Background: an optimization exercise with open tools, aiming at small area. Do not read the settings as production practice.
In this exercise RTL edits were held to simulation tests only and were not proved equivalent to the original.
Some runs may be left out. An edit can pass the tests and still lose a function that they never use.
Power is estimated from default activity; no workload was simulated.

**Run 1: hierarchy map of the flops**

Other sequential cells in the stronger gray, the rest of the logic in the fainter gray.
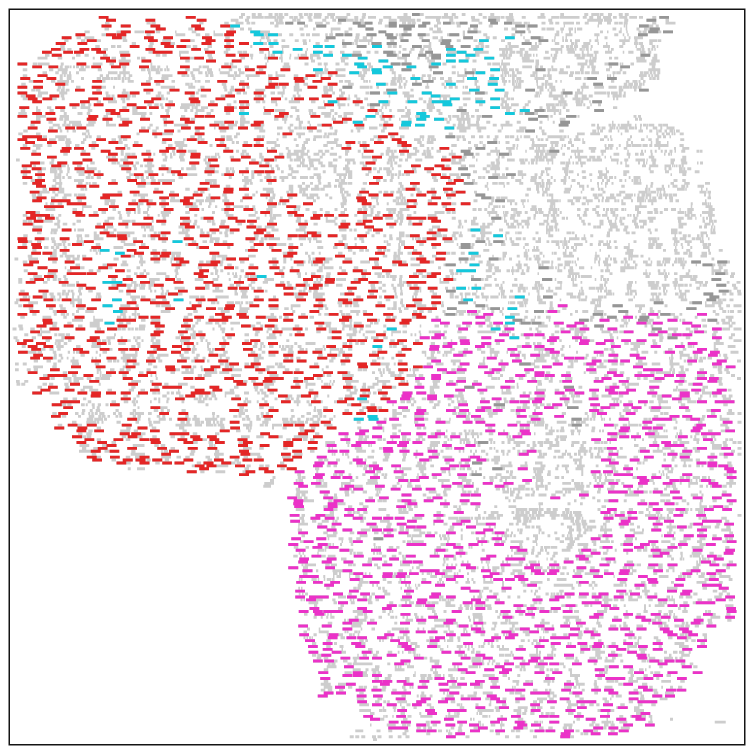
**Run 1: the metal 4 layer**

Supply wires on this layer in gray.
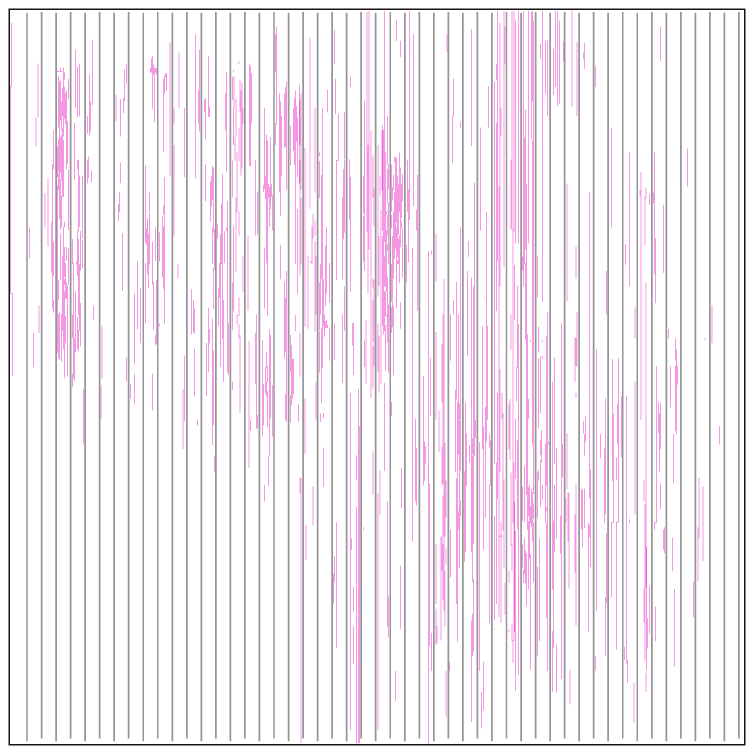
**Run 1: cell outlines without signal wires**

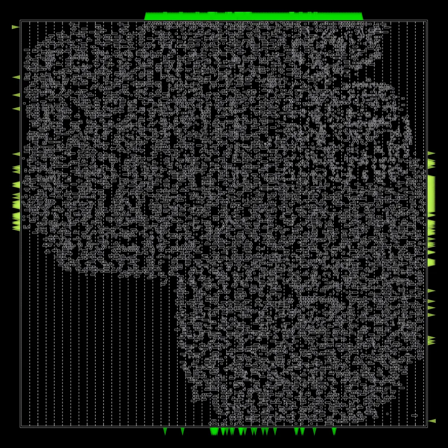
**Run 1: placement density heat map**

The bar under the picture is 200 um long. 34 x 34 tiles, from white (low) to dark blue (high), 0 to 100% covered.
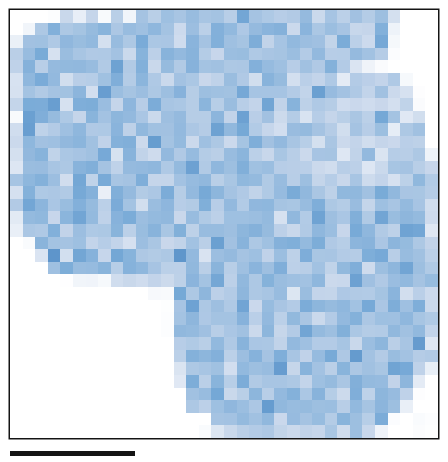
==> flow/constraint.sdc <==
create_clock -name core_clock -period 13.0 [get_ports {CLK}]
set_input_delay 2.6000 -clock core_clock [delete_from_list [all_inputs] [get_ports {CLK}]]
set_output_delay 2.6000 -clock core_clock [all_outputs]
set_load 0.01 [all_outputs]
==> flow/run.sh <==
#!/bin/bash
# synth_recipe.tcl (not shown) runs the flow's synth.tcl, then flattens the netlist and writes it again
# the make line also repeats each setting of config.mk as NAME=value (left out here)
make -C /OpenROAD-flow-scripts/flow DESIGN_CONFIG=/design/flow/config.mk WORK_HOME=/design/flow/orfs CLKGATE_MAP_FILE= SYNTH_SCRIPT=/design/flow/synth_recipe.tcl finish
==> flow/config.mk <==
export PLATFORM = sky130hd
export DESIGN_NAME = MyCPU
export DESIGN_NICKNAME = MyCPU
export VERILOG_FILES = /design/flow/design.v
export SDC_FILE = /design/flow/constraint.sdc
export NUM_CORES = 4
export LEC_CHECK = 0
export CAP_MARGIN = 20
export CORE_MARGIN = 2
export CORE_UTILIZATION = 25
export GPL_ROUTABILITY_DRIVEN = 1
export PLACE_DENSITY = 0.35
export SLEW_MARGIN = 20
==> flow/design.v <==
`timescale 1ns / 1ps
module ALU(
  input [2:0] ALUOp,
  input [31:0] SrcDataA,
  input [31:0] SrcDataB,
  output reg[31:0] result
  );
  reg [31:0] A;
  reg [31:0] B;
  always@(*)
  begin
    A = SrcDataA;
    B = SrcDataB;  
    case(ALUOp)
      3'b000: result <= A + B;
      3'b001: result <= A - B;
      3'b010: result <= (A <B) ? 1:0;
      3'b011: result <= (((A < B) && (A[31] == B[31])) || ((A[31] == 1 && B[31] == 0))) ? 1 : 0;
      3'b100: result <= A<<B;
      3'b101: result <= A>>B;
      3'b110: result <= A|B;
      3'b111: result <= A&B;
    endcase
  end
endmodule
`timescale 1ns / 1ps
module Branch_Control(
  input [1:0]J,
  input ALUOut,
  output reg Flash,
  output reg [1:0] PCSrc
  );
  always@(*) begin
    case(J)
      2'b00: Flash = 1'b0;
      2'b10: Flash = 1'b1;
      2'b11: Flash = ALUOut ? 1'b1 : 1'b0;
      default: Flash = 1'b0;
    endcase
  end
  always@(*) begin
    case(J)
      2'b00: PCSrc = 2'b00;
      2'b10: PCSrc = 2'b10;
      2'b11: PCSrc = ALUOut ? 2'b01 : 2'b00;
      default: PCSrc = 2'b00;
    endcase
  end
endmodule
module BypassContral(
  input [4:0] ID_EX_Reg_RS,
  input [4:0] ID_EX_Reg_RT,
  input [4:0] EX_MEM_Reg_RD,
  input EX_MEM_RegWre,
  input [4:0] MEM_WB_Reg_RD,
  input  MEM_WB_RegWre,
  output [1:0] ForwardA,
  output [1:0] ForwardB
  );
  assign ForwardA = ((EX_MEM_Reg_RD == ID_EX_Reg_RS) && (EX_MEM_Reg_RD != 5'b0)
                      && EX_MEM_RegWre) ? 2'b01 :  
                    ((MEM_WB_Reg_RD == ID_EX_Reg_RS) && (MEM_WB_Reg_RD != 5'b0)
                      && MEM_WB_RegWre) ? 2'b10 :  
                    2'b00;  
  assign ForwardB = ((EX_MEM_Reg_RD == ID_EX_Reg_RT) && (EX_MEM_Reg_RD != 5'b0)
                      && EX_MEM_RegWre) ? 2'b01 :
                    ((MEM_WB_Reg_RD == ID_EX_Reg_RT) && (MEM_WB_Reg_RD != 5'b0)
                      && MEM_WB_RegWre) ? 2'b10 :
                    2'b00;
endmodule
`timescale 1ns / 1ps
module CU(
  input [5:0] OpCode,
  output RegWre,   
  output RegDst,   
  output [1:0] J,
  output MEM_Read,   
  output MEM_Write,   
  output MEMtoReg,   
  output ExtSign,   
  output [2:0] ALUOp
  );
  wire exception;
  assign exception = 
    (OpCode == 6'b000000 ||   
     OpCode == 6'b000001 ||   
     OpCode == 6'b000010 ||   
     OpCode == 6'b000011 ||   
     OpCode == 6'b000100 ||   
     OpCode == 6'b000101 ||   
     OpCode == 6'b000110 ||   
     OpCode == 6'b000111 ||   
     OpCode == 6'b001000 ||   
     OpCode == 6'b001001 ||   
     OpCode == 6'b010000 ||   
     OpCode == 6'b010001 ||   
     OpCode == 6'b100000 ||   
     OpCode == 6'b100001 ||   
     OpCode == 6'b100010 ||   
     OpCode == 6'b100011)     
     ? 1'b0 : 1'b1;
  assign RegWre =
         (exception ||
          OpCode == 6'b010000 ||
          OpCode == 6'b100010 ||
          OpCode == 6'b100011) ? 1'b0 : 1'b1;
  assign RegDst = 
          exception ? 1'b0 :
          (OpCode == 6'b000001 ||
           OpCode == 6'b000011 ||
           OpCode == 6'b100001 ||
           OpCode == 6'b100010 ||
           OpCode == 6'b100011) ? 1'b1 : 1'b0;
  assign J =
          exception ? 2'b00 :
          (OpCode == 6'b100010) ? 2'b10 :
          (OpCode == 6'b100011) ? 2'b11 : 2'b00;
  assign MEM_Read = 
          exception ? 1'b0 :
          (OpCode == 6'b010001) ? 1'b1 : 1'b0;
  assign MEM_Write = 
          exception ? 1'b0 :
          (OpCode == 6'b010000) ? 1'b1 : 1'b0;
  assign MEMtoReg = 
          exception ? 1'b0 :
          (OpCode == 6'b010000 ||
           OpCode == 6'b010001) ? 1'b1 : 1'b0;
  assign ExtSign = 
          exception ? 1'b0 :
          (OpCode == 6'b000001 ||
           OpCode == 6'b000011 ||
           OpCode == 6'b100001) ? 1'b1 : 1'b0;
  assign ALUOp[2:0] = 
          exception ? 3'b000 :
          (OpCode == 6'b000000 ||
           OpCode == 6'b000001 ||
           OpCode == 6'b010000 ||
           OpCode == 6'b010001 ||
           OpCode == 6'b100000 ||
           OpCode == 6'b100001 ||
           OpCode == 6'b100010) ? 3'b000 :
          (OpCode == 6'b000010 ||
           OpCode == 6'b000011) ? 3'b001 :
          (OpCode == 6'b000100 ||
           OpCode == 6'b100011) ? 3'b010 :
          (OpCode == 6'b000101) ? 3'b011 :
          (OpCode == 6'b000110) ? 3'b100 :
          (OpCode == 6'b000111) ? 3'b101 :
          (OpCode == 6'b001000) ? 3'b110 :
          (OpCode == 6'b001001) ? 3'b111 : 3'b000;
endmodule
`timescale 1ns / 1ps
module DataMem(   
  input CLK,
  input RST,
  input read,   
  input write,  
  input [4:0] addr,
  input [31:0] wData,
  output [31:0] rData
  );
  parameter RAM_SIZE = 32;
  reg [31:0] ram [RAM_SIZE-1:0];  
  assign rData = (read && (addr < RAM_SIZE))?ram[addr] : 32'b0;
  integer i;
  always@(posedge CLK or negedge RST)
  begin
    if(~RST)
      begin
        for(i = 0; i < RAM_SIZE; i = i + 1)
          ram[i] <= 32'h00000000;
      end
    else begin
      if(write && (addr < RAM_SIZE))
        begin
          ram[addr] <= wData;
        end
    end
  end
endmodule
`timescale 1ns / 1ps
module EX_MEM_Reg(
   input CLK,
   input RST,
   input [1:0] MEM_Signal,
   input [1:0] MEM_WB_Signal,
   input [31:0] ALUOut,
   input [4:0] EX_Reg_RD,
   output reg EX_MEM_Write_Con,
   output reg EX_MEM_Read_Con,
   output reg [31:0] EX_MEM_ALUOut,
   output reg EX_MEM_MEMtoReg,
   output reg EX_MEM_RegWre,
   output reg [4:0] EX_MEM_Reg_RD
   );
   always@(posedge CLK or negedge RST)
   begin
    if(~RST)
      begin
        EX_MEM_Write_Con <= 0;
        EX_MEM_Read_Con <= 0;
        EX_MEM_ALUOut <= 32'b0;
        EX_MEM_MEMtoReg <= 0;
        EX_MEM_RegWre <= 0;
        EX_MEM_Reg_RD <= 5'b0;
      end
    else
      begin
        EX_MEM_Read_Con <= MEM_Signal[1];
        EX_MEM_Write_Con <= MEM_Signal[0];
        EX_MEM_ALUOut <= ALUOut;
        EX_MEM_MEMtoReg <= MEM_WB_Signal[1];
        EX_MEM_RegWre <= MEM_WB_Signal[0];
        EX_MEM_Reg_RD <= EX_Reg_RD;
      end
   end
endmodule  
`timescale 1ns / 1ps
module Hazard_Detection(
  input [4:0] ID_Reg_RS,
  input [4:0] ID_Reg_RT,
  input [4:0] ID_EX_Addr,
  output stall);
  assign stall = (((ID_Reg_RS == ID_EX_Addr) || (ID_Reg_RT == ID_EX_Addr))
                  && (ID_EX_Addr != 5'b0)) ? 1'b1 : 1'b0;
  endmodule
`timescale 1ns / 1ps
module ID_EX_Reg(
  input CLK,
  input RST,
  input [3:0]MEM_WB_Con,   
  input [2:0] ALUOp,
  input [4:0] ID_Reg_RS,
  input [4:0] ID_Reg_RT,
  input [4:0] ID_Reg_RD,
  input [31:0] ID_immediate,
  input [31:0] DataBusA,
  input [31:0] DataBusB,
  output reg [1:0] MEM_Con,
  output reg [1:0] WB_Con,
  output reg [2:0] ALUCon,
  output reg [4:0] ID_EX_Reg_RS,    
  output reg [4:0] ID_EX_Reg_RT,    
  output reg [4:0] ID_EX_Reg_RD,
  output reg [31:0] ID_EX_Reg_immediate,
  output reg [31:0] ID_EX_DataBusA,
  output reg [31:0] ID_EX_DataBusB
  );
  always@(posedge CLK or negedge RST)
  begin
    if(~RST)
      begin
        MEM_Con <= 2'b0;
        WB_Con <= 3'b0;
        ALUCon <= 3'b0;
        ID_EX_Reg_RS <= 5'b0;
        ID_EX_Reg_RT <= 5'b0;
        ID_EX_Reg_RD <= 5'b0;
        ID_EX_Reg_immediate <= 32'b0;
        ID_EX_DataBusA <= 32'b0;
        ID_EX_DataBusB <= 32'b0;
      end
    else
      begin
        MEM_Con <= MEM_WB_Con[3:2];
        WB_Con <= MEM_WB_Con[1:0];
        ALUCon <= ALUOp;
        ID_EX_Reg_RS <= ID_Reg_RS;
        ID_EX_Reg_RT <= ID_Reg_RT;
        ID_EX_Reg_RD <= ID_Reg_RD;
        ID_EX_Reg_immediate <= ID_immediate;
        ID_EX_DataBusA <= DataBusA;
        ID_EX_DataBusB <= DataBusB;
      end
  end
endmodule   
`timescale 1ns / 1ps
module ID(
  input CLK,
  input RST,
  input Flash,
  input [31:0] InsCode,
  output reg[5:0] op,
  output reg[4:0] rs,
  output reg[4:0] rt,
  output reg[4:0] rd,
  output reg[15:0] ID_immediate
  );
  always@(posedge CLK or negedge RST)
  begin
    if(~RST)
      begin
        op <= 6'b0;
        rs <= 5'b0;
        rt <= 5'b0;
        rd <= 5'b0;
        ID_immediate <= 16'b0;
      end
    else
      begin
        if(~Flash)
          begin
            op <= InsCode[31:26];
            rs <= InsCode[25:21];
            rt <= InsCode[20:16];
            rd <= InsCode[15:11];
            ID_immediate <= InsCode[15:0];
          end
        else
          begin
            op <= 6'b0;
            rs <= 5'b0;
            rt <= 5'b0;
            rd <= 5'b0;
            ID_immediate <= 16'b0;
          end
      end
  end
endmodule
`timescale 1ns / 1ps
module IR(
  input CLK,
  input [31:0] ins,
  output reg[31:0] IRIns
  );
  always@(posedge CLK)
  begin
        IRIns <= ins;
  end
endmodule  
`timescale 1ns / 1ps
module MEM_WB_Reg(
  input CLK,
  input RST,
  input MEM_WB_RegWre,
  input [4:0] MEM_Reg_RD,
  input [31:0] MEM_ALU_DataBus,
  output reg WB_RegWre,
  output reg [31:0] WB_DataBus,
  output reg [4:0] WB_Reg_RD
  );
  always@(posedge CLK or negedge RST)
  begin
    if(~RST)
      begin
        WB_RegWre <= 0;
        WB_DataBus <= 32'b0;
        WB_Reg_RD <= 5'b0;
      end
    else
      begin
        WB_RegWre <= MEM_WB_RegWre;
        WB_Reg_RD <= MEM_Reg_RD;
        WB_DataBus <= MEM_ALU_DataBus;
      end
  end
endmodule
`timescale 1ns / 1ps
module PC(
  input CLK,
  input RST,
  input stall,   
  input [31:0] nextPC,   
  output reg[31:0] currPC
  );
  always@(posedge CLK or negedge RST)
  begin
    if(~RST) begin
      currPC <= 0;
    end
  else
    begin
      if(~stall)
        begin
          currPC <= nextPC;
        end
      else
        begin
          currPC <= currPC;
        end
    end
  end
endmodule
`timescale 1ns / 1ps
module pcAdder (
  input RST,
  input [1:0] PCSrc,   
  input [31:0] offset,  
  input [31:0] currPC,
  output reg [31:0] nextPC
  );
  always@(*)
  begin
    if(~RST)
      begin
        nextPC <= 0;
      end
    else
      begin
        case(PCSrc)
          2'b00: nextPC = currPC + 4;
          2'b01: nextPC = currPC + 4 + offset;
          2'b10: nextPC = {14'b0, offset[15:0], 2'b00};
          default: nextPC = currPC + 4;
        endcase
      end
  end
endmodule
`timescale 1ns / 1ps
module RegFile(
  input CLK,
  input RST,
  input [4:0] rs,
  input [4:0] rt,
  input [4:0] write,   
  input [31:0] writeData,   
  input RegWre,   
  input [4:0] rd,
  input RegDst,
  output [31:0] readData1, 
  output [31:0] readData2,
  output reg [4:0] addr
  );
  reg [31:0] register[31:1];   
  integer i;
  assign readData1 = (rs==5'b0)? 32'b0 : register[rs];
  assign readData2 = (rt==5'b0)? 32'b0 : register[rt];
  always@(negedge CLK or negedge RST)
  begin
    if(~RST)
      begin
        for(i = 1; i < 32; i = i + 1) register[i] <= 32'b0;
      end
    else begin
      if(RegWre && write != 5'b0)
        begin 
          register[write] = writeData;
        end
    end
  end
  always@(*)
  begin
    case(RegDst)
      1'b0: addr <= rd;
      1'b1: addr <= rt;
      default: addr <= rd;
    endcase
  end
endmodule  
`timescale 1ns / 1ps
module Extend_Unit(
  input [15:0] EU_immediate, 
  input ExtSign,   
  output reg [31:0] extended   
  );
  always@(*)
  begin
    if(ExtSign)
      begin
        extended[15:0] = EU_immediate;
        extended[31:16] = EU_immediate[15] ? 16'hffff : 16'h0000;
      end
    else
      begin
        extended = {16'h0000, EU_immediate};
      end
  end
endmodule
`timescale 1ns / 1ps
module MyCPU(
  input CLK,
  input RST,
  output [31:0] nextPC,
  output [31:0] currPC,
  input [31:0] InsData,
  output [31:0] IRIns,
  output [5:0] op,
  output [4:0] rs,
  output [4:0] rt,
  output [4:0] rd,
  output [15:0] ID_immediate,
  output RegWre,
  output RegDst,
  output [1:0] J,
  output MEM_Read,
  output MEM_Write,
  output MEMtoReg,
  output ExtSign,
  output [2:0] ALUOp,
  output [31:0] Reg_DataBusA,
  output [31:0] Reg_DataBusB,
  output [4:0] addr,
  output [31:0] extended,
  output [1:0] MEM_Con,
  output [1:0] WB_Con,
  output [2:0] ALUCon,
  output [4:0] ID_EX_Reg_RS,
  output [4:0] ID_EX_Reg_RT,
  output [4:0] ID_EX_Reg_RD,
  output [31:0] ID_EX_Reg_immediate,
  output [31:0] ID_EX_DataBusA,
  output [31:0] ID_EX_DataBusB,
  output [31:0] result,
  output EX_MEM_Write_Con,
  output EX_MEM_Read_Con,
  output [31:0] EX_MEM_ALUOut,
  output EX_MEM_MEMtoReg,
  output EX_MEM_RegWre,
  output [4:0] EX_MEM_Reg_RD,
  output [31:0] rData,
  output WB_RegWre,
  output [31:0] WB_DataBus,
  output [4:0] WB_Reg_RD,
  output stall,
  output [1:0] ForwardA,
  output [1:0] ForwardB,
  output Flash,
  output [1:0] PCSrc
  );
  pcAdder PCadder(
    .RST(RST),
    .PCSrc(PCSrc),
    .offset(ID_EX_Reg_immediate),
    .currPC(currPC),
    .nextPC(nextPC)
    );
  PC PC(
    .CLK(CLK),
    .RST(RST),
    .stall(stall),
    .nextPC(nextPC),
    .currPC(currPC)
    );
  IR InsRegister(
    .CLK(CLK),
    .ins(InsData),
    .IRIns(IRIns)
    );
  ID InsDecode(
    .CLK(CLK),
    .RST(RST),
    .Flash(Flash),
    .InsCode(IRIns),
    .op(op),
    .rs(rs),
    .rt(rt),
    .rd(rd),
    .ID_immediate(ID_immediate)
    );
  wire [31:0] ReadData2;
  wire [3:0] MEM_WB_ConSignal;
  CU Control(
    .OpCode(op),
    .RegWre(RegWre),
    .RegDst(RegDst),
    .J(J),
    .MEM_Read(MEM_Read),
    .MEM_Write(MEM_Write),
    .MEMtoReg(MEMtoReg),
    .ExtSign(ExtSign),
    .ALUOp(ALUOp)
    );
  RegFile RegFile(
    .CLK(CLK),
    .RST(RST),
    .rs(rs),
    .rt(rt),
    .write(WB_Reg_RD),
    .writeData(WB_DataBus),
    .RegWre(WB_RegWre),
    .rd(rd),
    .RegDst(RegDst),
    .readData1(Reg_DataBusA),
    .readData2(ReadData2),
    .addr(addr)
    );
  Extend_Unit EU(
    .EU_immediate(ID_immediate),
    .ExtSign(ExtSign),
    .extended(extended)
    );
  assign Reg_DataBusB = ExtSign ? extended : ReadData2;
  assign MEM_WB_ConSignal = {MEM_Read, MEM_Write, MEMtoReg, RegWre};   
  wire [4:0] ID_RT;
  assign ID_RT = RegDst ? 5'b00000 : rt;
  ID_EX_Reg ID_EX_Reg(
    .CLK(CLK),
    .RST(RST),
    .MEM_WB_Con(MEM_WB_ConSignal),
    .ALUOp(ALUOp),
    .ID_Reg_RS(rs),
    .ID_Reg_RT(ID_RT),
    .ID_Reg_RD(addr),
    .ID_immediate(extended),
    .DataBusA(Reg_DataBusA),
    .DataBusB(Reg_DataBusB),
    .MEM_Con(MEM_Con),
    .WB_Con(WB_Con),
    .ALUCon(ALUCon),
    .ID_EX_Reg_RS(ID_EX_Reg_RS),
    .ID_EX_Reg_RT(ID_EX_Reg_RT),
    .ID_EX_Reg_RD(ID_EX_Reg_RD),
    .ID_EX_Reg_immediate(ID_EX_Reg_immediate),
    .ID_EX_DataBusA(ID_EX_DataBusA),
    .ID_EX_DataBusB(ID_EX_DataBusB)
    );
  reg [31:0] ALU_SrcA;
  reg [31:0] ALU_SrcB;
  wire [31:0] MEM_ALU_DataBus;
  always@(*)
  begin
    case(ForwardA)
      2'b00: ALU_SrcA = ID_EX_DataBusA;
      2'b01: ALU_SrcA = MEM_ALU_DataBus;
      2'b10: ALU_SrcA = WB_DataBus;
      default: ALU_SrcA = ID_EX_DataBusA;
    endcase
  end
  always@(*)
  begin
    case(ForwardB)
      2'b00: ALU_SrcB = ID_EX_DataBusB;
      2'b01: ALU_SrcB = MEM_ALU_DataBus;
      2'b10: ALU_SrcB = WB_DataBus;
      default: ALU_SrcB = ID_EX_DataBusB;
    endcase
  end
  ALU ALU(
    .ALUOp(ALUCon),
    .SrcDataA(ALU_SrcA),
    .SrcDataB(ALU_SrcB),
    .result(result)
    );
  EX_MEM_Reg EX_MEM_Reg(
    .CLK(CLK),
    .RST(RST),
    .MEM_Signal(MEM_Con),
    .MEM_WB_Signal(WB_Con),
    .ALUOut(result),
    .EX_Reg_RD(ID_EX_Reg_RD),
    .EX_MEM_Write_Con(EX_MEM_Write_Con),
    .EX_MEM_Read_Con(EX_MEM_Read_Con),
    .EX_MEM_ALUOut(EX_MEM_ALUOut),
    .EX_MEM_MEMtoReg(EX_MEM_MEMtoReg),
    .EX_MEM_RegWre(EX_MEM_RegWre),
    .EX_MEM_Reg_RD(EX_MEM_Reg_RD)
    );
  wire [4:0] MEM_Addr;
  assign MEM_Addr = EX_MEM_Write_Con ? EX_MEM_Reg_RD : EX_MEM_ALUOut[4:0];
  DataMem DataMem(
    .CLK(CLK),
    .RST(RST),
    .read(EX_MEM_Read_Con),
    .write(EX_MEM_Write_Con),
    .addr(MEM_Addr),
    .wData(EX_MEM_ALUOut),
    .rData(rData)
    );
  assign MEM_ALU_DataBus = EX_MEM_MEMtoReg ? rData : EX_MEM_ALUOut;
  MEM_WB_Reg MEM_WB_Reg(
    .CLK(CLK),
    .RST(RST),
    .MEM_WB_RegWre(EX_MEM_RegWre),
    .MEM_Reg_RD(EX_MEM_Reg_RD),
    .MEM_ALU_DataBus(MEM_ALU_DataBus),
    .WB_RegWre(WB_RegWre),   
    .WB_DataBus(WB_DataBus),
    .WB_Reg_RD(WB_Reg_RD)
    );
  Hazard_Detection HD(
    .ID_Reg_RS(rs),
    .ID_Reg_RT(ID_RT),
    .ID_EX_Addr(ID_EX_Reg_RD),
    .stall(stall)  
    );
  BypassContral ByPassControl(
    .ID_EX_Reg_RS(ID_EX_Reg_RS),
    .ID_EX_Reg_RT(ID_EX_Reg_RT),
    .EX_MEM_Reg_RD(EX_MEM_Reg_RD),
    .EX_MEM_RegWre(EX_MEM_RegWre),
    .MEM_WB_Reg_RD(WB_Reg_RD),
    .MEM_WB_RegWre(WB_RegWre),
    .ForwardA(ForwardA),
    .ForwardB(ForwardB)
    );
  Branch_Control BranchControl(
    .J(J),
    .ALUOut(result[0]),
    .Flash(Flash),
    .PCSrc(PCSrc)
    );
endmodule
==> results.rst, run 1 <==
.. list-table::
   :header-rows: 1

   * - Metric
     - Value
   * - Total via count in the routed design
     - 104000
   * - Critical path class
     - register to output port
   * - Internal cell power
     - 15.1 mW
   * - Clock insertion delay at the later pin of the skew report
     - 960 ps
   * - Syn. warnings
     - 15
   * - Met1 Usage GRT
     - 0.418
   * - Seq. cell area
     - 57300 um^2
   * - RD Place Congestion
     - 0.976
   * - Top fanout value on the critical path
     - 3
   * - Portion of the post-synthesis area used by sequential elements
     - 0.493
   * - Post-synth ARST share
     - 0.986
   * - Post-synth EDFFs
     - 0
   * - Aggregate routed wire length
     - 757000 um
   * - Fin. max-slew vios
     - 0
   * - First DRT Iteration DRCs
     - 14700
   * - Pin count of the biggest net entering global routing
     - 143
   * - Die Width
     - 685 um
   * - H-tree levels
     - 5
   * - Flops & latches, synth
     - 2294
   * - Die boundary height
     - 685 um
   * - Origin of the worst min-delay path
     - InsRegister.IRIns[4]
   * - Max reg flops
     - 1024
   * - Tap Cells
     - 6174
   * - Buffers, non-clock
     - 1220
   * - Cells after synthesis
     - 10300
   * - Number of antenna violations at the first check in global routing
     - 103
   * - Combinational group share of total power
     - 0.295
   * - Number of buffers and inverters on the critical path
     - 2
   * - Met2 track demand over resource in global routing
     - 0.467
   * - Number of buffers created by CTS
     - 295
   * - Most frequently used flop master after synthesis
     - dfrtp_1
   * - First-pass GRT wire length
     - 994000 um
   * - Met2 routed wirelength
     - 326000 um
   * - Lkg Pwr
     - 63.2 nW
   * - Starting utilization of the core area
     - 0.251
   * - Grt ovf
     - 0
   * - Max-capacitance violation count
     - 0
   * - Nets in the synthesized netlist
     - 10500
   * - Number of buffer cells added on primary ports
     - 547
   * - Largest register by flop count
     - DataMem.ram
   * - Gr usage total
     - 0.311
   * - Worst flop-to-flop path startpoint
     - MEM_WB_Reg.WB_Reg_RD[2]
   * - DR WL met3
     - 66800 um
   * - Critical Path End Type
     - output port
   * - Cell type taking the most area
     - sequential cells
   * - Count of unique library cells instantiated by Yosys
     - 109
   * - Sequential share of power
     - 0.358
   * - Highest routing layer actually used
     - met5
   * - Number of antenna repair diodes
     - 41
   * - CP required
     - 10400 ps
   * - Run status
     - timing/DRC/antenna clean
   * - Average instance area after synthesis
     - 11.3 um^2
   * - Slowest cell on crit path
     - nor4_1
   * - Number of endpoints with negative hold slack in the final report
     - 0
   * - Clock transition at the registers of the reported paths
     - 60 ps
   * - Final-stage net count
     - 11000
   * - Data arrival, critical path
     - 10280 ps
   * - Number of sinks driven by the clock tree
     - 2294
   * - Final ANT Viol Nets
     - 0
   * - Post-Route Skew
     - 104 ps
   * - Met1 wire length
     - 318000 um
   * - Worst-case headroom to the max-slew limit
     - 0.152
   * - Smallest hold slack
     - 443 ps
   * - Top delay family on crit path
     - buffers and inverters
   * - Total net switching power
     - 9.86 mW
   * - Half-perimeter wire length of the detailed placement result
     - 495000 um
   * - Met3 routing resource usage after global routing
     - 0.0698
   * - DRC Markers
     - 0
   * - Post-Syn Area
     - 116000 um^2
   * - Most used routing layer
     - met2
   * - Top-count cell post-synth
     - mux2_2
   * - Commonest cells post-synth
     - mux2_2 (1900), dfrtp_1 (1270), dfrtn_1 (992)
   * - Clock buffer count in the final layout
     - 433
   * - CTS tree
     - done
   * - Fraction of power spent switching nets
     - 0.394
   * - Number of placed I/O pins
     - 548
   * - Share of layout cells above drive strength 1
     - 0.303
   * - Vias in the first global route
     - 100000
   * - Proportion of cell area occupied by multi-input gates
     - 0.391
   * - IR drop worst, VDD
     - 0.102 mV
   * - Worst-path cell chain
     - a22o_1 -> a221oi_1 -> nand3_1 -> nor4_1 -> buf_4 -> o21ai_0 -> clkdlybuf4s50_1
   * - WL/cell
     - 43.8 um
   * - Per-cell via count in the routed design
     - 5.99
   * - Crit-path max cell delay
     - 700 ps
   * - Final setup violation count
     - 0
   * - Launch point of the critical path
     - RegFile.register[31][14]
Notes on 'hierarchy map of the flops' above:
Key: `ID_EX_Reg` = cyan [placed flops 103, where top center]; `RegFile` = red [placed flops 992]; `DataMem` = magenta [placed flops 1024]

Notes on 'the metal 4 layer' above:
The wires run mostly vertical. 390 nets have wire on it. The layer holds 6.1% of the routed length.

Notes on 'cell outlines without signal wires' above:
fill cell count: 47300
sequential share of cell area: 0.404
number of standard cells in the final layout excluding fillers: 17300
row cnt: 250
seq_cells: 2294

Notes on 'placement density heat map' above:
The fullest tile reaches 59%. 19% of the tiles are nearly empty. The emptiest ninth of the die: lower left. The mean over all tiles is 28%.

## run 1: worst paths after layout
check	cells after the start	slack (ps)	to
setup / recovery	7	120	Reg_DataBusB[14]
hold / removal	1	440	InsDecode.ID_immediate[4]
setup reg to reg	4	2830	RegFile.register[22][18]
hold reg to reg	1	440	InsDecode.ID_immediate[4]
max in group asynchronous	2	3200	RegFile.register[11][10]
min in group asynchronous	1	1490	DataMem.ram[4][9]
## run 1: kinds of logic after synthesis
| group | synth area share |
|---|---|
| AND/OR/NAND/NOR | 0.0766 |
| multiplexers | 0.199 |
| XOR/XNOR | 0.00860 |
| adder cells (fa/ha/maj) | 0.0139 |
| flip-flops | 0.493 |
| AO/OA/AOI/OAI | 0.169 |
| buffers and inverters | 0.0407 |
## run 1: power by group through the flow
stage,sequential (mW),combinational [mW],clock (mW)
2_1_floorplan,8.61,3.02,0
3_3_place_gp,9.01,7.17,0
3_5_place_dp,9.02,7.19,0
4_1_cts,8.90,7.21,8.78
5_1_grt,9.00,7.52,9.08
6_report,8.95,7.39,8.67
## run 1: placed cells by master (no fill, tap or decap), drive strengths merged, types with 61 or more instances in the layout
cell type	n
dfrtp	1270
clkdlybuf4s50	546
o22ai	67
a21oi	387
buf	674
nor2	373
clkinv	61
a221oi	245
dfrtn	992
clkbuf	433
a22o	268
a222oi	115
xnor2	79
nand2	623
and2	69
inv	160
mux2	1900
o21ai	581
nand3	190
a22oi	613
nand4	173
nor3	107
mux2i	165
ha	124
## run 1: stage by stage
| stage | power [mW] | utilization | std cells | instance area [um^2] | setup slack [ps] |
|---|---|---|---|---|---|
| 5_1_grt | 25.6 | 0.306 | 17300 | 142000 | 27.4 |
| 3_5_place_dp | 16.2 | 0.285 | 16700 | 132000 | 830 |
| 3_3_place_gp | 16.2 | 0.284 | 16700 | 132000 | 789 |
| 2_1_floorplan | 11.6 | - | 10300 | 116000 | 1990 |
| 4_1_cts | 24.9 | 0.306 | 17200 | 142000 | 47.4 |
| 6_report | 25.0 | 0.307 | 17300 | 142000 | 116 |
## run 1: worst reg2reg max path, delay by kind of cell, from the launching register on
| family | cells | cell delay [ps] |
|---|---|---|
| flops | 1 | 810 |
| mux | 1 | 430 |
| buf+inv | 1 | 750 |
| simple gates | 2 | 1470 |
## run 1: repair_timing
item                                    CTS  global route
endpoints found under the setup margin   32            36
resized for setup                         1            12
cloned                                    0             0
buffers inserted                          0             2
**Run 1: where the registers sit**

Other sequential cells in the stronger gray, the rest of the logic in the fainter gray.
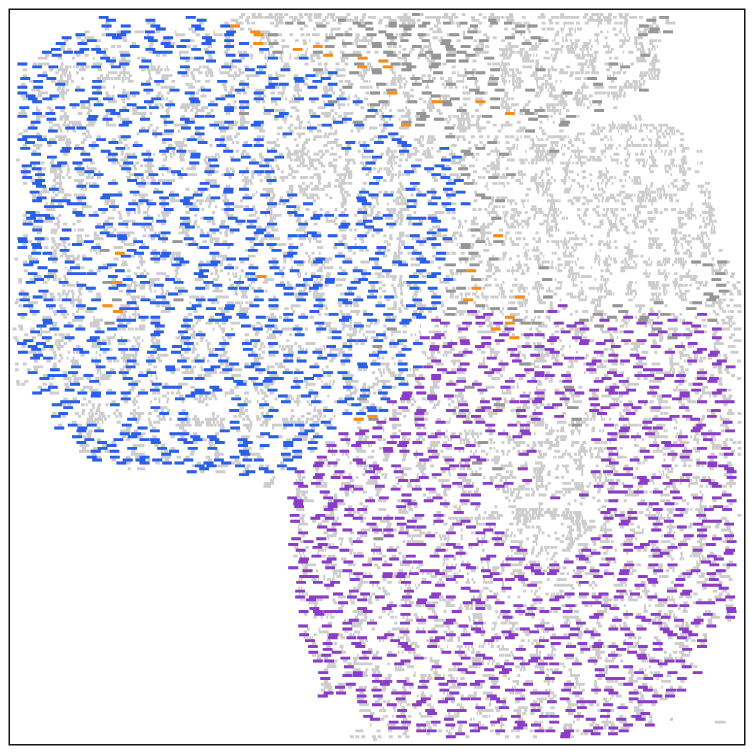

==> run 2: a larger rewrite; changed files in full <==
removed: flow/run.sh
==> flow/design.v <==
`timescale 1ns / 1ps
module MyCPU(
  input CLK,
  input RST,
  output [31:0] nextPC,
  output [31:0] currPC,
  input [31:0] InsData,
  output [31:0] IRIns,
  output [5:0] op,
  output [4:0] rs,
  output [4:0] rt,
  output [4:0] rd,
  output [15:0] ID_immediate,
  output RegWre,
  output RegDst,
  output [1:0] J,
  output MEM_Read,
  output MEM_Write,
  output MEMtoReg,
  output ExtSign,
  output [2:0] ALUOp,
  output [31:0] Reg_DataBusA,
  output [31:0] Reg_DataBusB,
  output [4:0] addr,
  output [31:0] extended,
  output [1:0] MEM_Con,
  output [1:0] WB_Con,
  output [2:0] ALUCon,
  output [4:0] ID_EX_Reg_RS,
  output [4:0] ID_EX_Reg_RT,
  output [4:0] ID_EX_Reg_RD,
  output [31:0] ID_EX_Reg_immediate,
  output [31:0] ID_EX_DataBusA,
  output [31:0] ID_EX_DataBusB,
  output [31:0] result,
  output EX_MEM_Write_Con,
  output EX_MEM_Read_Con,
  output [31:0] EX_MEM_ALUOut,
  output EX_MEM_MEMtoReg,
  output EX_MEM_RegWre,
  output [4:0] EX_MEM_Reg_RD,
  output [31:0] rData,
  output WB_RegWre,
  output [31:0] WB_DataBus,
  output [4:0] WB_Reg_RD,
  output stall,
  output [1:0] ForwardA,
  output [1:0] ForwardB,
  output Flash,
  output [1:0] PCSrc
  );
  integer i;
  reg [31:0] pc_q;
  reg [31:0] ir_q;
  assign currPC = pc_q;
  assign IRIns = ir_q;
  always @(posedge CLK) ir_q <= InsData;
  reg [5:0] op_q;
  reg [4:0] rs_q, rt_q;
  reg [15:0] imm_q;
  assign op = op_q;
  assign rs = rs_q;
  assign rt = rt_q;
  assign rd = imm_q[15:11];
  assign ID_immediate = imm_q;
  always @(posedge CLK or negedge RST)
    if (!RST) begin
      op_q <= 6'b0; rs_q <= 5'b0; rt_q <= 5'b0; imm_q <= 16'b0;
    end else if (Flash) begin
      op_q <= 6'b0; rs_q <= 5'b0; rt_q <= 5'b0; imm_q <= 16'b0;
    end else begin
      op_q <= ir_q[31:26]; rs_q <= ir_q[25:21]; rt_q <= ir_q[20:16]; imm_q <= ir_q[15:0];
    end
  wire op_add  = op_q == 6'b000000;
  wire op_addi = op_q == 6'b000001;
  wire op_sub  = op_q == 6'b000010;
  wire op_subi = op_q == 6'b000011;
  wire op_cmp  = op_q == 6'b000100;
  wire op_cmps = op_q == 6'b000101;
  wire op_sl   = op_q == 6'b000110;
  wire op_sr   = op_q == 6'b000111;
  wire op_or   = op_q == 6'b001000;
  wire op_and  = op_q == 6'b001001;
  wire op_mw   = op_q == 6'b010000;
  wire op_mr   = op_q == 6'b010001;
  wire op_mov  = op_q == 6'b100000;
  wire op_movi = op_q == 6'b100001;
  wire op_jmp  = op_q == 6'b100010;
  wire op_jb   = op_q == 6'b100011;
  assign RegWre = op_add | op_addi | op_sub | op_subi | op_cmp | op_cmps | op_sl | op_sr |
                  op_or | op_and | op_mr | op_mov | op_movi;
  assign RegDst = op_addi | op_subi | op_movi | op_jmp | op_jb;
  assign J = {op_jmp | op_jb, op_jb};
  assign MEM_Read = op_mr;
  assign MEM_Write = op_mw;
  assign MEMtoReg = op_mw | op_mr;
  assign ExtSign = op_addi | op_subi | op_movi;
  assign ALUOp[2] = op_sl | op_sr | op_or | op_and;
  assign ALUOp[1] = op_cmp | op_jb | op_cmps | op_or | op_and;
  assign ALUOp[0] = op_sub | op_subi | op_cmps | op_sr | op_and;
  assign addr = RegDst ? rt_q : imm_q[15:11];
  wire [4:0] ID_RT = RegDst ? 5'b0 : rt_q;
  assign extended = {{16{ExtSign & imm_q[15]}}, imm_q};
  reg [1:0] memc_q, wbc_q;
  reg [2:0] aluc_q;
  reg [4:0] exrs_q, exrt_q, exrd_q;
  reg [16:0] eximm_q;
  reg [31:0] exa_q, exb_q;
  assign MEM_Con = memc_q;
  assign WB_Con = {memc_q[1] | memc_q[0], wbc_q[0]};
  assign ALUCon = aluc_q;
  assign ID_EX_Reg_RS = exrs_q;
  assign ID_EX_Reg_RT = exrt_q;
  assign ID_EX_Reg_RD = exrd_q;
  assign ID_EX_Reg_immediate = {{15{eximm_q[16]}}, eximm_q};
  assign ID_EX_DataBusA = exa_q;
  assign ID_EX_DataBusB = exb_q;
  always @(posedge CLK or negedge RST)
    if (!RST) begin
      memc_q <= 2'b0; wbc_q <= 2'b0; aluc_q <= 3'b0;
      exrs_q <= 5'b0; exrt_q <= 5'b0; exrd_q <= 5'b0;
      eximm_q <= 17'b0; exa_q <= 32'b0; exb_q <= 32'b0;
    end else begin
      memc_q <= {MEM_Read, MEM_Write};
      wbc_q <= {MEMtoReg, RegWre};
      aluc_q <= ALUOp;
      exrs_q <= rs_q;
      exrt_q <= ID_RT;
      exrd_q <= addr;
      eximm_q <= extended[16:0];
      exa_q <= Reg_DataBusA;
      exb_q <= Reg_DataBusB;
    end
  wire [31:0] rf [1:31];
  reg [31:1] rf_v;
  wire wb_we = WB_RegWre & (WB_Reg_RD != 5'b0);
  wire [31:1] rf_we;
  genvar w, b;
  generate for (w = 1; w < 32; w = w + 1) begin : rfw
    assign rf_we[w] = wb_we & (WB_Reg_RD == w);
    wire enb = ~rf_we[w];
    reg [31:0] q;
    wire [31:0] nq;
    for (b = 0; b < 32; b = b + 1) begin : bt
      cell_hold h(.en(rf_we[w]), .d(WB_DataBus[b]), .enb(enb), .q(q[b]), .y(nq[b]));
    end
    always @(posedge CLK) q <= nq;
    assign rf[w] = q;
  end endgenerate
  always @(posedge CLK or negedge RST)
    if (!RST) rf_v <= 31'b0;
    else rf_v <= rf_v | rf_we;
  wire bypA = wb_we & (WB_Reg_RD == rs_q);
  wire bypB = wb_we & (WB_Reg_RD == rt_q);
  wire [32:0] selA, selB;
  assign selA[0] = bypA;
  assign selA[32] = 1'b0;
  assign selB[0] = ~ExtSign & bypB;
  assign selB[32] = ExtSign;
  generate for (w = 1; w < 32; w = w + 1) begin : rsel
    assign selA[w] = ~bypA & rf_v[w] & (rs_q == w);
    assign selB[w] = ~ExtSign & ~bypB & rf_v[w] & (rt_q == w);
  end endgenerate
  generate for (b = 0; b < 32; b = b + 1) begin : rdb
    wire [32:0] col;
    assign col[0] = WB_DataBus[b];
    assign col[32] = extended[b];
    for (w = 1; w < 32; w = w + 1) begin : c
      assign col[w] = rf[w][b];
    end
    cell_mux32 ma(.s(selA[31:0]), .d(col[31:0]), .y(Reg_DataBusA[b]));
    cell_mux33 mb(.s(selB), .d(col), .y(Reg_DataBusB[b]));
  end endgenerate
  wire fwA1 = (EX_MEM_Reg_RD == exrs_q) && (EX_MEM_Reg_RD != 5'b0) && EX_MEM_RegWre;
  wire fwA2 = (WB_Reg_RD == exrs_q) && (WB_Reg_RD != 5'b0) && WB_RegWre;
  wire fwB1 = (EX_MEM_Reg_RD == exrt_q) && (EX_MEM_Reg_RD != 5'b0) && EX_MEM_RegWre;
  wire fwB2 = (WB_Reg_RD == exrt_q) && (WB_Reg_RD != 5'b0) && WB_RegWre;
  assign ForwardA = {~fwA1 & fwA2, fwA1};
  assign ForwardB = {~fwB1 & fwB2, fwB1};
  wire [31:0] MEM_ALU_DataBus;
  wire [31:0] A = fwA1 ? MEM_ALU_DataBus : fwA2 ? WB_DataBus : exa_q;
  wire [31:0] B = fwB1 ? MEM_ALU_DataBus : fwB2 ? WB_DataBus : exb_q;
  wire [2:0] c = aluc_q;
  wire sub = ~c[2] & (c[1] | c[0]);
  wire [31:0] Bx = B ^ {32{sub}};
  wire [31:0] ag = A & Bx;
  wire [31:0] ap = A ^ Bx;
  reg [31:0] G, P;
  integer l, k;
  always @(*) begin
    G = ag;
    P = ap;
    G[0] = ag[0] | (ap[0] & sub);
    for (l = 1; l < 32; l = l * 2)
      for (k = 2 * l - 1; k < 32; k = k + 2 * l) begin
        G[k] = G[k] | (P[k] & G[k - l]);
        P[k] = P[k] & P[k - l];
      end
    for (l = 8; l >= 1; l = l / 2)
      for (k = 3 * l - 1; k < 32; k = k + 2 * l) begin
        G[k] = G[k] | (P[k] & G[k - l]);
        P[k] = P[k] & P[k - l];
      end
  end
  wire [31:0] sum = ap ^ {G[30:0], sub};
  wire lt_u = ~G[31];
  wire lt_s = (A[31] ^ B[31]) ? A[31] : lt_u;
  wire big = |B[31:5];
  wire [31:0] Arev, shl, shrev;
  genvar g;
  generate for (g = 0; g < 32; g = g + 1) begin : rv
    assign Arev[g] = A[31 - g];
    assign shrev[g] = shl[31 - g];
  end endgenerate
  assign shl = (c[0] ? Arev : A) << B[4:0];
  wire s_sum = ~c[2] & ~c[1];
  wire s_ltu = ~c[2] & c[1] & ~c[0];
  wire s_lts = ~c[2] & c[1] & c[0];
  wire s_shl = c[2] & ~c[1] & ~c[0] & ~big;
  wire s_shr = c[2] & ~c[1] & c[0] & ~big;
  wire s_lg = c[2] & c[1];
  wire s_or = c[2] & c[1] & ~c[0];
  assign result = ({32{s_sum}} & sum) | ({32{s_shl}} & shl) | ({32{s_shr}} & shrev) |
                  ({32{s_lg}} & ag) | ({32{s_or}} & ap) |
                  {31'b0, (s_ltu & lt_u) | (s_lts & lt_s)};
  assign Flash = J[1] & (~J[0] | result[0]);
  assign PCSrc = {J[1] & ~J[0], J[1] & J[0] & result[0]};
  assign stall = ((rs_q == exrd_q) || (ID_RT == exrd_q)) && (exrd_q != 5'b0);
  wire [31:0] pc4 = {pc_q[31:2] + 30'd1, pc_q[1:0]};
  wire sgn = eximm_q[16];
  wire [31:0] pcb;
  wire [8:0] bc;
  assign bc[0] = 1'b0;
  generate for (g = 0; g < 8; g = g + 1) begin : lo
    assign pcb[g] = pc4[g] ^ eximm_q[g] ^ bc[g];
    assign bc[g + 1] = (pc4[g] & eximm_q[g]) | (bc[g] & (pc4[g] | eximm_q[g]));
  end endgenerate
  wire [8:0] b0, b1;
  wire [7:0] s0, s1;
  assign b0[0] = 1'b0;
  assign b1[0] = 1'b1;
  generate for (g = 0; g < 8; g = g + 1) begin : mid
    assign s0[g] = pc4[g + 8] ^ eximm_q[g + 8] ^ b0[g];
    assign b0[g + 1] = (pc4[g + 8] & eximm_q[g + 8]) | (b0[g] & (pc4[g + 8] | eximm_q[g + 8]));
    assign s1[g] = pc4[g + 8] ^ eximm_q[g + 8] ^ b1[g];
    assign b1[g + 1] = (pc4[g + 8] & eximm_q[g + 8]) | (b1[g] & (pc4[g + 8] | eximm_q[g + 8]));
  end endgenerate
  assign pcb[15:8] = bc[8] ? s1 : s0;
  wire c16 = bc[8] ? b1[8] : b0[8];
  wire [15:0] hi = pc4[31:16];
  wire [16:0] ic, dc;
  assign ic[0] = 1'b1;
  assign dc[0] = 1'b1;
  generate for (g = 0; g < 16; g = g + 1) begin : hd
    assign ic[g + 1] = ic[g] & hi[g];
    assign dc[g + 1] = dc[g] & ~hi[g];
  end endgenerate
  wire up = c16 & ~sgn;
  wire dn = ~c16 & sgn;
  assign pcb[31:16] = hi ^ ({16{up}} & ic[15:0]) ^ ({16{dn}} & dc[15:0]);
  wire nb = RST & PCSrc[0];
  wire nj = RST & PCSrc[1];
  wire n4 = RST & ~PCSrc[0] & ~PCSrc[1];
  assign nextPC = ({32{nb}} & pcb) | ({32{nj}} & {14'b0, eximm_q[15:0], 2'b00}) | ({32{n4}} & pc4);
  always @(posedge CLK or negedge RST)
    if (!RST) pc_q <= 32'b0;
    else if (!stall) pc_q <= nextPC;
  reg exm_w, exm_r, exm_rw;
  reg [31:0] exm_out;
  reg [4:0] exm_rd;
  assign EX_MEM_Write_Con = exm_w;
  assign EX_MEM_Read_Con = exm_r;
  assign EX_MEM_ALUOut = exm_out;
  assign EX_MEM_MEMtoReg = exm_w | exm_r;
  assign EX_MEM_RegWre = exm_rw;
  assign EX_MEM_Reg_RD = exm_rd;
  always @(posedge CLK or negedge RST)
    if (!RST) begin
      exm_w <= 1'b0; exm_r <= 1'b0; exm_rw <= 1'b0; exm_out <= 32'b0; exm_rd <= 5'b0;
    end else begin
      exm_r <= memc_q[1];
      exm_w <= memc_q[0];
      exm_rw <= wbc_q[0];
      exm_out <= result;
      exm_rd <= exrd_q;
    end
  wire [31:0] dm [0:31];
  reg [31:0] dm_v;
  wire [31:0] dm_we;
  generate for (w = 0; w < 32; w = w + 1) begin : dmw
    assign dm_we[w] = exm_w & (exm_rd == w);
    wire enb = ~dm_we[w];
    reg [31:0] q;
    wire [31:0] nq;
    for (b = 0; b < 32; b = b + 1) begin : bt
      cell_hold h(.en(dm_we[w]), .d(exm_out[b]), .enb(enb), .q(q[b]), .y(nq[b]));
    end
    always @(posedge CLK) q <= nq;
    assign dm[w] = q;
  end endgenerate
  always @(posedge CLK or negedge RST)
    if (!RST) dm_v <= 32'b0;
    else dm_v <= dm_v | dm_we;
  wire [31:0] selM;
  generate for (w = 0; w < 32; w = w + 1) begin : msel
    assign selM[w] = exm_r & dm_v[w] & (exm_out[4:0] == w);
  end endgenerate
  generate for (b = 0; b < 32; b = b + 1) begin : rdm
    wire [31:0] col;
    for (w = 0; w < 32; w = w + 1) begin : c
      assign col[w] = dm[w][b];
    end
    cell_mux32 mm(.s(selM), .d(col), .y(rData[b]));
  end endgenerate
  assign MEM_ALU_DataBus = EX_MEM_MEMtoReg ? rData : exm_out;
  reg wb_rw;
  reg [31:0] wb_d;
  reg [4:0] wb_rd;
  assign WB_RegWre = wb_rw;
  assign WB_DataBus = wb_d;
  assign WB_Reg_RD = wb_rd;
  always @(posedge CLK or negedge RST)
    if (!RST) begin
      wb_rw <= 1'b0; wb_d <= 32'b0; wb_rd <= 5'b0;
    end else begin
      wb_rw <= exm_rw;
      wb_rd <= exm_rd;
      wb_d <= MEM_ALU_DataBus;
    end
endmodule
module cell_hold(input en, input d, input enb, input q, output y);
  assign y = (en & d) | (enb & q);
endmodule
module cell_aoi222(input a1, input a2, input b1, input b2, input c1, input c2, output y);
  assign y = ~((a1 & a2) | (b1 & b2) | (c1 & c2));
endmodule
module cell_aoi22(input a1, input a2, input b1, input b2, output y);
  assign y = ~((a1 & a2) | (b1 & b2));
endmodule
module cell_nand11(input [10:0] x, output y);
  assign y = ~(&x);
endmodule
module cell_mux32(input [31:0] s, input [31:0] d, output y);
  wire [10:0] t;
  genvar i;
  generate for (i = 0; i < 10; i = i + 1) begin : g
    cell_aoi222 u(.a1(s[3*i]), .a2(d[3*i]), .b1(s[3*i+1]), .b2(d[3*i+1]), .c1(s[3*i+2]), .c2(d[3*i+2]), .y(t[i]));
  end endgenerate
  cell_aoi22 u10(.a1(s[30]), .a2(d[30]), .b1(s[31]), .b2(d[31]), .y(t[10]));
  cell_nand11 n(.x(t), .y(y));
endmodule
module cell_mux33(input [32:0] s, input [32:0] d, output y);
  wire [10:0] t;
  genvar i;
  generate for (i = 0; i < 11; i = i + 1) begin : g
    cell_aoi222 u(.a1(s[3*i]), .a2(d[3*i]), .b1(s[3*i+1]), .b2(d[3*i+1]), .c1(s[3*i+2]), .c2(d[3*i+2]), .y(t[i]));
  end endgenerate
  cell_nand11 n(.x(t), .y(y));
endmodule
==> flow/flow/run.sh <==
#!/bin/bash
set -euo pipefail
W=$(pwd)
{
  cat <<EOF
proc abc {args} {
  set i [lsearch -exact \$args -script]
  if {\$i >= 0} { lset args [expr {\$i + 1}] $W/flow/nf.abc }
  yosys abc {*}\$args
}
EOF
  cat synth_recipe.tcl
} > my_synth.tcl
bash standard.sh SYNTH_SCRIPT=$W/my_synth.tcl "BUFFER_PORTS_ARGS=-buffer_cell sky130_fd_sc_hd__buf_1" finish > standard.log 2>&1
==> flow/flow/nf.abc <==
strash
&get -n
&dch
&nf -R 1000
&put
==> flow/standard.sh <==
#!/bin/bash
# synth_recipe.tcl (not shown) runs the flow's synth.tcl, then flattens the netlist and writes it again
# the make line also repeats each setting of config.mk as NAME=value (left out here)
make -C /OpenROAD-flow-scripts/flow DESIGN_CONFIG=/design/flow/config.mk WORK_HOME=/design/flow/orfs CLKGATE_MAP_FILE= SYNTH_SCRIPT=/design/flow/synth_recipe.tcl "${@:-finish}"
==> flow/config.mk <==
export PLATFORM = sky130hd
export DESIGN_NAME = MyCPU
export DESIGN_NICKNAME = MyCPU
export VERILOG_FILES = /design/flow/design.v
export SDC_FILE = /design/flow/constraint.sdc
export NUM_CORES = 4
export LEC_CHECK = 0
export ABC_AREA = 1
export CAP_MARGIN = 20
export CORE_MARGIN = 2
export CORE_UTILIZATION = 40
export GPL_ROUTABILITY_DRIVEN = 1
export PLACE_DENSITY = 0.45
export SLEW_MARGIN = 20
export SYNTH_HIERARCHICAL = 1
export SYNTH_MINIMUM_KEEP_SIZE = 0
**Run 2: where the registers sit**

Other sequential cells in the stronger gray, the rest of the logic in the fainter gray.
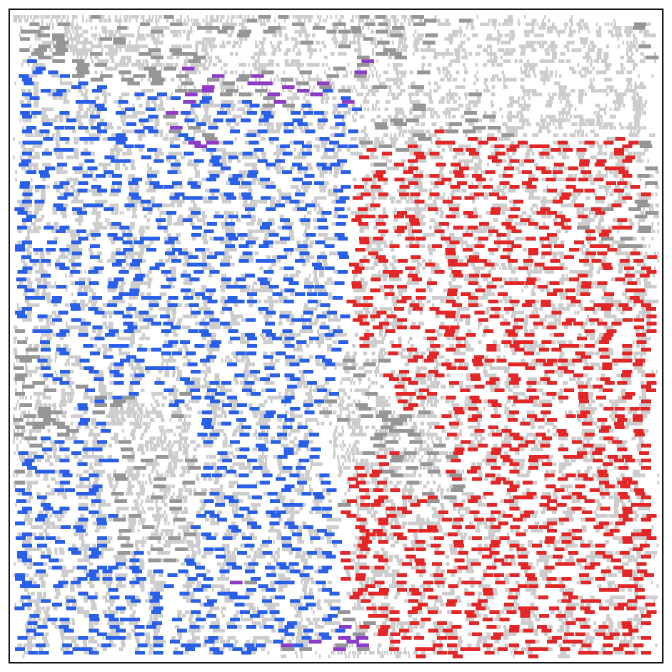
Key: `dmw.q` = red [placed flops 1024]; `exa_q` = purple [placed flops 32]; `rfw.q` = blue [placed flops 992]

**Run 2: placement density heat map**

The bar under the picture is 100 um long. 24 x 24 tiles, from white (low) to dark blue (high), 0 to 100% covered.
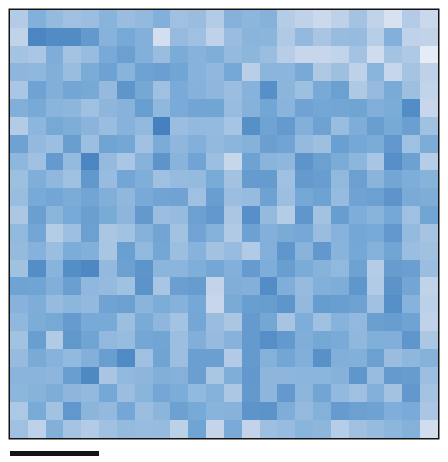
The mean over all tiles is 45%. The fullest tile reaches 67%. The emptiest ninth of the die: upper right.

==> run 2 against run 1 <==
Combinational power is 76% lower. Synthesized area shrank 22%. Cell area decreased by 24%. Flip-flop and latch count grew 61. Non-clock buffer count decreased by 295. Wire length decreased by 35%. Worst setup slack gained 320 ps. Cell count decreased by 31%. Hold slack worse by 45 ps. Utilization up 17 points. Sequential share of layout area up 4.9 points. Largest cell class unchanged.
==> results.rst, run 2 <==
.. list-table::
   :header-rows: 1

   * - Metric
     - Value
   * - Top fanout value on the critical path
     - 23
   * - Final total power
     - 17.6 mW
   * - CTS tree
     - done
   * - Internal cell power
     - 12.7 mW
   * - Maximum operating frequency
     - 0.0796 GHz
   * - Cell accounting for the most synthesized area
     - dfxtp_1
   * - Instance count along the most critical hold path
     - 0
   * - Sequential share of power
     - 0.459
   * - R2R setup slack
     - 3820 ps
   * - First-pass DRT Iterations
     - 14
   * - Post-layout minimum cycle time
     - 12560 ps
   * - Commonest cells post-synth
     - dfxtp_1 (2048), a22o_1 (2017), a222oi_1 (994)
   * - Fin. max-slew vios
     - 0
   * - Layout Utilization
     - 0.479
   * - Starting utilization of the core area
     - 0.402
   * - Number of buffer cells added on primary ports
     - 547
   * - Biggest regs
     - dmw.q (1024), rfw.q (992)
   * - Power per unit of standard cell area
     - 164 nW/um^2
   * - Max-capacitance violation count
     - 0
   * - Number of placed I/O pins
     - 548
   * - Flops & latches, synth
     - 2355
   * - Largest buffer count on any clock path
     - 4
   * - Max reg flops
     - 1024
   * - Commonest non-fill, non-tap cell in the layout
     - dfxtp_1
   * - Syn. warnings
     - 7
   * - Number of antenna violations at the first check in global routing
     - 29
   * - Run status
     - timing/DRC/antenna clean
   * - IR drop worst, VDD
     - 0.115 mV
   * - Number of endpoints with negative hold slack in the final report
     - 0
   * - Post-synth EDFFs
     - 0
   * - Post-Route Skew
     - 73.9 ps
   * - Average instance area after synthesis
     - 11.9 um^2
   * - DP Area
     - 98700 um^2
   * - Critical Path End Type
     - output port
   * - H-tree levels
     - 5
   * - Worst Setup Start Kind
     - register
   * - Placed instance count
     - 11400
   * - Leading cell types in the layout, fill and taps excluded
     - dfxtp_1 (2048), a22o_1 (2017), a222oi_1 (994)
   * - Number of standard cells in the final layout excluding fillers
     - 11900
   * - Hold Crit Endpoint
     - exm_rw
   * - First-pass GRT wire length
     - 664000 um
   * - Nets in the synthesized netlist
     - 7707
   * - CP required
     - 10400 ps
   * - RSZ-0062 raised after global routing
     - no
   * - Top-count cell post-synth
     - dfxtp_1
   * - Area share of the leading cell type in the synthesized netlist
     - 0.453
   * - RD Place Congestion
     - 0.928
   * - Die Width
     - 480 um
   * - Half-perimeter wire length of the detailed placement result
     - 318000 um
   * - Post-route setup TNS
     - 0 ps
   * - DRC Markers
     - 0
   * - CTS Hold Buffers Added
     - 0
   * - Worst-case headroom to the max-slew limit
     - 0.152
   * - Clock insertion delay at the later pin of the skew report
     - 960 ps
   * - Period utilisation layout
     - 0.966
   * - Die area
     - 230000 um^2
   * - Worst reg2reg endpoint
     - pc_q[16]
   * - Share of layout cells above drive strength 1
     - 0.106
   * - Combinational group share of total power
     - 0.102
   * - Vias in the first global route
     - 79800
   * - Grt ovf
     - 0
   * - Final ANT Viol Nets
     - 0
   * - Number of sinks driven by the clock tree
     - 2355
   * - Count of unique library cells instantiated by Yosys
     - 51
   * - Min-delay worst type
     - register to register
   * - Data arrival, critical path
     - 9960 ps
   * - Largest register by flop count
     - dmw.q
   * - Buffer cell driving the clock tree root
     - clkbuf_16
   * - Final worst setup slack
     - 439 ps
   * - Aggregate routed wire length
     - 490000 um
   * - Fraction of power spent switching nets
     - 0.279
   * - Lkg Pwr
     - 41.7 nW
   * - First DRT Iteration DRCs
     - 17700
   * - Critical path class
     - register to output port
   * - Pin count of the biggest net entering global routing
     - 68
   * - Layout Area Growth over Synthesis
     - 19.0%
   * - Cell depth of the worst flop-to-flop path
     - 38
   * - Synth area leaders
     - dfxtp_1 (45%), a22o_1 (20%), a222oi_1 (11%)
   * - Portion of the post-synthesis area used by sequential elements
     - 0.538
   * - WL/cell
     - 41.2 um
   * - Smallest hold slack
     - 398 ps
   * - Row cnt
     - 174
   * - Cells after synthesis
     - 7606
   * - Final setup violation count
     - 0
   * - Crit-path max cell delay
     - 590 ps
   * - Post-synth ARST share
     - 0.130
   * - Post-route design area
     - 108000 um^2
   * - Total net switching power
     - 4.91 mW
   * - Total via count in the routed design
     - 86100
   * - Worst flop-to-flop path startpoint
     - exm_out[0]
   * - Die boundary height
     - 480 um
   * - Clock Power Share
     - 0.438
   * - Final-stage net count
     - 8809
   * - Origin of the worst min-delay path
     - wbc_q
   * - Number of buffers created by CTS
     - 280
   * - Clock transition at the registers of the reported paths
     - 60 ps
   * - Standard cell core area
     - 225000 um^2
   * - Post-Syn Area
     - 90500 um^2
   * - Dpl ws
     - 600 ps
   * - Slowest cell on crit path
     - dfrtp_4
   * - Most frequently used flop master after synthesis
     - dfxtp_1
   * - Fill cell count
     - 20600
   * - Per-cell via count in the routed design
     - 7.24
   * - Pin slew with the least headroom to its limit
     - 1270 ps
**Run 2: the metal 4 layer**

Supply wires on this layer in gray.
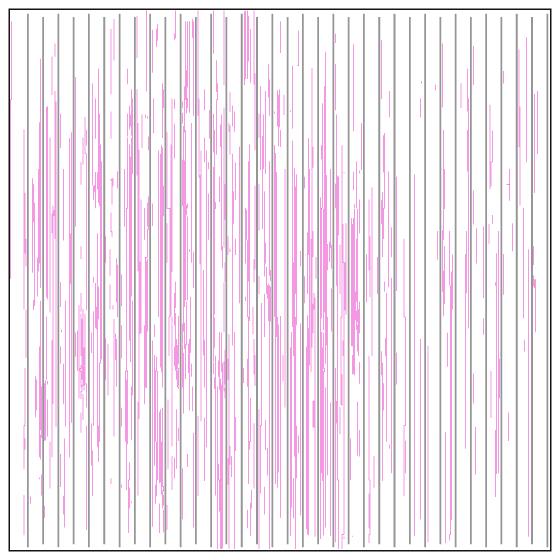
The wires run mostly vertical. 385 nets have wire on it. The layer carries 36.9 mm of wire. The longest straight run is 321 um. The layer holds 7.5% of the routed length.

**Run 2: track usage over the die**

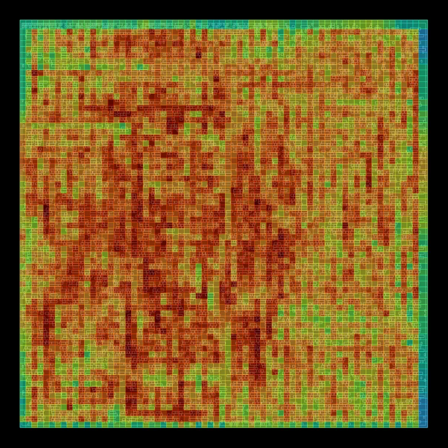
met1 Usage GRT: 0.520
gr usage total: 0.404

-- run 2: worst max path at each step --
stage | startpoint | end | cells after the start
after floorplan | exm_out[2] | nextPC[3] | 37
after global placement | exm_out[0] | nextPC[3] | 41
after detailed placement | exm_out[0] | nextPC[3] | 41
after CTS | exm_out[0] | nextPC[3] | 41
after global routing | exm_out[0] | nextPC[3] | 42
final | exm_out[0] | nextPC[3] | 39
-- run 2: layout make-up --
type	instances	area, um^2	share of cell area
Multi-Input combinational cell	5006	40900	0.380
Timing Repair Buffer	925	4940	0.0458
Clock buffer	421	8310	0.0772
Inverter	140	526	0.00488
Tap cell	2992	3740	0.0347
Sequential cell	2355	48700	0.452
Antenna cell	12	30.0	0.000279
Clock inverter	49	518	0.00481
-- run 2: kinds of logic after synthesis --
group	after synthesis	share of synthesized area
adder cells (fa/ha/maj)	67	0.0118
AND/OR/NAND/NOR	1224	0.0689
multiplexers	194	0.0224
AO/OA/AOI/OAI	3387	0.332
buffers and inverters	245	0.0145
XOR/XNOR	134	0.0130
flip-flops	2355	0.538
-- run 2: per-layer routing --
layer / GRT usage / up-vias / routed length (um)
li1: - / 35000 / -
met1: 0.520 / 43400 / 188000
met2: 0.600 / 6459 / 211000
met3: 0.103 / 1263 / 53600
met4: 0.262 / 16 / 36900
met5: 0 / - / 105
-- run 2: Yosys stat by module, one instance, submodules excluded, excerpt --
module       times used  cells inside  area, um^2
cell_nand11          96             4        22.5
cell_aoi222         992             1        10.0
cell_hold          2016             1        8.76
cell_aoi22           64             1        7.51
MyCPU                 1          4150       60300
-- run 2: critical path, delay by kind of cell, from the launching register on --
family | cells | cell delay, ps
adder cells (fa/ha/maj) | 1 | 380
XOR/XNOR | 1 | 130
multiplexers | 1 | 430
buffers and inverters | 8 | 1320
AO/OA/AOI/OAI | 13 | 3380
flip-flops | 1 | 590
AND/OR/NAND/NOR | 15 | 2710
-- run 2: timing repair --
action	CTS	global route
resized for setup	7	30
setup endpoints to repair	32	41
pin swaps	0	3
cloned	0	0
setup buffers	0	3
-- run 2: power by group through the flow --
stage	clock network, mW	registers [mW]	logic (mW)
after floorplan	0	8.25	0.687
final	7.72	8.09	1.81
after global routing	8.06	8.12	1.86
after global placement	0	8.20	1.74
after CTS	7.78	8.06	1.75
after detailed placement	0	8.21	1.74
**Run 2: hierarchy map of the flops**

Other sequential cells in the stronger gray, the rest of the logic in the fainter gray.
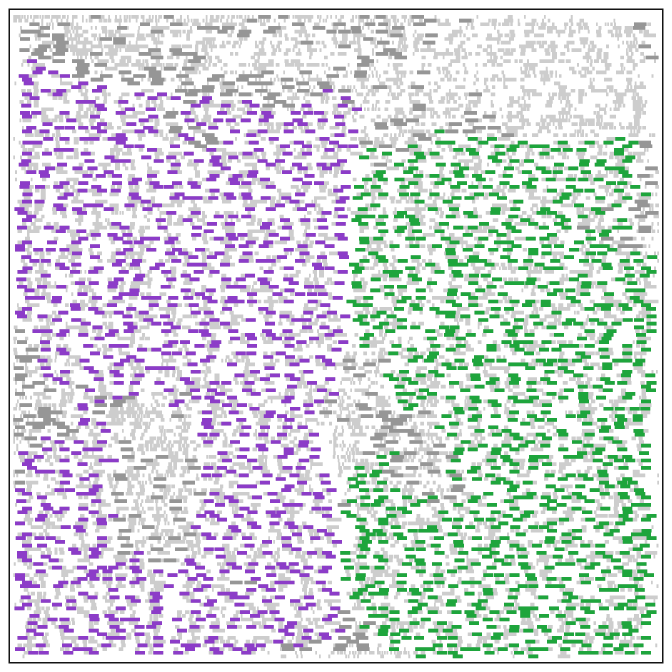

## Run 3: what changed since run 2
--- a/flow/config.mk
+++ b/flow/config.mk
@@ -9,6 +9,9 @@
 export CAP_MARGIN = 20
 export CORE_MARGIN = 2
 export CORE_UTILIZATION = 40
+export CTS_BUF_LIST = sky130_fd_sc_hd__clkbuf_16
+export CTS_CLUSTER_DIAMETER = 80
+export CTS_CLUSTER_SIZE = 20
 export GPL_ROUTABILITY_DRIVEN = 1
 export PLACE_DENSITY = 0.45
 export SLEW_MARGIN = 20
**Run 3: hierarchy map of the flops**

Other sequential cells in the stronger gray, the rest of the logic in the fainter gray.
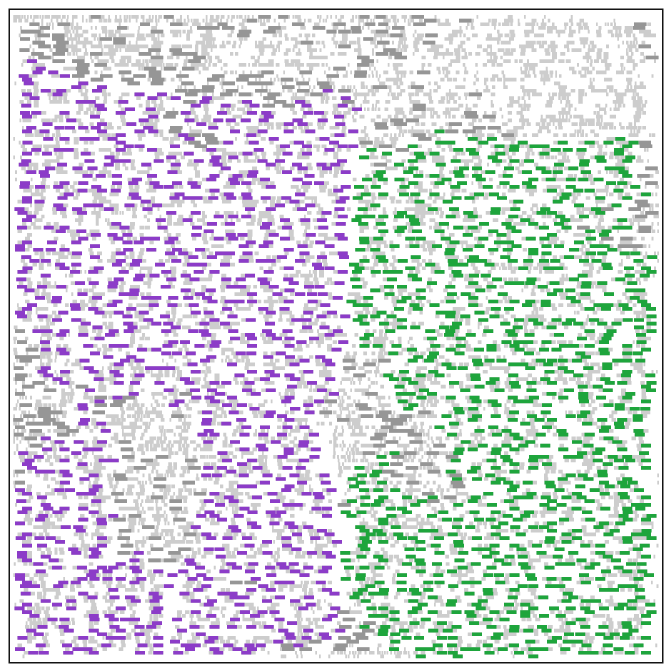
Key: `dmw` = green [placed flops 1024]; `rfw` = purple [placed flops 992]
Another 339 sequential cells are not colored.

**Run 3: where the registers sit**

Other sequential cells in the stronger gray, the rest of the logic in the fainter gray.
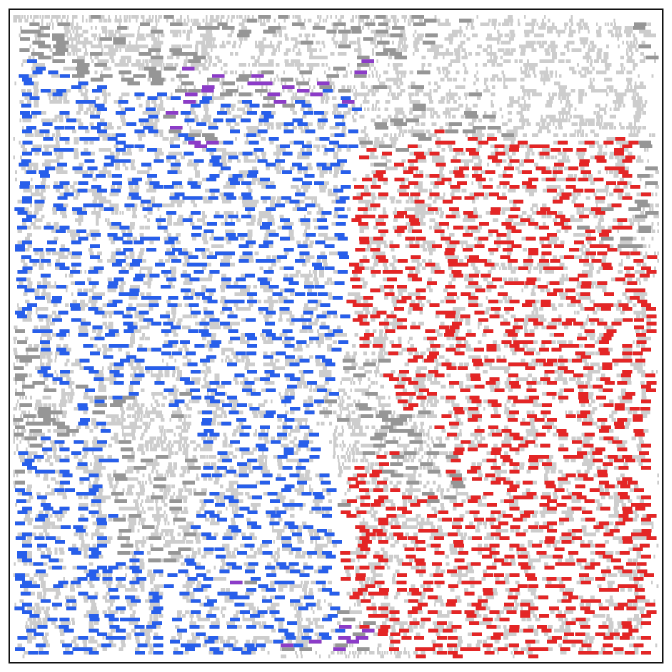
Key: `dmw.q` = red [placed flops 1024]; `exa_q` = purple [placed flops 32]; `rfw.q` = blue [placed flops 992]
Another 307 sequential cells are not colored.

**Run 3: track usage over the die**

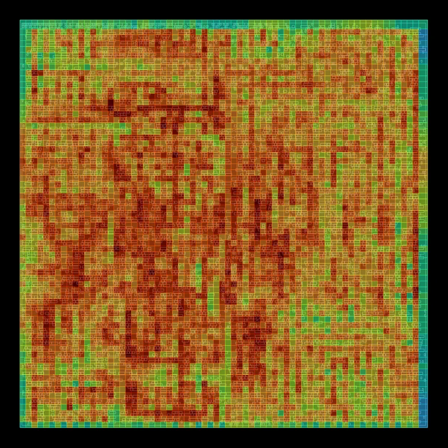
met2 track demand over resource in global routing: 0.594
gr usage total: 0.402
met1 Usage GRT: 0.522

**Run 3: placement density heat map**

The bar under the picture is 100 um long. 24 x 24 tiles, from white (low) to dark blue (high), 0 to 100% covered.
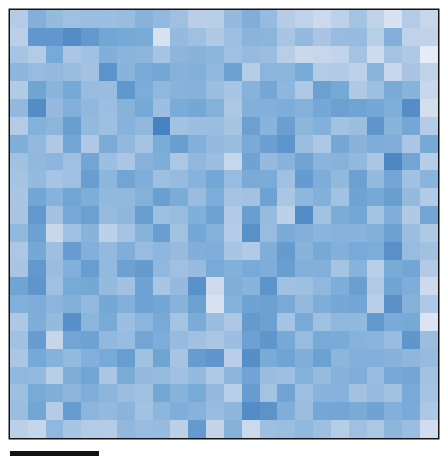
The fullest tile reaches 66%. The mean over all tiles is 43%. The emptiest ninth of the die: upper right.

==> run 3 against run 2 <==
Cell count decreased by 1.9%. Critical endpoint is now nextPC[4]. Non-clock buffer count decreased by 2. Maximum frequency increased by 0.65%. Synthesized area unchanged. Global-route usage decreased by 0.24 points. Sequential share of layout area increased by 1.9 points. First-iteration DRC count increased by 0.65%. Sequential power about the same. Register-to-register slack improved by 30 ps. Utilization decreased by 1.9 points.
==> results.rst, run 3 <==
.. list-table::
   :header-rows: 1

   * - Metric
     - Value
   * - Run status
     - timing/DRC/antenna clean
   * - Largest register by flop count
     - dmw.q
   * - H-tree levels
     - 4
   * - Worst-case headroom to the max-slew limit
     - 0.158
   * - Post-Syn Area
     - 90500 um^2
   * - Worst Setup Start Kind
     - register
   * - Post-route setup TNS
     - 0 ps
   * - Total net switching power
     - 4.47 mW
   * - Max-capacitance violation count
     - 0
   * - Pin count of the biggest net entering global routing
     - 68
   * - Cell accounting for the most synthesized area
     - dfxtp_1
   * - Row cnt
     - 174
   * - Min-delay worst type
     - register to register
   * - Post-Route Skew
     - 29.9 ps
   * - Internal cell power
     - 10.4 mW
   * - WL/cell
     - 41.7 um
   * - Number of placed I/O pins
     - 548
   * - Pin slew with the least headroom to its limit
     - 1260 ps
   * - Post-synth ARST share
     - 0.130
   * - Leading cell types in the layout, fill and taps excluded
     - dfxtp_1 (2048), a22o_1 (2017), a222oi_1 (994)
   * - RD Place Congestion
     - 0.928
   * - Die Width
     - 480 um
   * - Clock transition at the registers of the reported paths
     - 80 ps
   * - CTS Hold Buffers Added
     - 0
   * - Most frequently used flop master after synthesis
     - dfxtp_1
   * - Met2 routed wirelength
     - 209000 um
   * - Portion of the post-synthesis area used by sequential elements
     - 0.538
   * - CP required
     - 10400 ps
   * - Area share of the leading cell type in the synthesized netlist
     - 0.453
   * - Buffer cell driving the clock tree root
     - clkbuf_16
   * - Average instance area after synthesis
     - 11.9 um^2
   * - Post-synth EDFFs
     - 0
   * - Share of layout cells above drive strength 1
     - 0.0851
   * - Number of antenna violations at the first check in global routing
     - 28
   * - Biggest regs
     - dmw.q (1024), rfw.q (992)
   * - Die area
     - 230000 um^2
   * - Crit-path max cell delay
     - 600 ps
   * - Count of unique library cells instantiated by Yosys
     - 51
   * - Post-layout minimum cycle time
     - 12480 ps
   * - Per-cell via count in the routed design
     - 7.28
   * - DR WL met3
     - 52800 um
   * - Maximum operating frequency
     - 0.0801 GHz
   * - Layout Utilization
     - 0.460
   * - Starting utilization of the core area
     - 0.402
   * - Met1 wire length
     - 187000 um
   * - Clock insertion delay at the later pin of the skew report
     - 840 ps
   * - IR drop worst, VDD
     - 0.119 mV
   * - Half-perimeter wire length of the detailed placement result
     - 318000 um
   * - Highest routing layer actually used
     - met5
   * - Data arrival, critical path
     - 9880 ps
   * - Number of buffer cells added on primary ports
     - 547
   * - Grt ovf
     - 0
   * - Critical path class
     - register to output port
   * - P_seq
     - 8.08 mW
   * - Power group with the highest consumption
     - registers
   * - Aggregate routed wire length
     - 486000 um
   * - Critical Path End Type
     - output port
   * - First-pass GRT wire length
     - 660000 um
   * - Power per unit of standard cell area
     - 144 nW/um^2
   * - Clock network power consumption
     - 4.98 mW
   * - Number of sinks driven by the clock tree
     - 2355
   * - Lkg Pwr
     - 39.7 nW
   * - Final ANT Viol Nets
     - 0
   * - DRC Markers
     - 0
   * - Fraction of power spent switching nets
     - 0.301
   * - Final-stage net count
     - 8674
   * - First-pass DRT Iterations
     - 14
   * - Top-count cell post-synth
     - dfxtp_1
   * - Standard cell core area
     - 225000 um^2
   * - Commonest cells post-synth
     - dfxtp_1 (2048), a22o_1 (2017), a222oi_1 (994)
   * - Final setup violation count
     - 0
   * - Number of endpoints with negative hold slack in the final report
     - 0
   * - Sequential share of power
     - 0.543
   * - Period utilisation layout
     - 0.960
   * - Max reg flops
     - 1024
   * - Combinational group share of total power
     - 0.121
   * - Flops & latches, synth
     - 2355
   * - Nets in the synthesized netlist
     - 7707
   * - Layout Area Growth over Synthesis
     - 14.2%
   * - Vias in the first global route
     - 78700
   * - Fin. max-slew vios
     - 0
-- run 3: cell counts after synthesis --
Identical to the previous run, type by type.
-- run 3: worst paths after layout --
path,slack (ps),endpoint,cells after the start,from
max in group asynchronous,8160,rf_v[19],4,RST
min,400,exm_rw,0,wbc_q
max,520,nextPC[4],34,exm_out[0]
min reg2reg,400,exm_rw,0,wbc_q
min in group asynchronous,1760,exa_q[5],1,RST
max reg2reg,3850,pc_q[1],35,exm_out[0]
-- run 3: per-module statistics from Yosys, one instance, submodules excluded, a selection --
module / cells / times used / flip-flops and latches / area (um^2)
cell_aoi22: 1 / 64 / 0 / 7.51
cell_aoi222: 1 / 992 / 0 / 10.0
MyCPU: 4150 / 1 / 2355 / 60300
cell_hold: 1 / 2016 / 0 / 8.76
cell_nand11: 4 / 96 / 0 / 22.5
-- run 3: worst max-delay path: cells and delay by family, from the launching register on --
| family | cells | cell delay [ps] |
|---|---|---|
| mux | 1 | 450 |
| flops | 1 | 600 |
| xor+xnor | 1 | 140 |
| fa+ha+maj | 1 | 400 |
| buf+inv | 6 | 1180 |
| compound gates | 10 | 2790 |
| simple gates | 15 | 3410 |
-- run 3: what timing repair did --
action                     CTS  global route
setup endpoints to repair   32            36
gates resized for setup      7            24
buffers inserted             0             1
-- run 3: final cells by class --
cell class                      count  area, um^2
Antenna cell                       20        50.0
Clock buffer                      152        3800
Clock inverter                     85         667
Fill cell                       20900      122000
Inverter                          140         526
Multi-Input combinational cell   5006       40900
Sequential cell                  2355       48700
Tap cell                         2992        3740
Timing Repair Buffer              923        4920
-- run 3: logic make-up after synthesis --
family	Yosys count	synth area share
and+or+nand+nor	1224	0.0689
xor gates and xnor gates	134	0.0130
muxes	194	0.0224
DFF	2355	0.538
adders and majority gates	67	0.0118
AOI/OAI and AO/OA	3387	0.332
buffers and inverters	245	0.0145
-- run 3: through the flow --
step           std cells  setup WS, ps  total power [mW]  area, um^2  hold WS [ps]
6_report           11700           520              14.9      103000           400
5_1_grt            11700          12.6              15.2      103000           412
4_1_cts            11700          43.9              14.8      103000           404
3_5_place_dp       11400           600              9.95       98700           376
3_3_place_gp       11400           765              9.94       98700           382
2_1_floorplan       7606           692              8.94       90500           355
-- run 3: layer usage --
metal / global-route usage / vias up
met5: 0 / -
met4: 0.257 / 14
met3: 0.0996 / 1106
met2: 0.594 / 6219
met1: 0.522 / 43100
li1: - / 34600
**Run 3: cell outlines without signal wires**

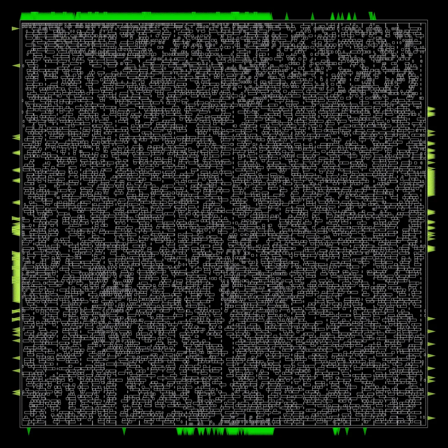

## Run 4: what changed since run 3
==> flow/config.mk (replaced) <==
export PLATFORM = sky130hd
export DESIGN_NAME = MyCPU
export DESIGN_NICKNAME = MyCPU
export VERILOG_FILES = /design/flow/design.v
export SDC_FILE = /design/flow/constraint.sdc
export NUM_CORES = 4
export LEC_CHECK = 0
export ABC_AREA = 1
export CAP_MARGIN = 10
export CORE_MARGIN = 2
export CORE_UTILIZATION = 40
export CTS_BUF_LIST = sky130_fd_sc_hd__clkbuf_16
export CTS_CLUSTER_DIAMETER = 100
export CTS_CLUSTER_SIZE = 24
export GPL_ROUTABILITY_DRIVEN = 1
export PLACE_DENSITY = 0.45
export SLEW_MARGIN = 10
export SYNTH_HIERARCHICAL = 1
export SYNTH_MINIMUM_KEEP_SIZE = 0
**Run 4: cell outlines without signal wires**

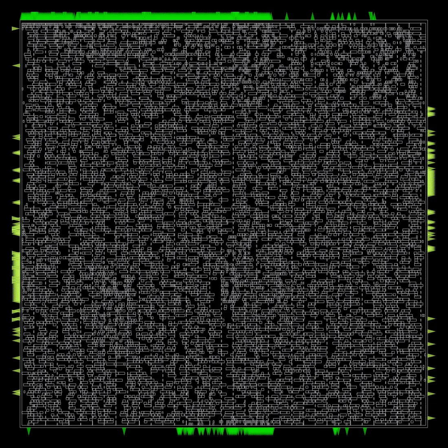
sequential share of cell area: 0.477
seq_cells: 2355
standard cell core area: 225000 um^2
Tap Cells: 2992
fill cell count: 21000

**Run 4: where the registers sit**

Other sequential cells in the stronger gray, the rest of the logic in the fainter gray.
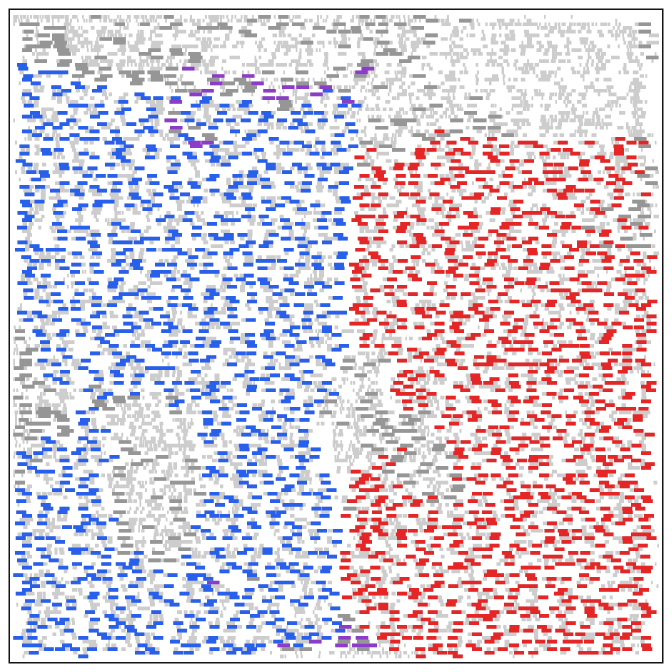
Key: `rfw.q` = blue [placed flops 992]; `exa_q` = purple [placed flops 32]; `dmw.q` = red [placed flops 1024]

==> run 4 against run 3 <==
Synthesized cell count stayed put. Worst setup slack worse by 38 ps. Register-to-register slack worse by 40 ps. Combinational power hardly changed. Hold slack better by 27 ps. Still clean. Sequential power hardly changed. Clock skew is 28 ps higher. Power is 5.0% lower. Sequential share of layout area is 0.55 points higher. Critical path type unchanged. Cell area is 1.2% lower. Utilization is 0.53 points lower. Largest cell class unchanged.
==> results.rst, run 4 <==
.. list-table::
   :header-rows: 1

   * - Metric
     - Value
   * - Number of antenna violations at the first check in global routing
     - 37
   * - Post-layout minimum cycle time
     - 12520 ps
   * - Critical path class
     - register to output port
   * - Cells after synthesis
     - 7606
   * - Fraction of power spent switching nets
     - 0.303
   * - Total net switching power
     - 4.28 mW
   * - R2R setup slack
     - 3810 ps
   * - Aggregate routed wire length
     - 485000 um
   * - Proportion of cell area occupied by multi-input gates
     - 0.400
   * - First-pass GRT wire length
     - 657000 um
   * - Final-layout clock-cell area share
     - 0.0324
   * - Cell depth of the worst flop-to-flop path
     - 38
   * - Cell accounting for the most synthesized area
     - dfxtp_1
   * - Pin count of the biggest net entering global routing
     - 68
   * - Internal cell power
     - 9.84 mW
   * - DRC Markers
     - 0
   * - Combinational group share of total power
     - 0.127
   * - Post-Synth Simple-Gate Area
     - 0.0689
   * - CTS tree
     - done
   * - Top fanout value on the critical path
     - 23
   * - Post-synthesis share of cell area spent on full adders, half adders and majority gates
     - 0.0118
   * - Syn. warnings
     - 7
   * - Max reg flops
     - 1024
   * - Post-synth EDFFs
     - 0
   * - First-pass DRT Iterations
     - 14
   * - First DRT Iteration DRCs
     - 17300
   * - Period utilisation layout
     - 0.963
   * - CTS Hold Buffers Added
     - 0
   * - Clock transition at the registers of the reported paths
     - 100 ps
   * - Instance count along the most critical hold path
     - 0
   * - Cell type taking the most area
     - sequential cells
   * - Data arrival, critical path
     - 9920 ps
   * - Synthesized-area fraction occupied by xor and xnor cells
     - 0.0130
   * - Non-clock buffer share
     - 0.0479
   * - Number of sinks driven by the clock tree
     - 2355
   * - WL/cell
     - 41.7 um
   * - Final setup violation count
     - 0
   * - Per-cell via count in the routed design
     - 7.28
   * - Max-capacitance violation count
     - 0
   * - Number of placed I/O pins
     - 548
   * - Layout inverter count without the clock tree
     - 140
   * - Worst-case headroom to the max-slew limit
     - 0.140
   * - Total via count in the routed design
     - 84600
   * - Flops & latches, synth
     - 2355
   * - Fraction of synthesized area in multiplexers
     - 0.0224
   * - Layout Area Growth over Synthesis
     - 12.9%
   * - Top-count cell post-synth
     - dfxtp_1
   * - Largest register by flop count
     - dmw.q
   * - Portion of the post-synthesis area used by sequential elements
     - 0.538
   * - Die area
     - 230000 um^2
   * - RD Place Congestion
     - 0.928
   * - Fin. max-slew vios
     - 0
   * - Count of unique library cells instantiated by Yosys
     - 51
   * - Sequential share of power
     - 0.572
   * - Nets in the synthesized netlist
     - 7707
   * - Number of antenna repair diodes
     - 23
   * - Clock buffer count in the final layout
     - 116
   * - IR drop worst, VDD
     - 0.131 mV
   * - Clock insertion delay at the later pin of the skew report
     - 840 ps
   * - Footprint of the multi-input gates
     - 40900 um^2
   * - Dpl ws
     - 653 ps
   * - Biggest regs
     - dmw.q (1024), rfw.q (992)
   * - Buffer cell driving the clock tree root
     - clkbuf_16
   * - Worst Setup Start Kind
     - register
   * - Grt ovf
     - 0
   * - Half-perimeter wire length of the detailed placement result
     - 318000 um
   * - Seq. cell area
     - 48700 um^2
   * - Post-route design area
     - 102000 um^2
   * - Post-Syn Area
     - 90500 um^2
   * - Clock Power Share
     - 0.300
   * - Share of layout cells above drive strength 1
     - 0.0787
   * - Main combinational cell family by area after synthesis
     - compound AO/OA/AOI/OAI gates
   * - Final ANT Viol Nets
     - 0
   * - Run status
     - timing/DRC/antenna clean
   * - H-tree levels
     - 3
   * - Compound-gate portion of the synthesized area
     - 0.332
   * - Die boundary height
     - 480 um
   * - Starting utilization of the core area
     - 0.402
   * - Layout Utilization
     - 0.454
   * - Maximum operating frequency
     - 0.0799 GHz
   * - Leading cell types in the layout, fill and taps excluded
     - dfxtp_1 (2048), a22o_1 (2017), a222oi_1 (994)
   * - Most frequently used flop master after synthesis
     - dfxtp_1
   * - Power per unit of standard cell area
     - 138 nW/um^2
   * - Post-Route Skew
     - 58.2 ps
   * - Vias in the first global route
     - 78100
   * - Min-delay worst type
     - register to register
   * - Crit-path max cell delay
     - 620 ps
   * - Average instance area after synthesis
     - 11.9 um^2
   * - CP required
     - 10400 ps
   * - DP Area
     - 98700 um^2
   * - Commonest cells post-synth
     - dfxtp_1 (2048), a22o_1 (2017), a222oi_1 (994)
   * - Number of buffer cells added on primary ports
     - 547
   * - Pin slew with the least headroom to its limit
     - 1280 ps
   * - Lkg Pwr
     - 39.1 nW
   * - Commonest non-fill, non-tap cell in the layout
     - dfxtp_1
   * - Synth area leaders
     - dfxtp_1 (45%), a22o_1 (20%), a222oi_1 (11%)
   * - Area share of the leading cell type in the synthesized netlist
     - 0.453
   * - Number of standard cells in the final layout excluding fillers
     - 11600
   * - Buffers, non-clock
     - 922
   * - Number of endpoints with negative hold slack in the final report
     - 0
   * - Final worst setup slack
     - 483 ps
   * - Largest buffer count on any clock path
     - 3
   * - Number of buffers created by CTS
     - 114
   * - Final-stage net count
     - 8640
   * - Number of multi-input combinational cells
     - 5006
   * - Critical Path End Type
     - output port
   * - Die Width
     - 480 um
   * - Slowest cell on crit path
     - dfrtp_4
**Run 4: the metal 4 layer**

Supply wires on this layer in gray.
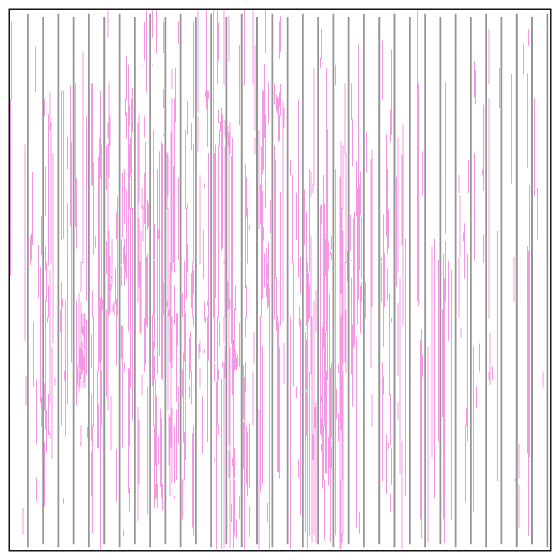
The wires run mostly vertical. The layer carries 38.7 mm of wire. The longest straight run is 331 um.

**Run 4: hierarchy map of the flops**

Other sequential cells in the stronger gray, the rest of the logic in the fainter gray.
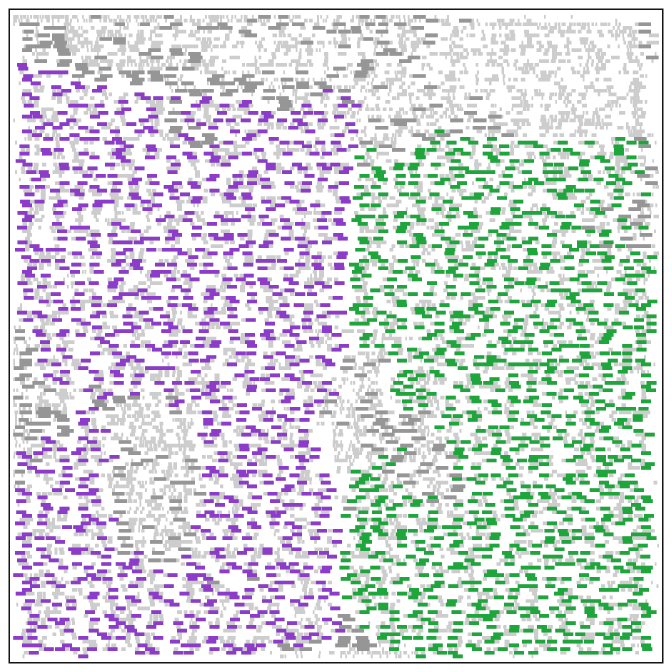
Key: `dmw` = green [placed flops 1024]; `rfw` = purple [placed flops 992]
Another 339 sequential cells are not colored.

-- run 4: power groups by stage --
| stage | Sequential [mW] | Clock (mW) | Combinational, mW |
|---|---|---|---|
| after detailed placement | 8.21 | 0 | 1.74 |
| after global placement | 8.20 | 0 | 1.74 |
| final | 8.08 | 4.24 | 1.80 |
| after global routing | 8.12 | 4.52 | 1.85 |
| after floorplan | 8.25 | 0 | 0.687 |
| after CTS | 8.05 | 4.27 | 1.75 |
-- run 4: final timing paths --
check,end,from
min in group asynchronous,exa_q[5],RST
hold / removal,exm_w,memc_q[0]
setup reg to reg,pc_q[16],exm_out[0]
setup / recovery,nextPC[3],exm_out[0]
hold reg to reg,exm_w,memc_q[0]
max in group asynchronous,exrd_q[2],RST
-- run 4: cell families after synthesis --
group,count (synthesis)
flops,2355
buf+inv,245
compound gates,3387
fa+ha+maj,67
xor+xnor,134
simple gates,1224
mux,194
-- run 4: through the flow --
stage                     power [mW]  setup TNS [ps]  hold slack, ps
final                           14.1               0             426
after global routing            14.5           -31.2             458
after CTS                       14.1               0             440
after detailed placement        9.95               0             402
after global placement          9.94               0             382
after floorplan                 8.94               0             355
-- run 4: per-module statistics from Yosys (local to each module, per instance), excerpt --
module / times used / flip-flops and latches / cell area, um^2
MyCPU: 1 / 2355 / 60300
cell_aoi22: 64 / 0 / 7.51
cell_aoi222: 992 / 0 / 10.0
cell_hold: 2016 / 0 / 8.76
cell_nand11: 96 / 0 / 22.5
-- run 4: worst max-delay path, delay by kind of cell (launching register included) --
family | cells | cell delay, ps
AOI/OAI and AO/OA | 13 | 3400
and+or+nand+nor | 15 | 2750
buffers and inverters | 8 | 1290
DFF | 1 | 620
muxes | 1 | 440
adders and majority gates | 1 | 380
xor gates and xnor gates | 1 | 130
-- run 4: timing repair --
action / in CTS / in global routing
pin swaps: 0 / 0
buffers inserted: 0 / 1
endpoints found under the setup margin: 32 / 35
resized for setup: 12 / 17
-- run 4: metal layers --
| metal | vias to the layer above | GRT usage | routed length (um) |
|---|---|---|---|
| li1 | 34500 | - | - |
| met1 | 42900 | 0.521 | 188000 |
| met2 | 5966 | 0.590 | 207000 |
| met3 | 1152 | 0.0942 | 50700 |
| met4 | 18 | 0.268 | 38700 |
| met5 | - | 0.000829 | 120 |
**Run 4: placement density heat map**

The bar under the picture is 100 um long. 24 x 24 tiles, from white (low) to dark blue (high), 0 to 100% covered.
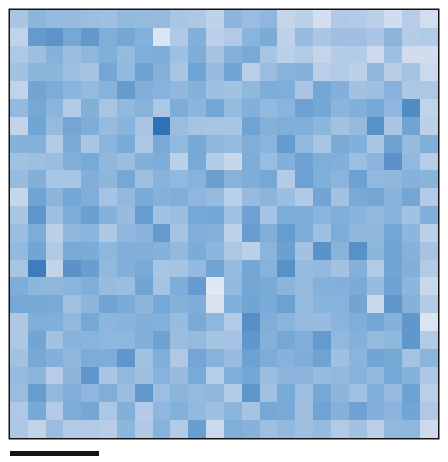

## Run 5: what changed since run 4
--- a/flow/design.v
+++ b/flow/design.v
@@ -131,6 +131,7 @@
       exa_q <= Reg_DataBusA;
       exb_q <= Reg_DataBusB;
     end
+  wire [31:0] MEM_ALU_DataBus;
   wire [31:0] rf [1:31];
   reg [31:1] rf_v;
   wire wb_we = WB_RegWre & (WB_Reg_RD != 5'b0);
@@ -150,34 +151,52 @@
   always @(posedge CLK or negedge RST)
     if (!RST) rf_v <= 31'b0;
     else rf_v <= rf_v | rf_we;
-  wire bypA = wb_we & (WB_Reg_RD == rs_q);
-  wire bypB = wb_we & (WB_Reg_RD == rt_q);
-  wire [32:0] selA, selB;
-  assign selA[0] = bypA;
-  assign selA[32] = 1'b0;
-  assign selB[0] = ~ExtSign & bypB;
-  assign selB[32] = ExtSign;
+  reg ph_p, ph_n;
+  always @(posedge CLK or negedge RST)
+    if (!RST) ph_p <= 1'b0;
+    else ph_p <= ~ph_p;
+  always @(negedge CLK or negedge RST)
+    if (!RST) ph_n <= 1'b0;
+    else ph_n <= ph_p;
+  wire ph = ph_p ^ ph_n;
+  wire [4:0] ra = ph ? rt_q : ir_q[25:21];
+  wire mem_we = EX_MEM_RegWre & (EX_MEM_Reg_RD != 5'b0);
+  wire ext = ph & ExtSign;
+  wire hitM = ~ph & mem_we & (EX_MEM_Reg_RD == ra);
+  wire hitW = wb_we & (WB_Reg_RD == ra);
+  wire [33:0] sel;
+  assign sel[0] = ~ext & ~hitM & hitW;
+  assign sel[32] = ext;
+  assign sel[33] = ~ext & hitM;
   generate for (w = 1; w < 32; w = w + 1) begin : rsel
-    assign selA[w] = ~bypA & rf_v[w] & (rs_q == w);
-    assign selB[w] = ~ExtSign & ~bypB & rf_v[w] & (rt_q == w);
+    assign sel[w] = ~ext & ~hitM & ~hitW & rf_v[w] & (ra == w);
   end endgenerate
+  wire [31:0] rport;
   generate for (b = 0; b < 32; b = b + 1) begin : rdb
-    wire [32:0] col;
+    wire [33:0] col;
     assign col[0] = WB_DataBus[b];
     assign col[32] = extended[b];
+    assign col[33] = MEM_ALU_DataBus[b];
     for (w = 1; w < 32; w = w + 1) begin : c
       assign col[w] = rf[w][b];
     end
-    cell_mux32 ma(.s(selA[31:0]), .d(col[31:0]), .y(Reg_DataBusA[b]));
-    cell_mux33 mb(.s(selB), .d(col), .y(Reg_DataBusB[b]));
+    cell_mux34 m(.s(sel), .d(col), .y(rport[b]));
   end endgenerate
+  reg [31:0] rdA_q, rdB_q;
+  always @(posedge CLK or negedge RST)
+    if (!RST) rdA_q <= 32'b0;
+    else rdA_q <= Flash ? 32'b0 : rport;
+  always @(negedge CLK or negedge RST)
+    if (!RST) rdB_q <= 32'b0;
+    else rdB_q <= rport;
+  assign Reg_DataBusA = rdA_q;
+  assign Reg_DataBusB = rdB_q;
   wire fwA1 = (EX_MEM_Reg_RD == exrs_q) && (EX_MEM_Reg_RD != 5'b0) && EX_MEM_RegWre;
   wire fwA2 = (WB_Reg_RD == exrs_q) && (WB_Reg_RD != 5'b0) && WB_RegWre;
   wire fwB1 = (EX_MEM_Reg_RD == exrt_q) && (EX_MEM_Reg_RD != 5'b0) && EX_MEM_RegWre;
   wire fwB2 = (WB_Reg_RD == exrt_q) && (WB_Reg_RD != 5'b0) && WB_RegWre;
   assign ForwardA = {~fwA1 & fwA2, fwA1};
   assign ForwardB = {~fwB1 & fwB2, fwB1};
-  wire [31:0] MEM_ALU_DataBus;
   wire [31:0] A = fwA1 ? MEM_ALU_DataBus : fwA2 ? WB_DataBus : exa_q;
   wire [31:0] B = fwB1 ? MEM_ALU_DataBus : fwB2 ? WB_DataBus : exb_q;
   wire [2:0] c = aluc_q;
@@ -357,3 +376,18 @@
   end endgenerate
   cell_nand11 n(.x(t), .y(y));
 endmodule
+module cell_mux34(input [33:0] s, input [33:0] d, output y);
+  wire [11:0] t;
+  genvar i;
+  generate for (i = 0; i < 11; i = i + 1) begin : g
+    cell_aoi222 u(.a1(s[3*i]), .a2(d[3*i]), .b1(s[3*i+1]), .b2(d[3*i+1]), .c1(s[3*i+2]), .c2(d[3*i+2]), .y(t[i]));
+  end endgenerate
+  cell_nand2 u11(.a(s[33]), .b(d[33]), .y(t[11]));
+  cell_nand12 n(.x(t), .y(y));
+endmodule
+module cell_nand2(input a, input b, output y);
+  assign y = ~(a & b);
+endmodule
+module cell_nand12(input [11:0] x, output y);
+  assign y = ~(&x);
+endmodule
==> flow/config.mk (replaced) <==
export PLATFORM = sky130hd
export DESIGN_NAME = MyCPU
export DESIGN_NICKNAME = MyCPU
export VERILOG_FILES = /design/flow/design.v
export SDC_FILE = /design/flow/constraint.sdc
export NUM_CORES = 4
export LEC_CHECK = 0
export ABC_AREA = 1
export CAP_MARGIN = 20
export CORE_MARGIN = 2
export CORE_UTILIZATION = 40
export CTS_BUF_LIST = sky130_fd_sc_hd__clkbuf_16
export CTS_CLUSTER_DIAMETER = 80
export CTS_CLUSTER_SIZE = 20
export GPL_ROUTABILITY_DRIVEN = 1
export PLACE_DENSITY = 0.45
export SLEW_MARGIN = 20
export SYNTH_HIERARCHICAL = 1
export SYNTH_MINIMUM_KEEP_SIZE = 0
**Run 5: placement density heat map**

The bar under the picture is 100 um long. 24 x 24 tiles, from white (low) to dark blue (high), 0 to 100% covered.
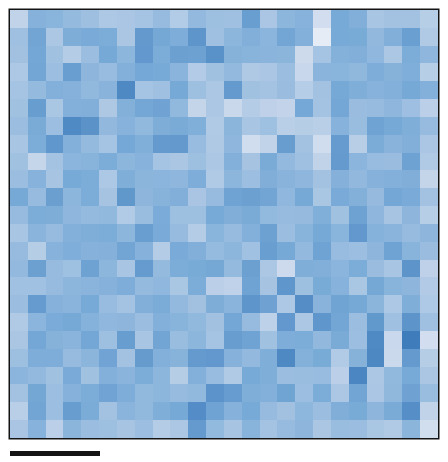
The mean over all tiles is 43%. The fullest tile reaches 69%.

**Run 5: track usage over the die**

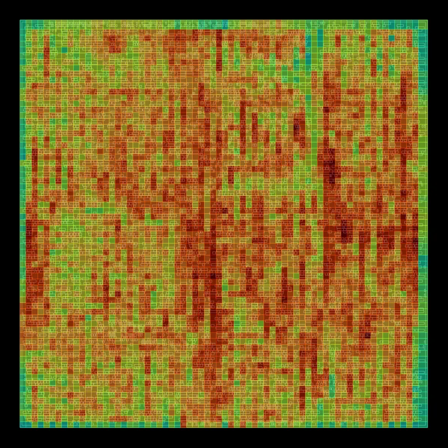
met1 Usage GRT: 0.479
gr usage total: 0.364

**Run 5: cell outlines without signal wires**

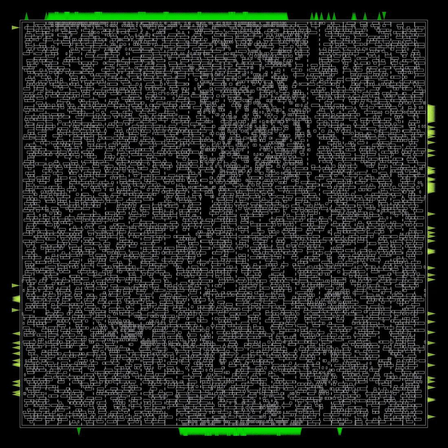
fill cell count: 20300
number of standard cells in the final layout excluding fillers: 11100
seq_cells: 2421
row cnt: 172

**Run 5: hierarchy map of the flops**

Other sequential cells in the stronger gray, the rest of the logic in the fainter gray.
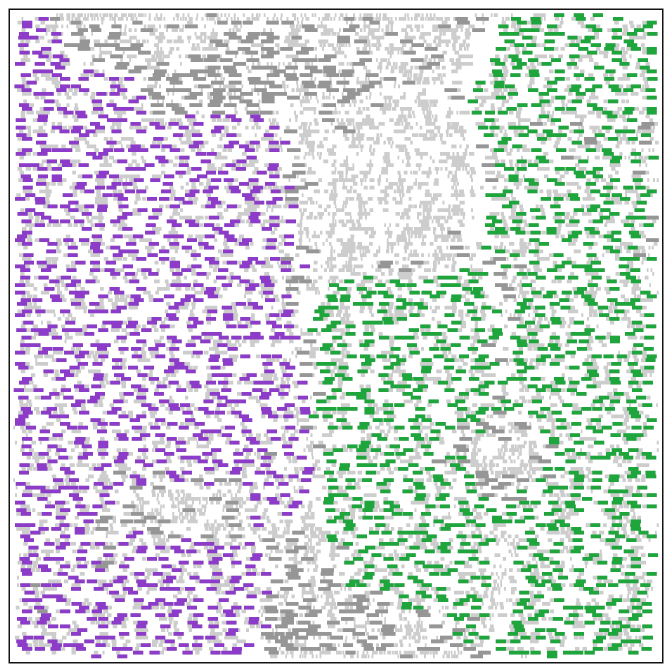
Key: `rfw` = purple [placed flops 992]; `dmw` = green [placed flops 1024]

==> run 5 against run 4 <==
Largest cell class unchanged. Clock-buffer cell count increased by 38. Flip-flop and latch count increased by 66. Die area shrank 2.8%. Sequential share of layout area rose by 2.5 points. Still clean on timing, DRC and antenna. Power is 7.2% higher. Synthesized cell count shrank 4.9%. Combinational power grew 5%.
==> results.rst, run 5 <==
.. list-table::
   :header-rows: 1

   * - Metric
     - Value
   * - Run status
     - timing/DRC/antenna clean
   * - Die Width
     - 473 um
   * - Worst-case headroom to the max-slew limit
     - 0.104
   * - Clock Power Share
     - 0.327
   * - Vias in the first global route
     - 71200
   * - Die area
     - 224000 um^2
   * - Largest buffer count on any clock path
     - 3
   * - Critical path class
     - register to output port
   * - Total net switching power
     - 4.40 mW
   * - Starting utilization of the core area
     - 0.402
   * - Area share of the leading cell type in the synthesized netlist
     - 0.466
   * - Dpl ws
     - -82.2 ps
   * - Number of endpoints with negative hold slack in the final report
     - 0
   * - WL/cell
     - 38.1 um
   * - Per-cell via count in the routed design
     - 6.83
   * - H-tree levels
     - 4
   * - Fin. max-slew vios
     - 0
   * - Buffer cell driving the clock tree root
     - clkbuf_16
   * - First-pass GRT wire length
     - 586000 um
   * - Top-count cell post-synth
     - dfxtp_1
   * - Die boundary height
     - 473 um
   * - Biggest regs
     - dmw.q (1024), rfw.q (992)
   * - DRC Markers
     - 0
   * - Largest register by flop count
     - dmw.q
   * - Half-perimeter wire length of the detailed placement result
     - 284000 um
   * - Period utilisation layout
     - 0.968
   * - Final-stage net count
     - 8286
   * - Commonest cells post-synth
     - dfxtp_1 (2048), a22o_1 (2024), a222oi_1 (693)
   * - Syn. warnings
     - 7
   * - Commonest non-fill, non-tap cell in the layout
     - dfxtp_1
   * - Cells after synthesis
     - 7231
   * - Grt ovf
     - 0
   * - Standard cell core area
     - 219000 um^2
   * - Post-Route Skew
     - 104 ps
   * - RD Place Congestion
     - 0.966
   * - Crit-path max cell delay
     - 590 ps
   * - Clock insertion delay at the later pin of the skew report
     - 840 ps
   * - Seq. cell area
     - 50400 um^2
   * - Portion of the post-synthesis area used by sequential elements
     - 0.572
   * - Average instance area after synthesis
     - 12.2 um^2
   * - Min-delay worst type
     - register to register
   * - Fraction of power spent switching nets
     - 0.290
   * - Cell accounting for the most synthesized area
     - dfxtp_1
   * - Number of antenna violations at the first check in global routing
     - 31
   * - Flops & latches, synth
     - 2421
   * - Footprint of the multi-input gates
     - 36500 um^2
   * - CTS Hold Buffers Added
     - 0
   * - Count of unique library cells instantiated by Yosys
     - 47
   * - RSZ-0062 raised after global routing
     - no
   * - IR drop worst, VDD
     - 0.112 mV
   * - First DRT Iteration DRCs
     - 12200
   * - Nets in the synthesized netlist
     - 7332
   * - Data arrival, critical path
     - 9990 ps
   * - P_comb
     - 1.89 mW
   * - Number of sinks driven by the clock tree
     - 2421
   * - Post-synth ARST share
     - 0.154
   * - Number of buffers created by CTS
     - 147
   * - Sequential share of power
     - 0.549
   * - Final ANT Viol Nets
     - 0
   * - P_seq
     - 8.30 mW
   * - Synth area leaders
     - dfxtp_1 (47%), a22o_1 (20%), dfrtp_1 (9.7%)
   * - Power group with the highest consumption
     - registers
   * - Pin slew with the least headroom to its limit
     - 1330 ps
   * - Clock transition at the registers of the reported paths
     - 90 ps
   * - Worst Setup Start Kind
     - register
   * - Share of layout cells above drive strength 1
     - 0.0766
   * - Max reg flops
     - 1024
   * - First-pass DRT Iterations
     - 13
   * - Post-route design area
     - 100000 um^2
   * - Pin count of the biggest net entering global routing
     - 104
   * - DP Area
     - 95800 um^2
   * - Most frequently used flop master after synthesis
     - dfxtp_1
   * - Combinational group share of total power
     - 0.125
   * - Lkg Pwr
     - 39.5 nW
   * - Final total power
     - 15.1 mW
   * - Post-Syn Area
     - 88000 um^2
   * - Number of buffers and inverters on the critical path
     - 7
   * - CP required
     - 10400 ps
   * - Top delay family on crit path
     - simple AND/OR/NAND/NOR gates
   * - Leading cell types in the layout, fill and taps excluded
     - dfxtp_1 (2048), a22o_1 (2024), a222oi_1 (693)
   * - Post-synth EDFFs
     - 0
   * - Number of placed I/O pins
     - 548
   * - Layout Area Growth over Synthesis
     - 14.1%
   * - Critical Path End Type
     - output port
   * - Total via count in the routed design
     - 76100
   * - Layout Utilization
     - 0.458
   * - Post-layout minimum cycle time
     - 12590 ps
   * - Final setup violation count
     - 0
   * - Final worst setup slack
     - 413 ps
   * - Power per unit of standard cell area
     - 151 nW/um^2
   * - CTS tree
     - done
   * - Internal cell power
     - 10.7 mW
   * - Maximum operating frequency
     - 0.0794 GHz
   * - Top fanout value on the critical path
     - 65
   * - Clock network power consumption
     - 4.94 mW
   * - Max-capacitance violation count
     - 0
   * - Aggregate routed wire length
     - 425000 um
   * - Slowest cell on crit path
     - dfrtp_4
   * - Number of buffer cells added on primary ports
     - 547
[run 5: modules after synthesis, one instance, submodules excluded, a selection]
| module | copies in the design | cells inside | flip-flops and latches |
|---|---|---|---|
| MyCPU | 1 | 4223 | 2421 |
| cell_aoi22 | 32 | 1 | 0 |
| cell_hold | 2016 | 1 | 0 |
| cell_nand12 | 32 | 4 | 0 |
| cell_aoi222 | 672 | 1 | 0 |
| cell_nand2 | 32 | 1 | 0 |
| cell_nand11 | 32 | 4 | 0 |
[run 5: area by class of cell]
cell class,instances,share of cell area
clock inverters,74,0.00545
well taps,2871,0.0358
clock buffers,154,0.0384
flip-flops and latches,2421,0.502
diodes,12,0.000299
repair buffers,910,0.0482
multi-input cells,4543,0.364
inverters,162,0.00606
[run 5: worst paths after layout]
| kind | startpoint | to | slack [ps] | cells after the start |
|---|---|---|---|---|
| worst max-delay path | exm_out[0] | nextPC[16] | 410 | 40 |
| worst min-delay path | rdA_q[4] | exa_q[4] | 370 | 0 |
| worst max register to register | exm_out[0] | rdB_q[29] | 670 | 14 |
| worst min register to register | rdA_q[4] | exa_q[4] | 370 | 0 |
| max in group asynchronous | RST | rdB_q[21] | 3760 | 2 |
| min in group asynchronous | RST | pc_q[27] | 1780 | 1 |
[run 5: cells by family (layout without fill, tap and decap cells)]
family / after synthesis / after routing / share of synthesized area
other cells: 0 / 12 / 0
xor+xnor: 135 / 135 / 0.0134
fa+ha+maj: 67 / 67 / 0.0121
simple gates: 1069 / 1069 / 0.0618
flops: 2421 / 2421 / 0.572
buf+inv: 267 / 1300 / 0.0159
compound gates: 3150 / 3150 / 0.310
mux: 122 / 122 / 0.0144
[run 5: repair_timing]
action	CTS	global route
pin swaps	0	3
setup buffers	0	2
resized for setup	8	26
setup endpoints to repair	32	33
[run 5: metal layers]
layer,routed length (um),track usage,vias to the layer above
li1,-,-,32000
met1,170000,0.479,39200
met2,195000,0.573,4244
met3,33300,0.0565,687
met4,26800,0.196,14
met5,97,0,-
[run 5: through the flow]
step           setup TNS [ps]  hold WS [ps]  cells
2_1_floorplan               0           355   7231
3_3_place_gp                0           360  10900
3_5_place_dp             -184           359  10900
4_1_cts                     0           379  11100
5_1_grt                     0           385  11100
6_report                    0           375  11100
**Run 5: the metal 4 layer**

Supply wires on this layer in gray.
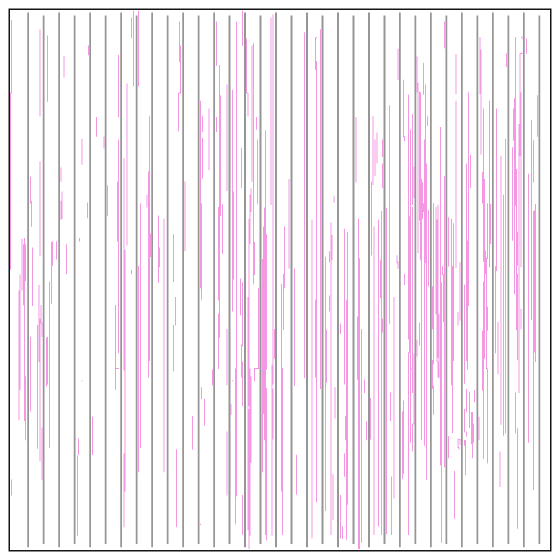

## Run 6: what changed since run 5
==> flow/config.mk (replaced) <==
export PLATFORM = sky130hd
export DESIGN_NAME = MyCPU
export DESIGN_NICKNAME = MyCPU
export VERILOG_FILES = /design/flow/design.v
export SDC_FILE = /design/flow/constraint.sdc
export NUM_CORES = 4
export LEC_CHECK = 0
export ABC_AREA = 1
export CAP_MARGIN = 10
export CORE_MARGIN = 2
export CORE_UTILIZATION = 40
export CTS_BUF_LIST = sky130_fd_sc_hd__clkbuf_16
export CTS_CLUSTER_DIAMETER = 100
export CTS_CLUSTER_SIZE = 24
export GPL_ROUTABILITY_DRIVEN = 1
export PLACE_DENSITY = 0.45
export SLEW_MARGIN = 10
export SYNTH_HIERARCHICAL = 1
export SYNTH_MINIMUM_KEEP_SIZE = 0
**Run 6: the metal 4 layer**

Supply wires on this layer in gray.
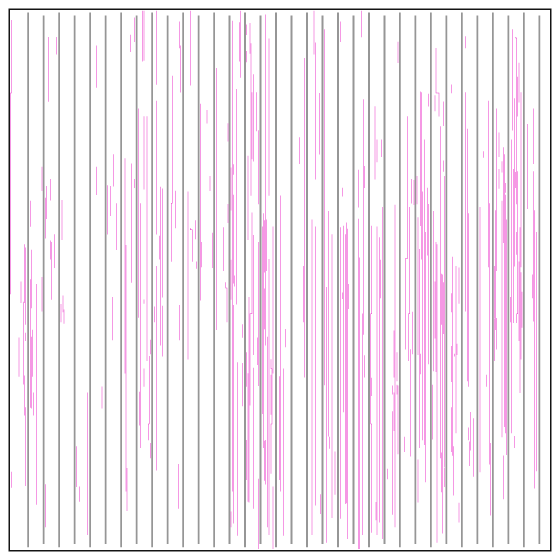
The longest straight run is 412 um. The wires run mostly vertical. The layer holds 6.1% of the routed length.

**Run 6: cell outlines without signal wires**

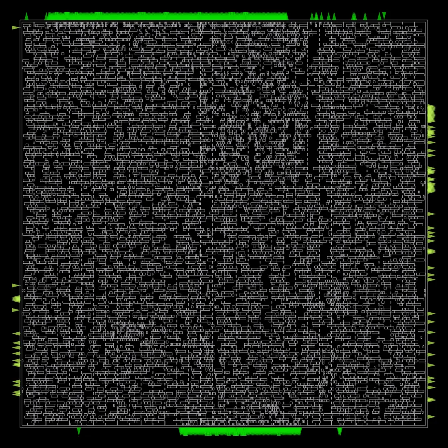
sequential share of cell area: 0.507
fill cell count: 20300
standard cell core area: 219000 um^2
number of standard cells in the final layout excluding fillers: 11100

**Run 6: track usage over the die**

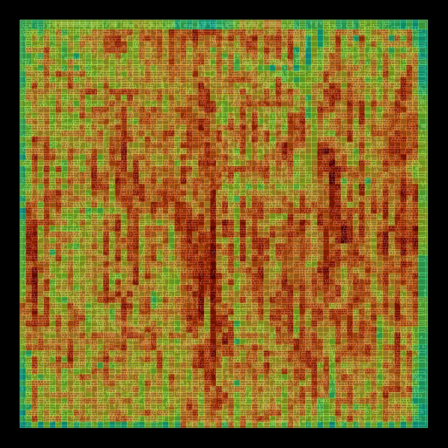
met2 track demand over resource in global routing: 0.575
Layout Utilization: 0.453
met1 Usage GRT: 0.475

**Run 6: placement density heat map**

The bar under the picture is 100 um long. 24 x 24 tiles, from white (low) to dark blue (high), 0 to 100% covered.
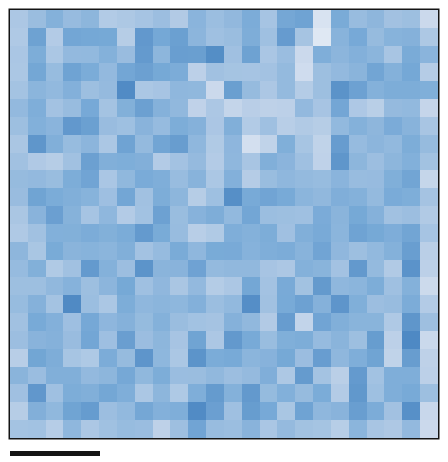
The fullest tile reaches 64%. The mean over all tiles is 43%.

==> run 6 against run 5 <==
Die area stayed put. Synthesized cell count stayed put. Still clean. Cell count decreased by 0.39%. Hold slack hardly changed. Synthesized area unchanged. Wire length is 0.22% lower. Highest routed layer unchanged. Utilization decreased by 0.47 points.
==> results.rst, run 6 <==
.. list-table::
   :header-rows: 1

   * - Metric
     - Value
   * - Commonest cells post-synth
     - dfxtp_1 (2048), a22o_1 (2024), a222oi_1 (693)
   * - Vias in the first global route
     - 70900
   * - Number of buffers and inverters on the critical path
     - 11
   * - Die Width
     - 473 um
   * - RSZ-0062 raised after global routing
     - no
   * - Grt ovf
     - 0
   * - Die area
     - 224000 um^2
   * - Cell repeated most along the worst path
     - buf_4
   * - Pin slew with the least headroom to its limit
     - 1310 ps
   * - Gr usage total
     - 0.362
   * - Number of buffers created by CTS
     - 115
   * - Final ANT Viol Nets
     - 0
   * - Number of endpoints with negative hold slack in the final report
     - 0
   * - Final setup violation count
     - 0
   * - Commonest non-fill, non-tap cell in the layout
     - dfxtp_1
   * - Run status
     - timing/DRC/antenna clean
   * - Top-count cell post-synth
     - dfxtp_1
   * - First-pass DRT Iterations
     - 10
   * - Post-Syn Area
     - 88000 um^2
   * - Final-stage net count
     - 8259
   * - Top delay family on crit path
     - simple AND/OR/NAND/NOR gates
   * - IR drop worst, VDD
     - 0.124 mV
   * - Synth area leaders
     - dfxtp_1 (47%), a22o_1 (20%), dfrtp_1 (9.7%)
   * - H-tree levels
     - 3
   * - Layout Area Growth over Synthesis
     - 12.9%
   * - Slowest cell on crit path
     - dfrtp_4
   * - RD Place Congestion
     - 0.966
   * - CTS Hold Buffers Added
     - 0
   * - Average instance area after synthesis
     - 12.2 um^2
   * - Biggest regs
     - dmw.q (1024), rfw.q (992)
   * - Lkg Pwr
     - 39.1 nW
   * - Power per unit of standard cell area
     - 146 nW/um^2
   * - Portion of the post-synthesis area used by sequential elements
     - 0.572
   * - First DRT Iteration DRCs
     - 12300
   * - Max-capacitance violation count
     - 0
   * - Number of buffer cells added on primary ports
     - 547
   * - Aggregate routed wire length
     - 424000 um
   * - Starting utilization of the core area
     - 0.402
   * - Maximum operating frequency
     - 0.0794 GHz
   * - Worst Setup Start Kind
     - register
   * - Max reg flops
     - 1024
   * - Area share of the leading cell type in the synthesized netlist
     - 0.466
   * - Syn. warnings
     - 7
   * - Period utilisation layout
     - 0.969
   * - Die boundary height
     - 473 um
   * - Post-layout minimum cycle time
     - 12600 ps
   * - DP Area
     - 95800 um^2
   * - Largest buffer count on any clock path
     - 3
   * - Critical Path End Type
     - output port
   * - Data arrival, critical path
     - 10000 ps
   * - First-pass GRT wire length
     - 584000 um
   * - Post-synth ARST share
     - 0.154
   * - Post-synth EDFFs
     - 0
   * - Top fanout value on the critical path
     - 31
   * - Clock insertion delay at the later pin of the skew report
     - 840 ps
   * - Per-cell via count in the routed design
     - 6.82
   * - Worst-case headroom to the max-slew limit
     - 0.118
   * - Min-delay worst type
     - register to register
   * - Fin. max-slew vios
     - 0
   * - Number of antenna violations at the first check in global routing
     - 25
   * - Leading cell types in the layout, fill and taps excluded
     - dfxtp_1 (2048), a22o_1 (2024), a222oi_1 (693)
   * - Number of sinks driven by the clock tree
     - 2421
   * - Most frequently used flop master after synthesis
     - dfxtp_1
   * - Buffer cell driving the clock tree root
     - clkbuf_16
   * - Clock transition at the registers of the reported paths
     - 110 ps
   * - Post-Route Skew
     - 108 ps
   * - CTS tree
     - done
   * - Nets in the synthesized netlist
     - 7332
   * - Half-perimeter wire length of the detailed placement result
     - 284000 um
   * - Number of placed I/O pins
     - 548
   * - Crit-path max cell delay
     - 590 ps
   * - Post-route design area
     - 99300 um^2
   * - WL/cell
     - 38.2 um
   * - Cells after synthesis
     - 7231
   * - Cell accounting for the most synthesized area
     - dfxtp_1
   * - Largest register by flop count
     - dmw.q
   * - Critical path class
     - register to output port
   * - Row cnt
     - 172
   * - Share of layout cells above drive strength 1
     - 0.0719
   * - Pin count of the biggest net entering global routing
     - 104
   * - Flops & latches, synth
     - 2421
   * - DRC Markers
     - 0
   * - CP required
     - 10400 ps
   * - Count of unique library cells instantiated by Yosys
     - 47
   * - Total via count in the routed design
     - 75700
[run 6: cells by family after synthesis]
kind of cell	Yosys count	synth area share
mux	122	0.0144
buf+inv	267	0.0159
compound gates	3150	0.310
fa+ha+maj	67	0.0121
xor+xnor	135	0.0134
simple gates	1069	0.0618
flops	2421	0.572
[run 6: through the flow]
stage	hold slack (ps)	power [mW]	setup slack (ps)	instances	TNS, ps
6_report	374	14.5	403	11100	0
5_1_grt	392	14.9	8.63	11100	0
4_1_cts	385	14.5	53.2	11100	0
3_5_place_dp	359	10.3	-156	10900	-874
3_3_place_gp	360	10.3	25.1	10900	0
2_1_floorplan	355	9.26	31.6	7231	0
[run 6: per-layer routing]
metal	global-route usage	part of all wire
met4	0.190	0.061
met1	0.475	0.40
met5	0	0.00011
met3	0.0560	0.078
met2	0.575	0.46
[run 6: layout make-up]
cell class              instances  area, um^2  area share
diodes                         14        35.0    0.000353
flip-flops and latches       2421       50400       0.507
well taps                    2871        3590      0.0362
repair buffers                915        4880      0.0491
inverters                     162         608     0.00612
clock inverters                61         432     0.00435
clock buffers                 117        2930      0.0295
multi-input cells            4543       36500       0.367
[run 6: worst paths after layout]
check,end,cells past startpoint,from,slack (ps)
worst max-delay path,nextPC[14],38,exm_out[1],400
worst min-delay path,exa_q[4],0,rdA_q[4],370
worst max register to register,rdB_q[17],13,exm_out[1],710
worst min register to register,exa_q[4],0,rdA_q[4],370
max in group asynchronous,rdB_q[24],2,RST,3750
min in group asynchronous,pc_q[27],1,RST,1780
[run 6: per-module statistics from Yosys, one instance, submodules excluded, excerpt]
module       flops+latches  cells inside  cell area (um^2)
MyCPU                 2421          4223             61700
cell_nand12              0             4              25.0
cell_nand11              0             4              22.5
cell_nand2               0             1              3.75
cell_aoi222              0             1              10.0
cell_aoi22               0             1              7.51
cell_hold                0             1              8.76
[run 6: power breakdown]
part	internal, mW	total [mW]	switching, mW
clock	1.71	4.28	2.57
sequential	7.91	8.30	0.386
combinational	0.570	1.89	1.32
total	10.2	14.5	4.28
[run 6: repair_timing]
action / in CTS / in global routing
endpoints found under the setup margin: 34 / 33
gates resized for setup: 9 / 23
buffers inserted: 0 / 4
pin swaps: 0 / 3
**Run 6: hierarchy map of the flops**

Other sequential cells in the stronger gray, the rest of the logic in the fainter gray.
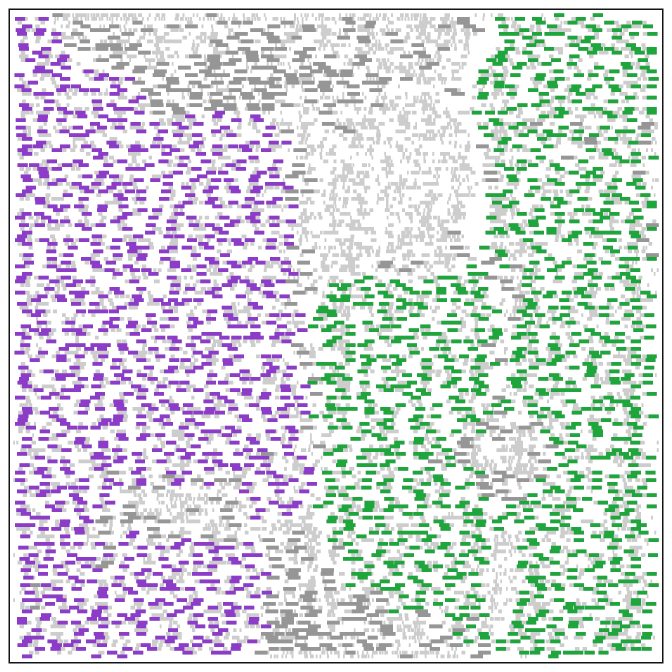

## Run 7: what changed since run 6
--- a/flow/design.v
+++ b/flow/design.v
@@ -164,12 +164,13 @@
   wire ext = ph & ExtSign;
   wire hitM = ~ph & mem_we & (EX_MEM_Reg_RD == ra);
   wire hitW = wb_we & (WB_Reg_RD == ra);
+  wire kill = ~ph & Flash;    
   wire [33:0] sel;
-  assign sel[0] = ~ext & ~hitM & hitW;
+  assign sel[0] = ~kill & ~ext & ~hitM & hitW;
   assign sel[32] = ext;
-  assign sel[33] = ~ext & hitM;
+  assign sel[33] = ~kill & ~ext & hitM;
   generate for (w = 1; w < 32; w = w + 1) begin : rsel
-    assign sel[w] = ~ext & ~hitM & ~hitW & rf_v[w] & (ra == w);
+    assign sel[w] = ~kill & ~ext & ~hitM & ~hitW & rf_v[w] & (ra == w);
   end endgenerate
   wire [31:0] rport;
   generate for (b = 0; b < 32; b = b + 1) begin : rdb
@@ -185,7 +186,7 @@
   reg [31:0] rdA_q, rdB_q;
   always @(posedge CLK or negedge RST)
     if (!RST) rdA_q <= 32'b0;
-    else rdA_q <= Flash ? 32'b0 : rport;
+    else rdA_q <= rport;
   always @(negedge CLK or negedge RST)
     if (!RST) rdB_q <= 32'b0;
     else rdB_q <= rport;
--- a/flow/config.mk
+++ b/flow/config.mk
@@ -6,7 +6,7 @@
 export NUM_CORES = 4
 export LEC_CHECK = 0
 export ABC_AREA = 1
-export CAP_MARGIN = 10
+export CAP_MARGIN = 20
 export CORE_MARGIN = 2
 export CORE_UTILIZATION = 40
 export CTS_BUF_LIST = sky130_fd_sc_hd__clkbuf_16
@@ -14,6 +14,6 @@
 export CTS_CLUSTER_SIZE = 24
 export GPL_ROUTABILITY_DRIVEN = 1
 export PLACE_DENSITY = 0.45
-export SLEW_MARGIN = 10
+export SLEW_MARGIN = 20
 export SYNTH_HIERARCHICAL = 1
 export SYNTH_MINIMUM_KEEP_SIZE = 0
**Run 7: hierarchy map of the flops**

Other sequential cells in the stronger gray, the rest of the logic in the fainter gray.
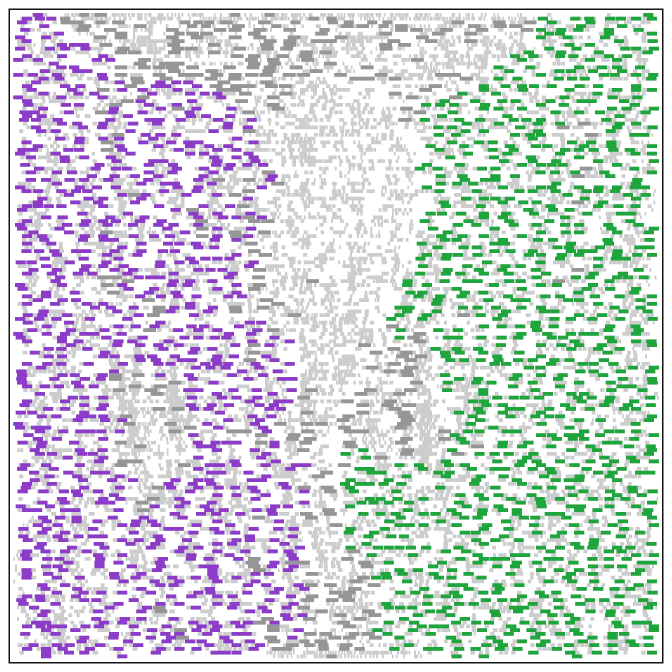
Key: `dmw` = green [placed flops 1024]; `rfw` = purple [placed flops 992]
Another 405 sequential cells are not colored.

**Run 7: cell outlines without signal wires**

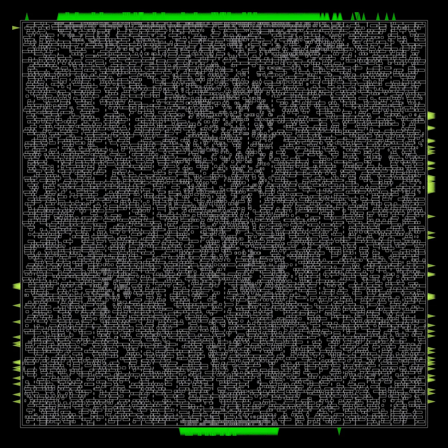
Tap Cells: 2871
fill cell count: 19900
Layout Utilization: 0.504
sequential share of cell area: 0.456

==> run 7 against run 6 <==
Clock skew grew 1.3 ps. Flip-flop and latch count did not move. Largest power group unchanged. Clock power is 2% higher. Utilization grew 5.1 points. Synthesized cell count is 0.14% lower. Now fails the layout checks on setup timing. Register-to-register slack worse by 3000 ps. Sequential power barely moved. Cell area is 11% higher.
==> results.rst, run 7 <==
.. list-table::
   :header-rows: 1

   * - Metric
     - Value
   * - Run status
     - finished with violations
   * - Reasons for failing layout checks
     - setup timing
   * - Biggest regs
     - dmw.q (1024), rfw.q (992)
   * - RD Place Congestion
     - 0.959
   * - H-tree levels
     - 3
   * - Die area
     - 224000 um^2
   * - Number of buffers and inverters on the critical path
     - 8
   * - Max reg flops
     - 1024
   * - Combinational group share of total power
     - 0.154
   * - Final setup violation count
     - 32
   * - Worst reg2reg endpoint
     - rdB_q[22]
   * - Pin count of the biggest net entering global routing
     - 70
   * - Number of endpoints with negative hold slack in the final report
     - 0
   * - Logic depth of the worst path, buffers included
     - 46
   * - Placed instance count
     - 12000
   * - Power group with the highest consumption
     - registers
   * - Flops & latches, synth
     - 2421
   * - Clock transition at the registers of the reported paths
     - 100 ps
   * - Fraction of power spent switching nets
     - 0.299
   * - Cell depth of the worst flop-to-flop path
     - 46
   * - RSZ-0062 raised after global routing
     - yes
   * - Data arrival, critical path
     - 9350 ps
   * - Clock network power consumption
     - 4.37 mW
   * - Aggregate routed wire length
     - 439000 um
   * - WL/cell
     - 35.6 um
   * - Met2 track demand over resource in global routing
     - 0.587
   * - P_comb
     - 2.30 mW
   * - Largest register by flop count
     - dmw.q
   * - Launch point of the critical path
     - exm_out[0]
   * - Number of standard cells in the final layout excluding fillers
     - 12300
   * - Half-perimeter wire length of the detailed placement result
     - 304000 um
   * - Row cnt
     - 172
   * - Worst flop-to-flop path startpoint
     - exm_out[0]
   * - Nets in the synthesized netlist
     - 7322
   * - Share of layout cells above drive strength 1
     - 0.203
   * - First-pass GRT wire length
     - 606000 um
   * - Number of buffer cells added on primary ports
     - 547
   * - First-pass DRT Iterations
     - 10
   * - Post-synth ARST share
     - 0.154
   * - Fin. max-slew vios
     - 0
   * - Count of unique library cells instantiated by Yosys
     - 45
   * - Number of sinks driven by the clock tree
     - 2421
   * - Min-delay worst type
     - register to register
   * - Number of antenna violations at the first check in global routing
     - 23
   * - Post-Route Skew
     - 109 ps
   * - Post-route design area
     - 110000 um^2
   * - Most used routing layer
     - met2
   * - Worst Setup Start Kind
     - register
   * - Power per unit of standard cell area
     - 135 nW/um^2
   * - First DRT Iteration DRCs
     - 12200
   * - Instance count along the most critical hold path
     - 0
   * - Final ANT Viol Nets
     - 0
   * - Die Width
     - 473 um
   * - Average instance area after synthesis
     - 12.2 um^2
   * - Commonest cells post-synth
     - dfxtp_1 (2048), a22o_1 (2021), a222oi_1 (694)
   * - Clock insertion delay at the later pin of the skew report
     - 840 ps
   * - Critical Path End Type
     - register
   * - Post-Syn Area
     - 87900 um^2
   * - P_seq
     - 8.27 mW
   * - Top delay family on crit path
     - compound AO/OA/AOI/OAI gates
   * - Cells after synthesis
     - 7221
   * - CTS Hold Buffers Added
     - 0
   * - Origin of the worst min-delay path
     - rdA_q[5]
   * - Pin slew with the least headroom to its limit
     - 1050 ps
   * - Final worst setup slack
     - -2260 ps
   * - Total net switching power
     - 4.48 mW
   * - Top fanout value on the critical path
     - 8
   * - Worst-case headroom to the max-slew limit
     - 0.294
   * - Synth area leaders
     - dfxtp_1 (47%), a22o_1 (20%), dfrtp_1 (9.7%)
   * - Portion of the post-synthesis area used by sequential elements
     - 0.573
   * - Leading cell types in the layout, fill and taps excluded
     - dfxtp_1 (2048), a22o_1 (2021), buf_4 (1429)
**Run 7: where the registers sit**

Other sequential cells in the stronger gray, the rest of the logic in the fainter gray.
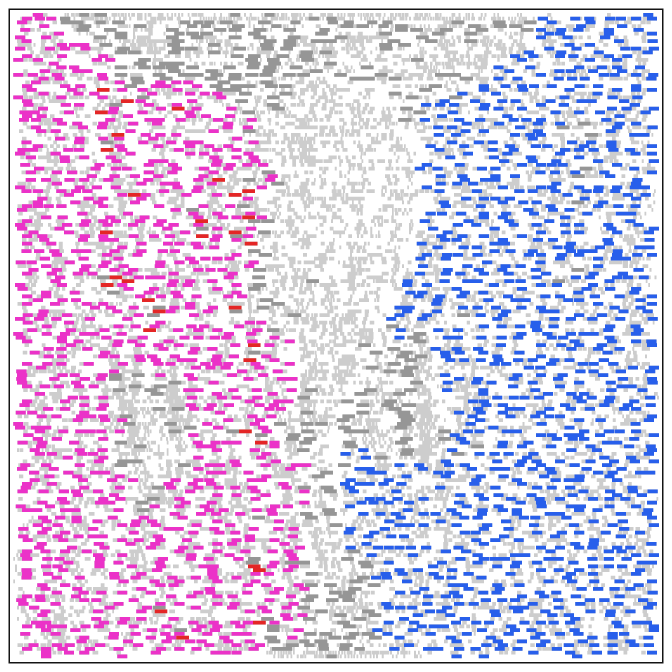
Key: `rdB_q` = red [placed flops 32, where a column on the left]; `rfw.q` = magenta [placed flops 992]; `dmw.q` = blue [placed flops 1024]

**Run 7: the metal 4 layer**

Supply wires on this layer in gray.
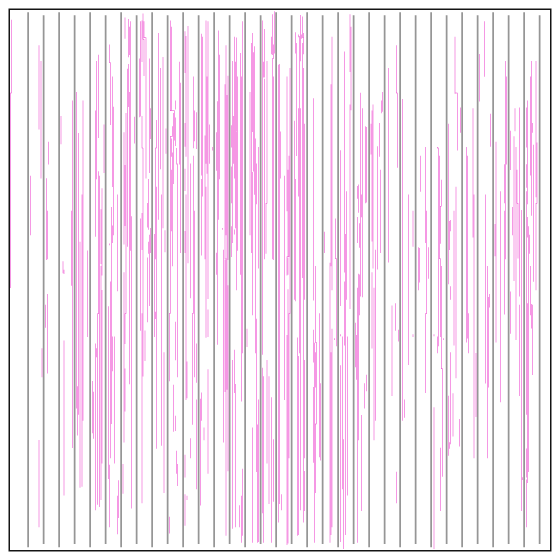
The layer carries 38.4 mm of wire. The layer holds 8.8% of the routed length. The wires run mostly vertical. 303 nets have wire on it. The longest straight run is 401 um.

[run 7: cell count changes in the layout (fill, tap and decap cells not counted), moves of 27 or more]
cell | previous run | this run
buf_6 | 1 | 58
buf_4 | 365 | 1429
or3_1 | 39 | 12
and3_1 | 71 | 12
nor3_4 | 1 | 29
and2_0 | 81 | 43
buf_12 | 3 | 66
mux2i_1 | 80 | 112
[run 7: modules after synthesis (local to each module, per instance), a selection]
module / cells inside / area [um^2]
cell_hold: 1 / 8.76
cell_nand2: 1 / 3.75
cell_nand12: 4 / 25.0
cell_nand11: 4 / 22.5
MyCPU: 4213 / 61600
cell_aoi222: 1 / 10.0
cell_aoi22: 1 / 7.51
[run 7: final cells by class]
type / count / area, um^2 / area share
tap: 2871 / 3590 / 0.0325
antenna: 15 / 37.5 / 0.000340
sequential: 2421 / 50400 / 0.456
multi-input combinational: 4535 / 37300 / 0.338
clock buffer: 124 / 3100 / 0.0281
timing repair buffer: 2112 / 15000 / 0.136
clock inverter: 66 / 450 / 0.00408
inverter: 164 / 624 / 0.00565
[run 7: per-stage QoR]
stage / TNS, ps / hold WS (ps) / setup slack, ps
2_1_floorplan: -139800 / 355 / -4380
3_3_place_gp: -89910 / 365 / -2960
3_5_place_dp: -86080 / 371 / -2930
4_1_cts: -66190 / 393 / -2190
5_1_grt: -76670 / 398 / -2480
6_report: -68440 / 391 / -2260
[run 7: worst reg2reg max path, delay by kind of cell (launching register included)]
family                     cells  cell delay [ps]
and+or+nand+nor               20             2740
muxes                          1              330
DFF                            1              550
AOI/OAI and AO/OA             15             3270
adders and majority gates      1              400
xor gates and xnor gates       1              170
buffers and inverters          8             1050
[run 7: logic make-up (layout without fill, tap and decap cells)]
group | count (synthesis) | count (layout) | synth area share
and+or+nand+nor | 1070 | 1074 | 0.0601
buffers and inverters | 269 | 2466 | 0.0160
adders and majority gates | 67 | 67 | 0.0121
DFF | 2421 | 2421 | 0.573
AOI/OAI and AO/OA | 3104 | 3104 | 0.307
xor gates and xnor gates | 130 | 130 | 0.0130
other | 0 | 15 | 0
muxes | 160 | 160 | 0.0189
[run 7: metal layers]
metal / routed length [um] / up-vias
li1: - / 34300
met1: 170000 / 40900
met2: 198000 / 4250
met3: 31400 / 852
met4: 38400 / 16
met5: 113 / -
[run 7: timing repair]
item,in CTS,in global routing
buffers inserted,84,20
pin swaps,131,125
cloned,8,1
resized for setup,85,72
setup endpoints to repair,32,35

-- static timing again, ports no longer ideal --
How much do the figures lean on ideal ports? The routed layouts below were timed once more, with nothing changed but the port constraints.
Step 1 (the two cells are an assumption about what drives the block):
set clk [get_ports {CLK}]
set_driving_cell -lib_cell sky130_fd_sc_hd__clkbuf_16 $clk
set_driving_cell -lib_cell sky130_fd_sc_hd__buf_2 [delete_from_list [all_inputs] $clk]
Step 2 also shifts input and output timing later by t, the mid clock arrival at the registers, as if the neighbouring blocks saw the same clock.
a / b / c = no drivers / after step 1 / after step 2; a / b = the first two.
run	shift t [ns]	setup slack, ns	pins driven straight from the clock port
run 2	1.018	0.439 / 0.339 / 1.358	1
run 3	0.924	0.520 / 0.419 / 1.343	1
run 4	0.918	0.483 / 0.380 / 1.298	1
After both steps setup and hold are still met in every run listed.
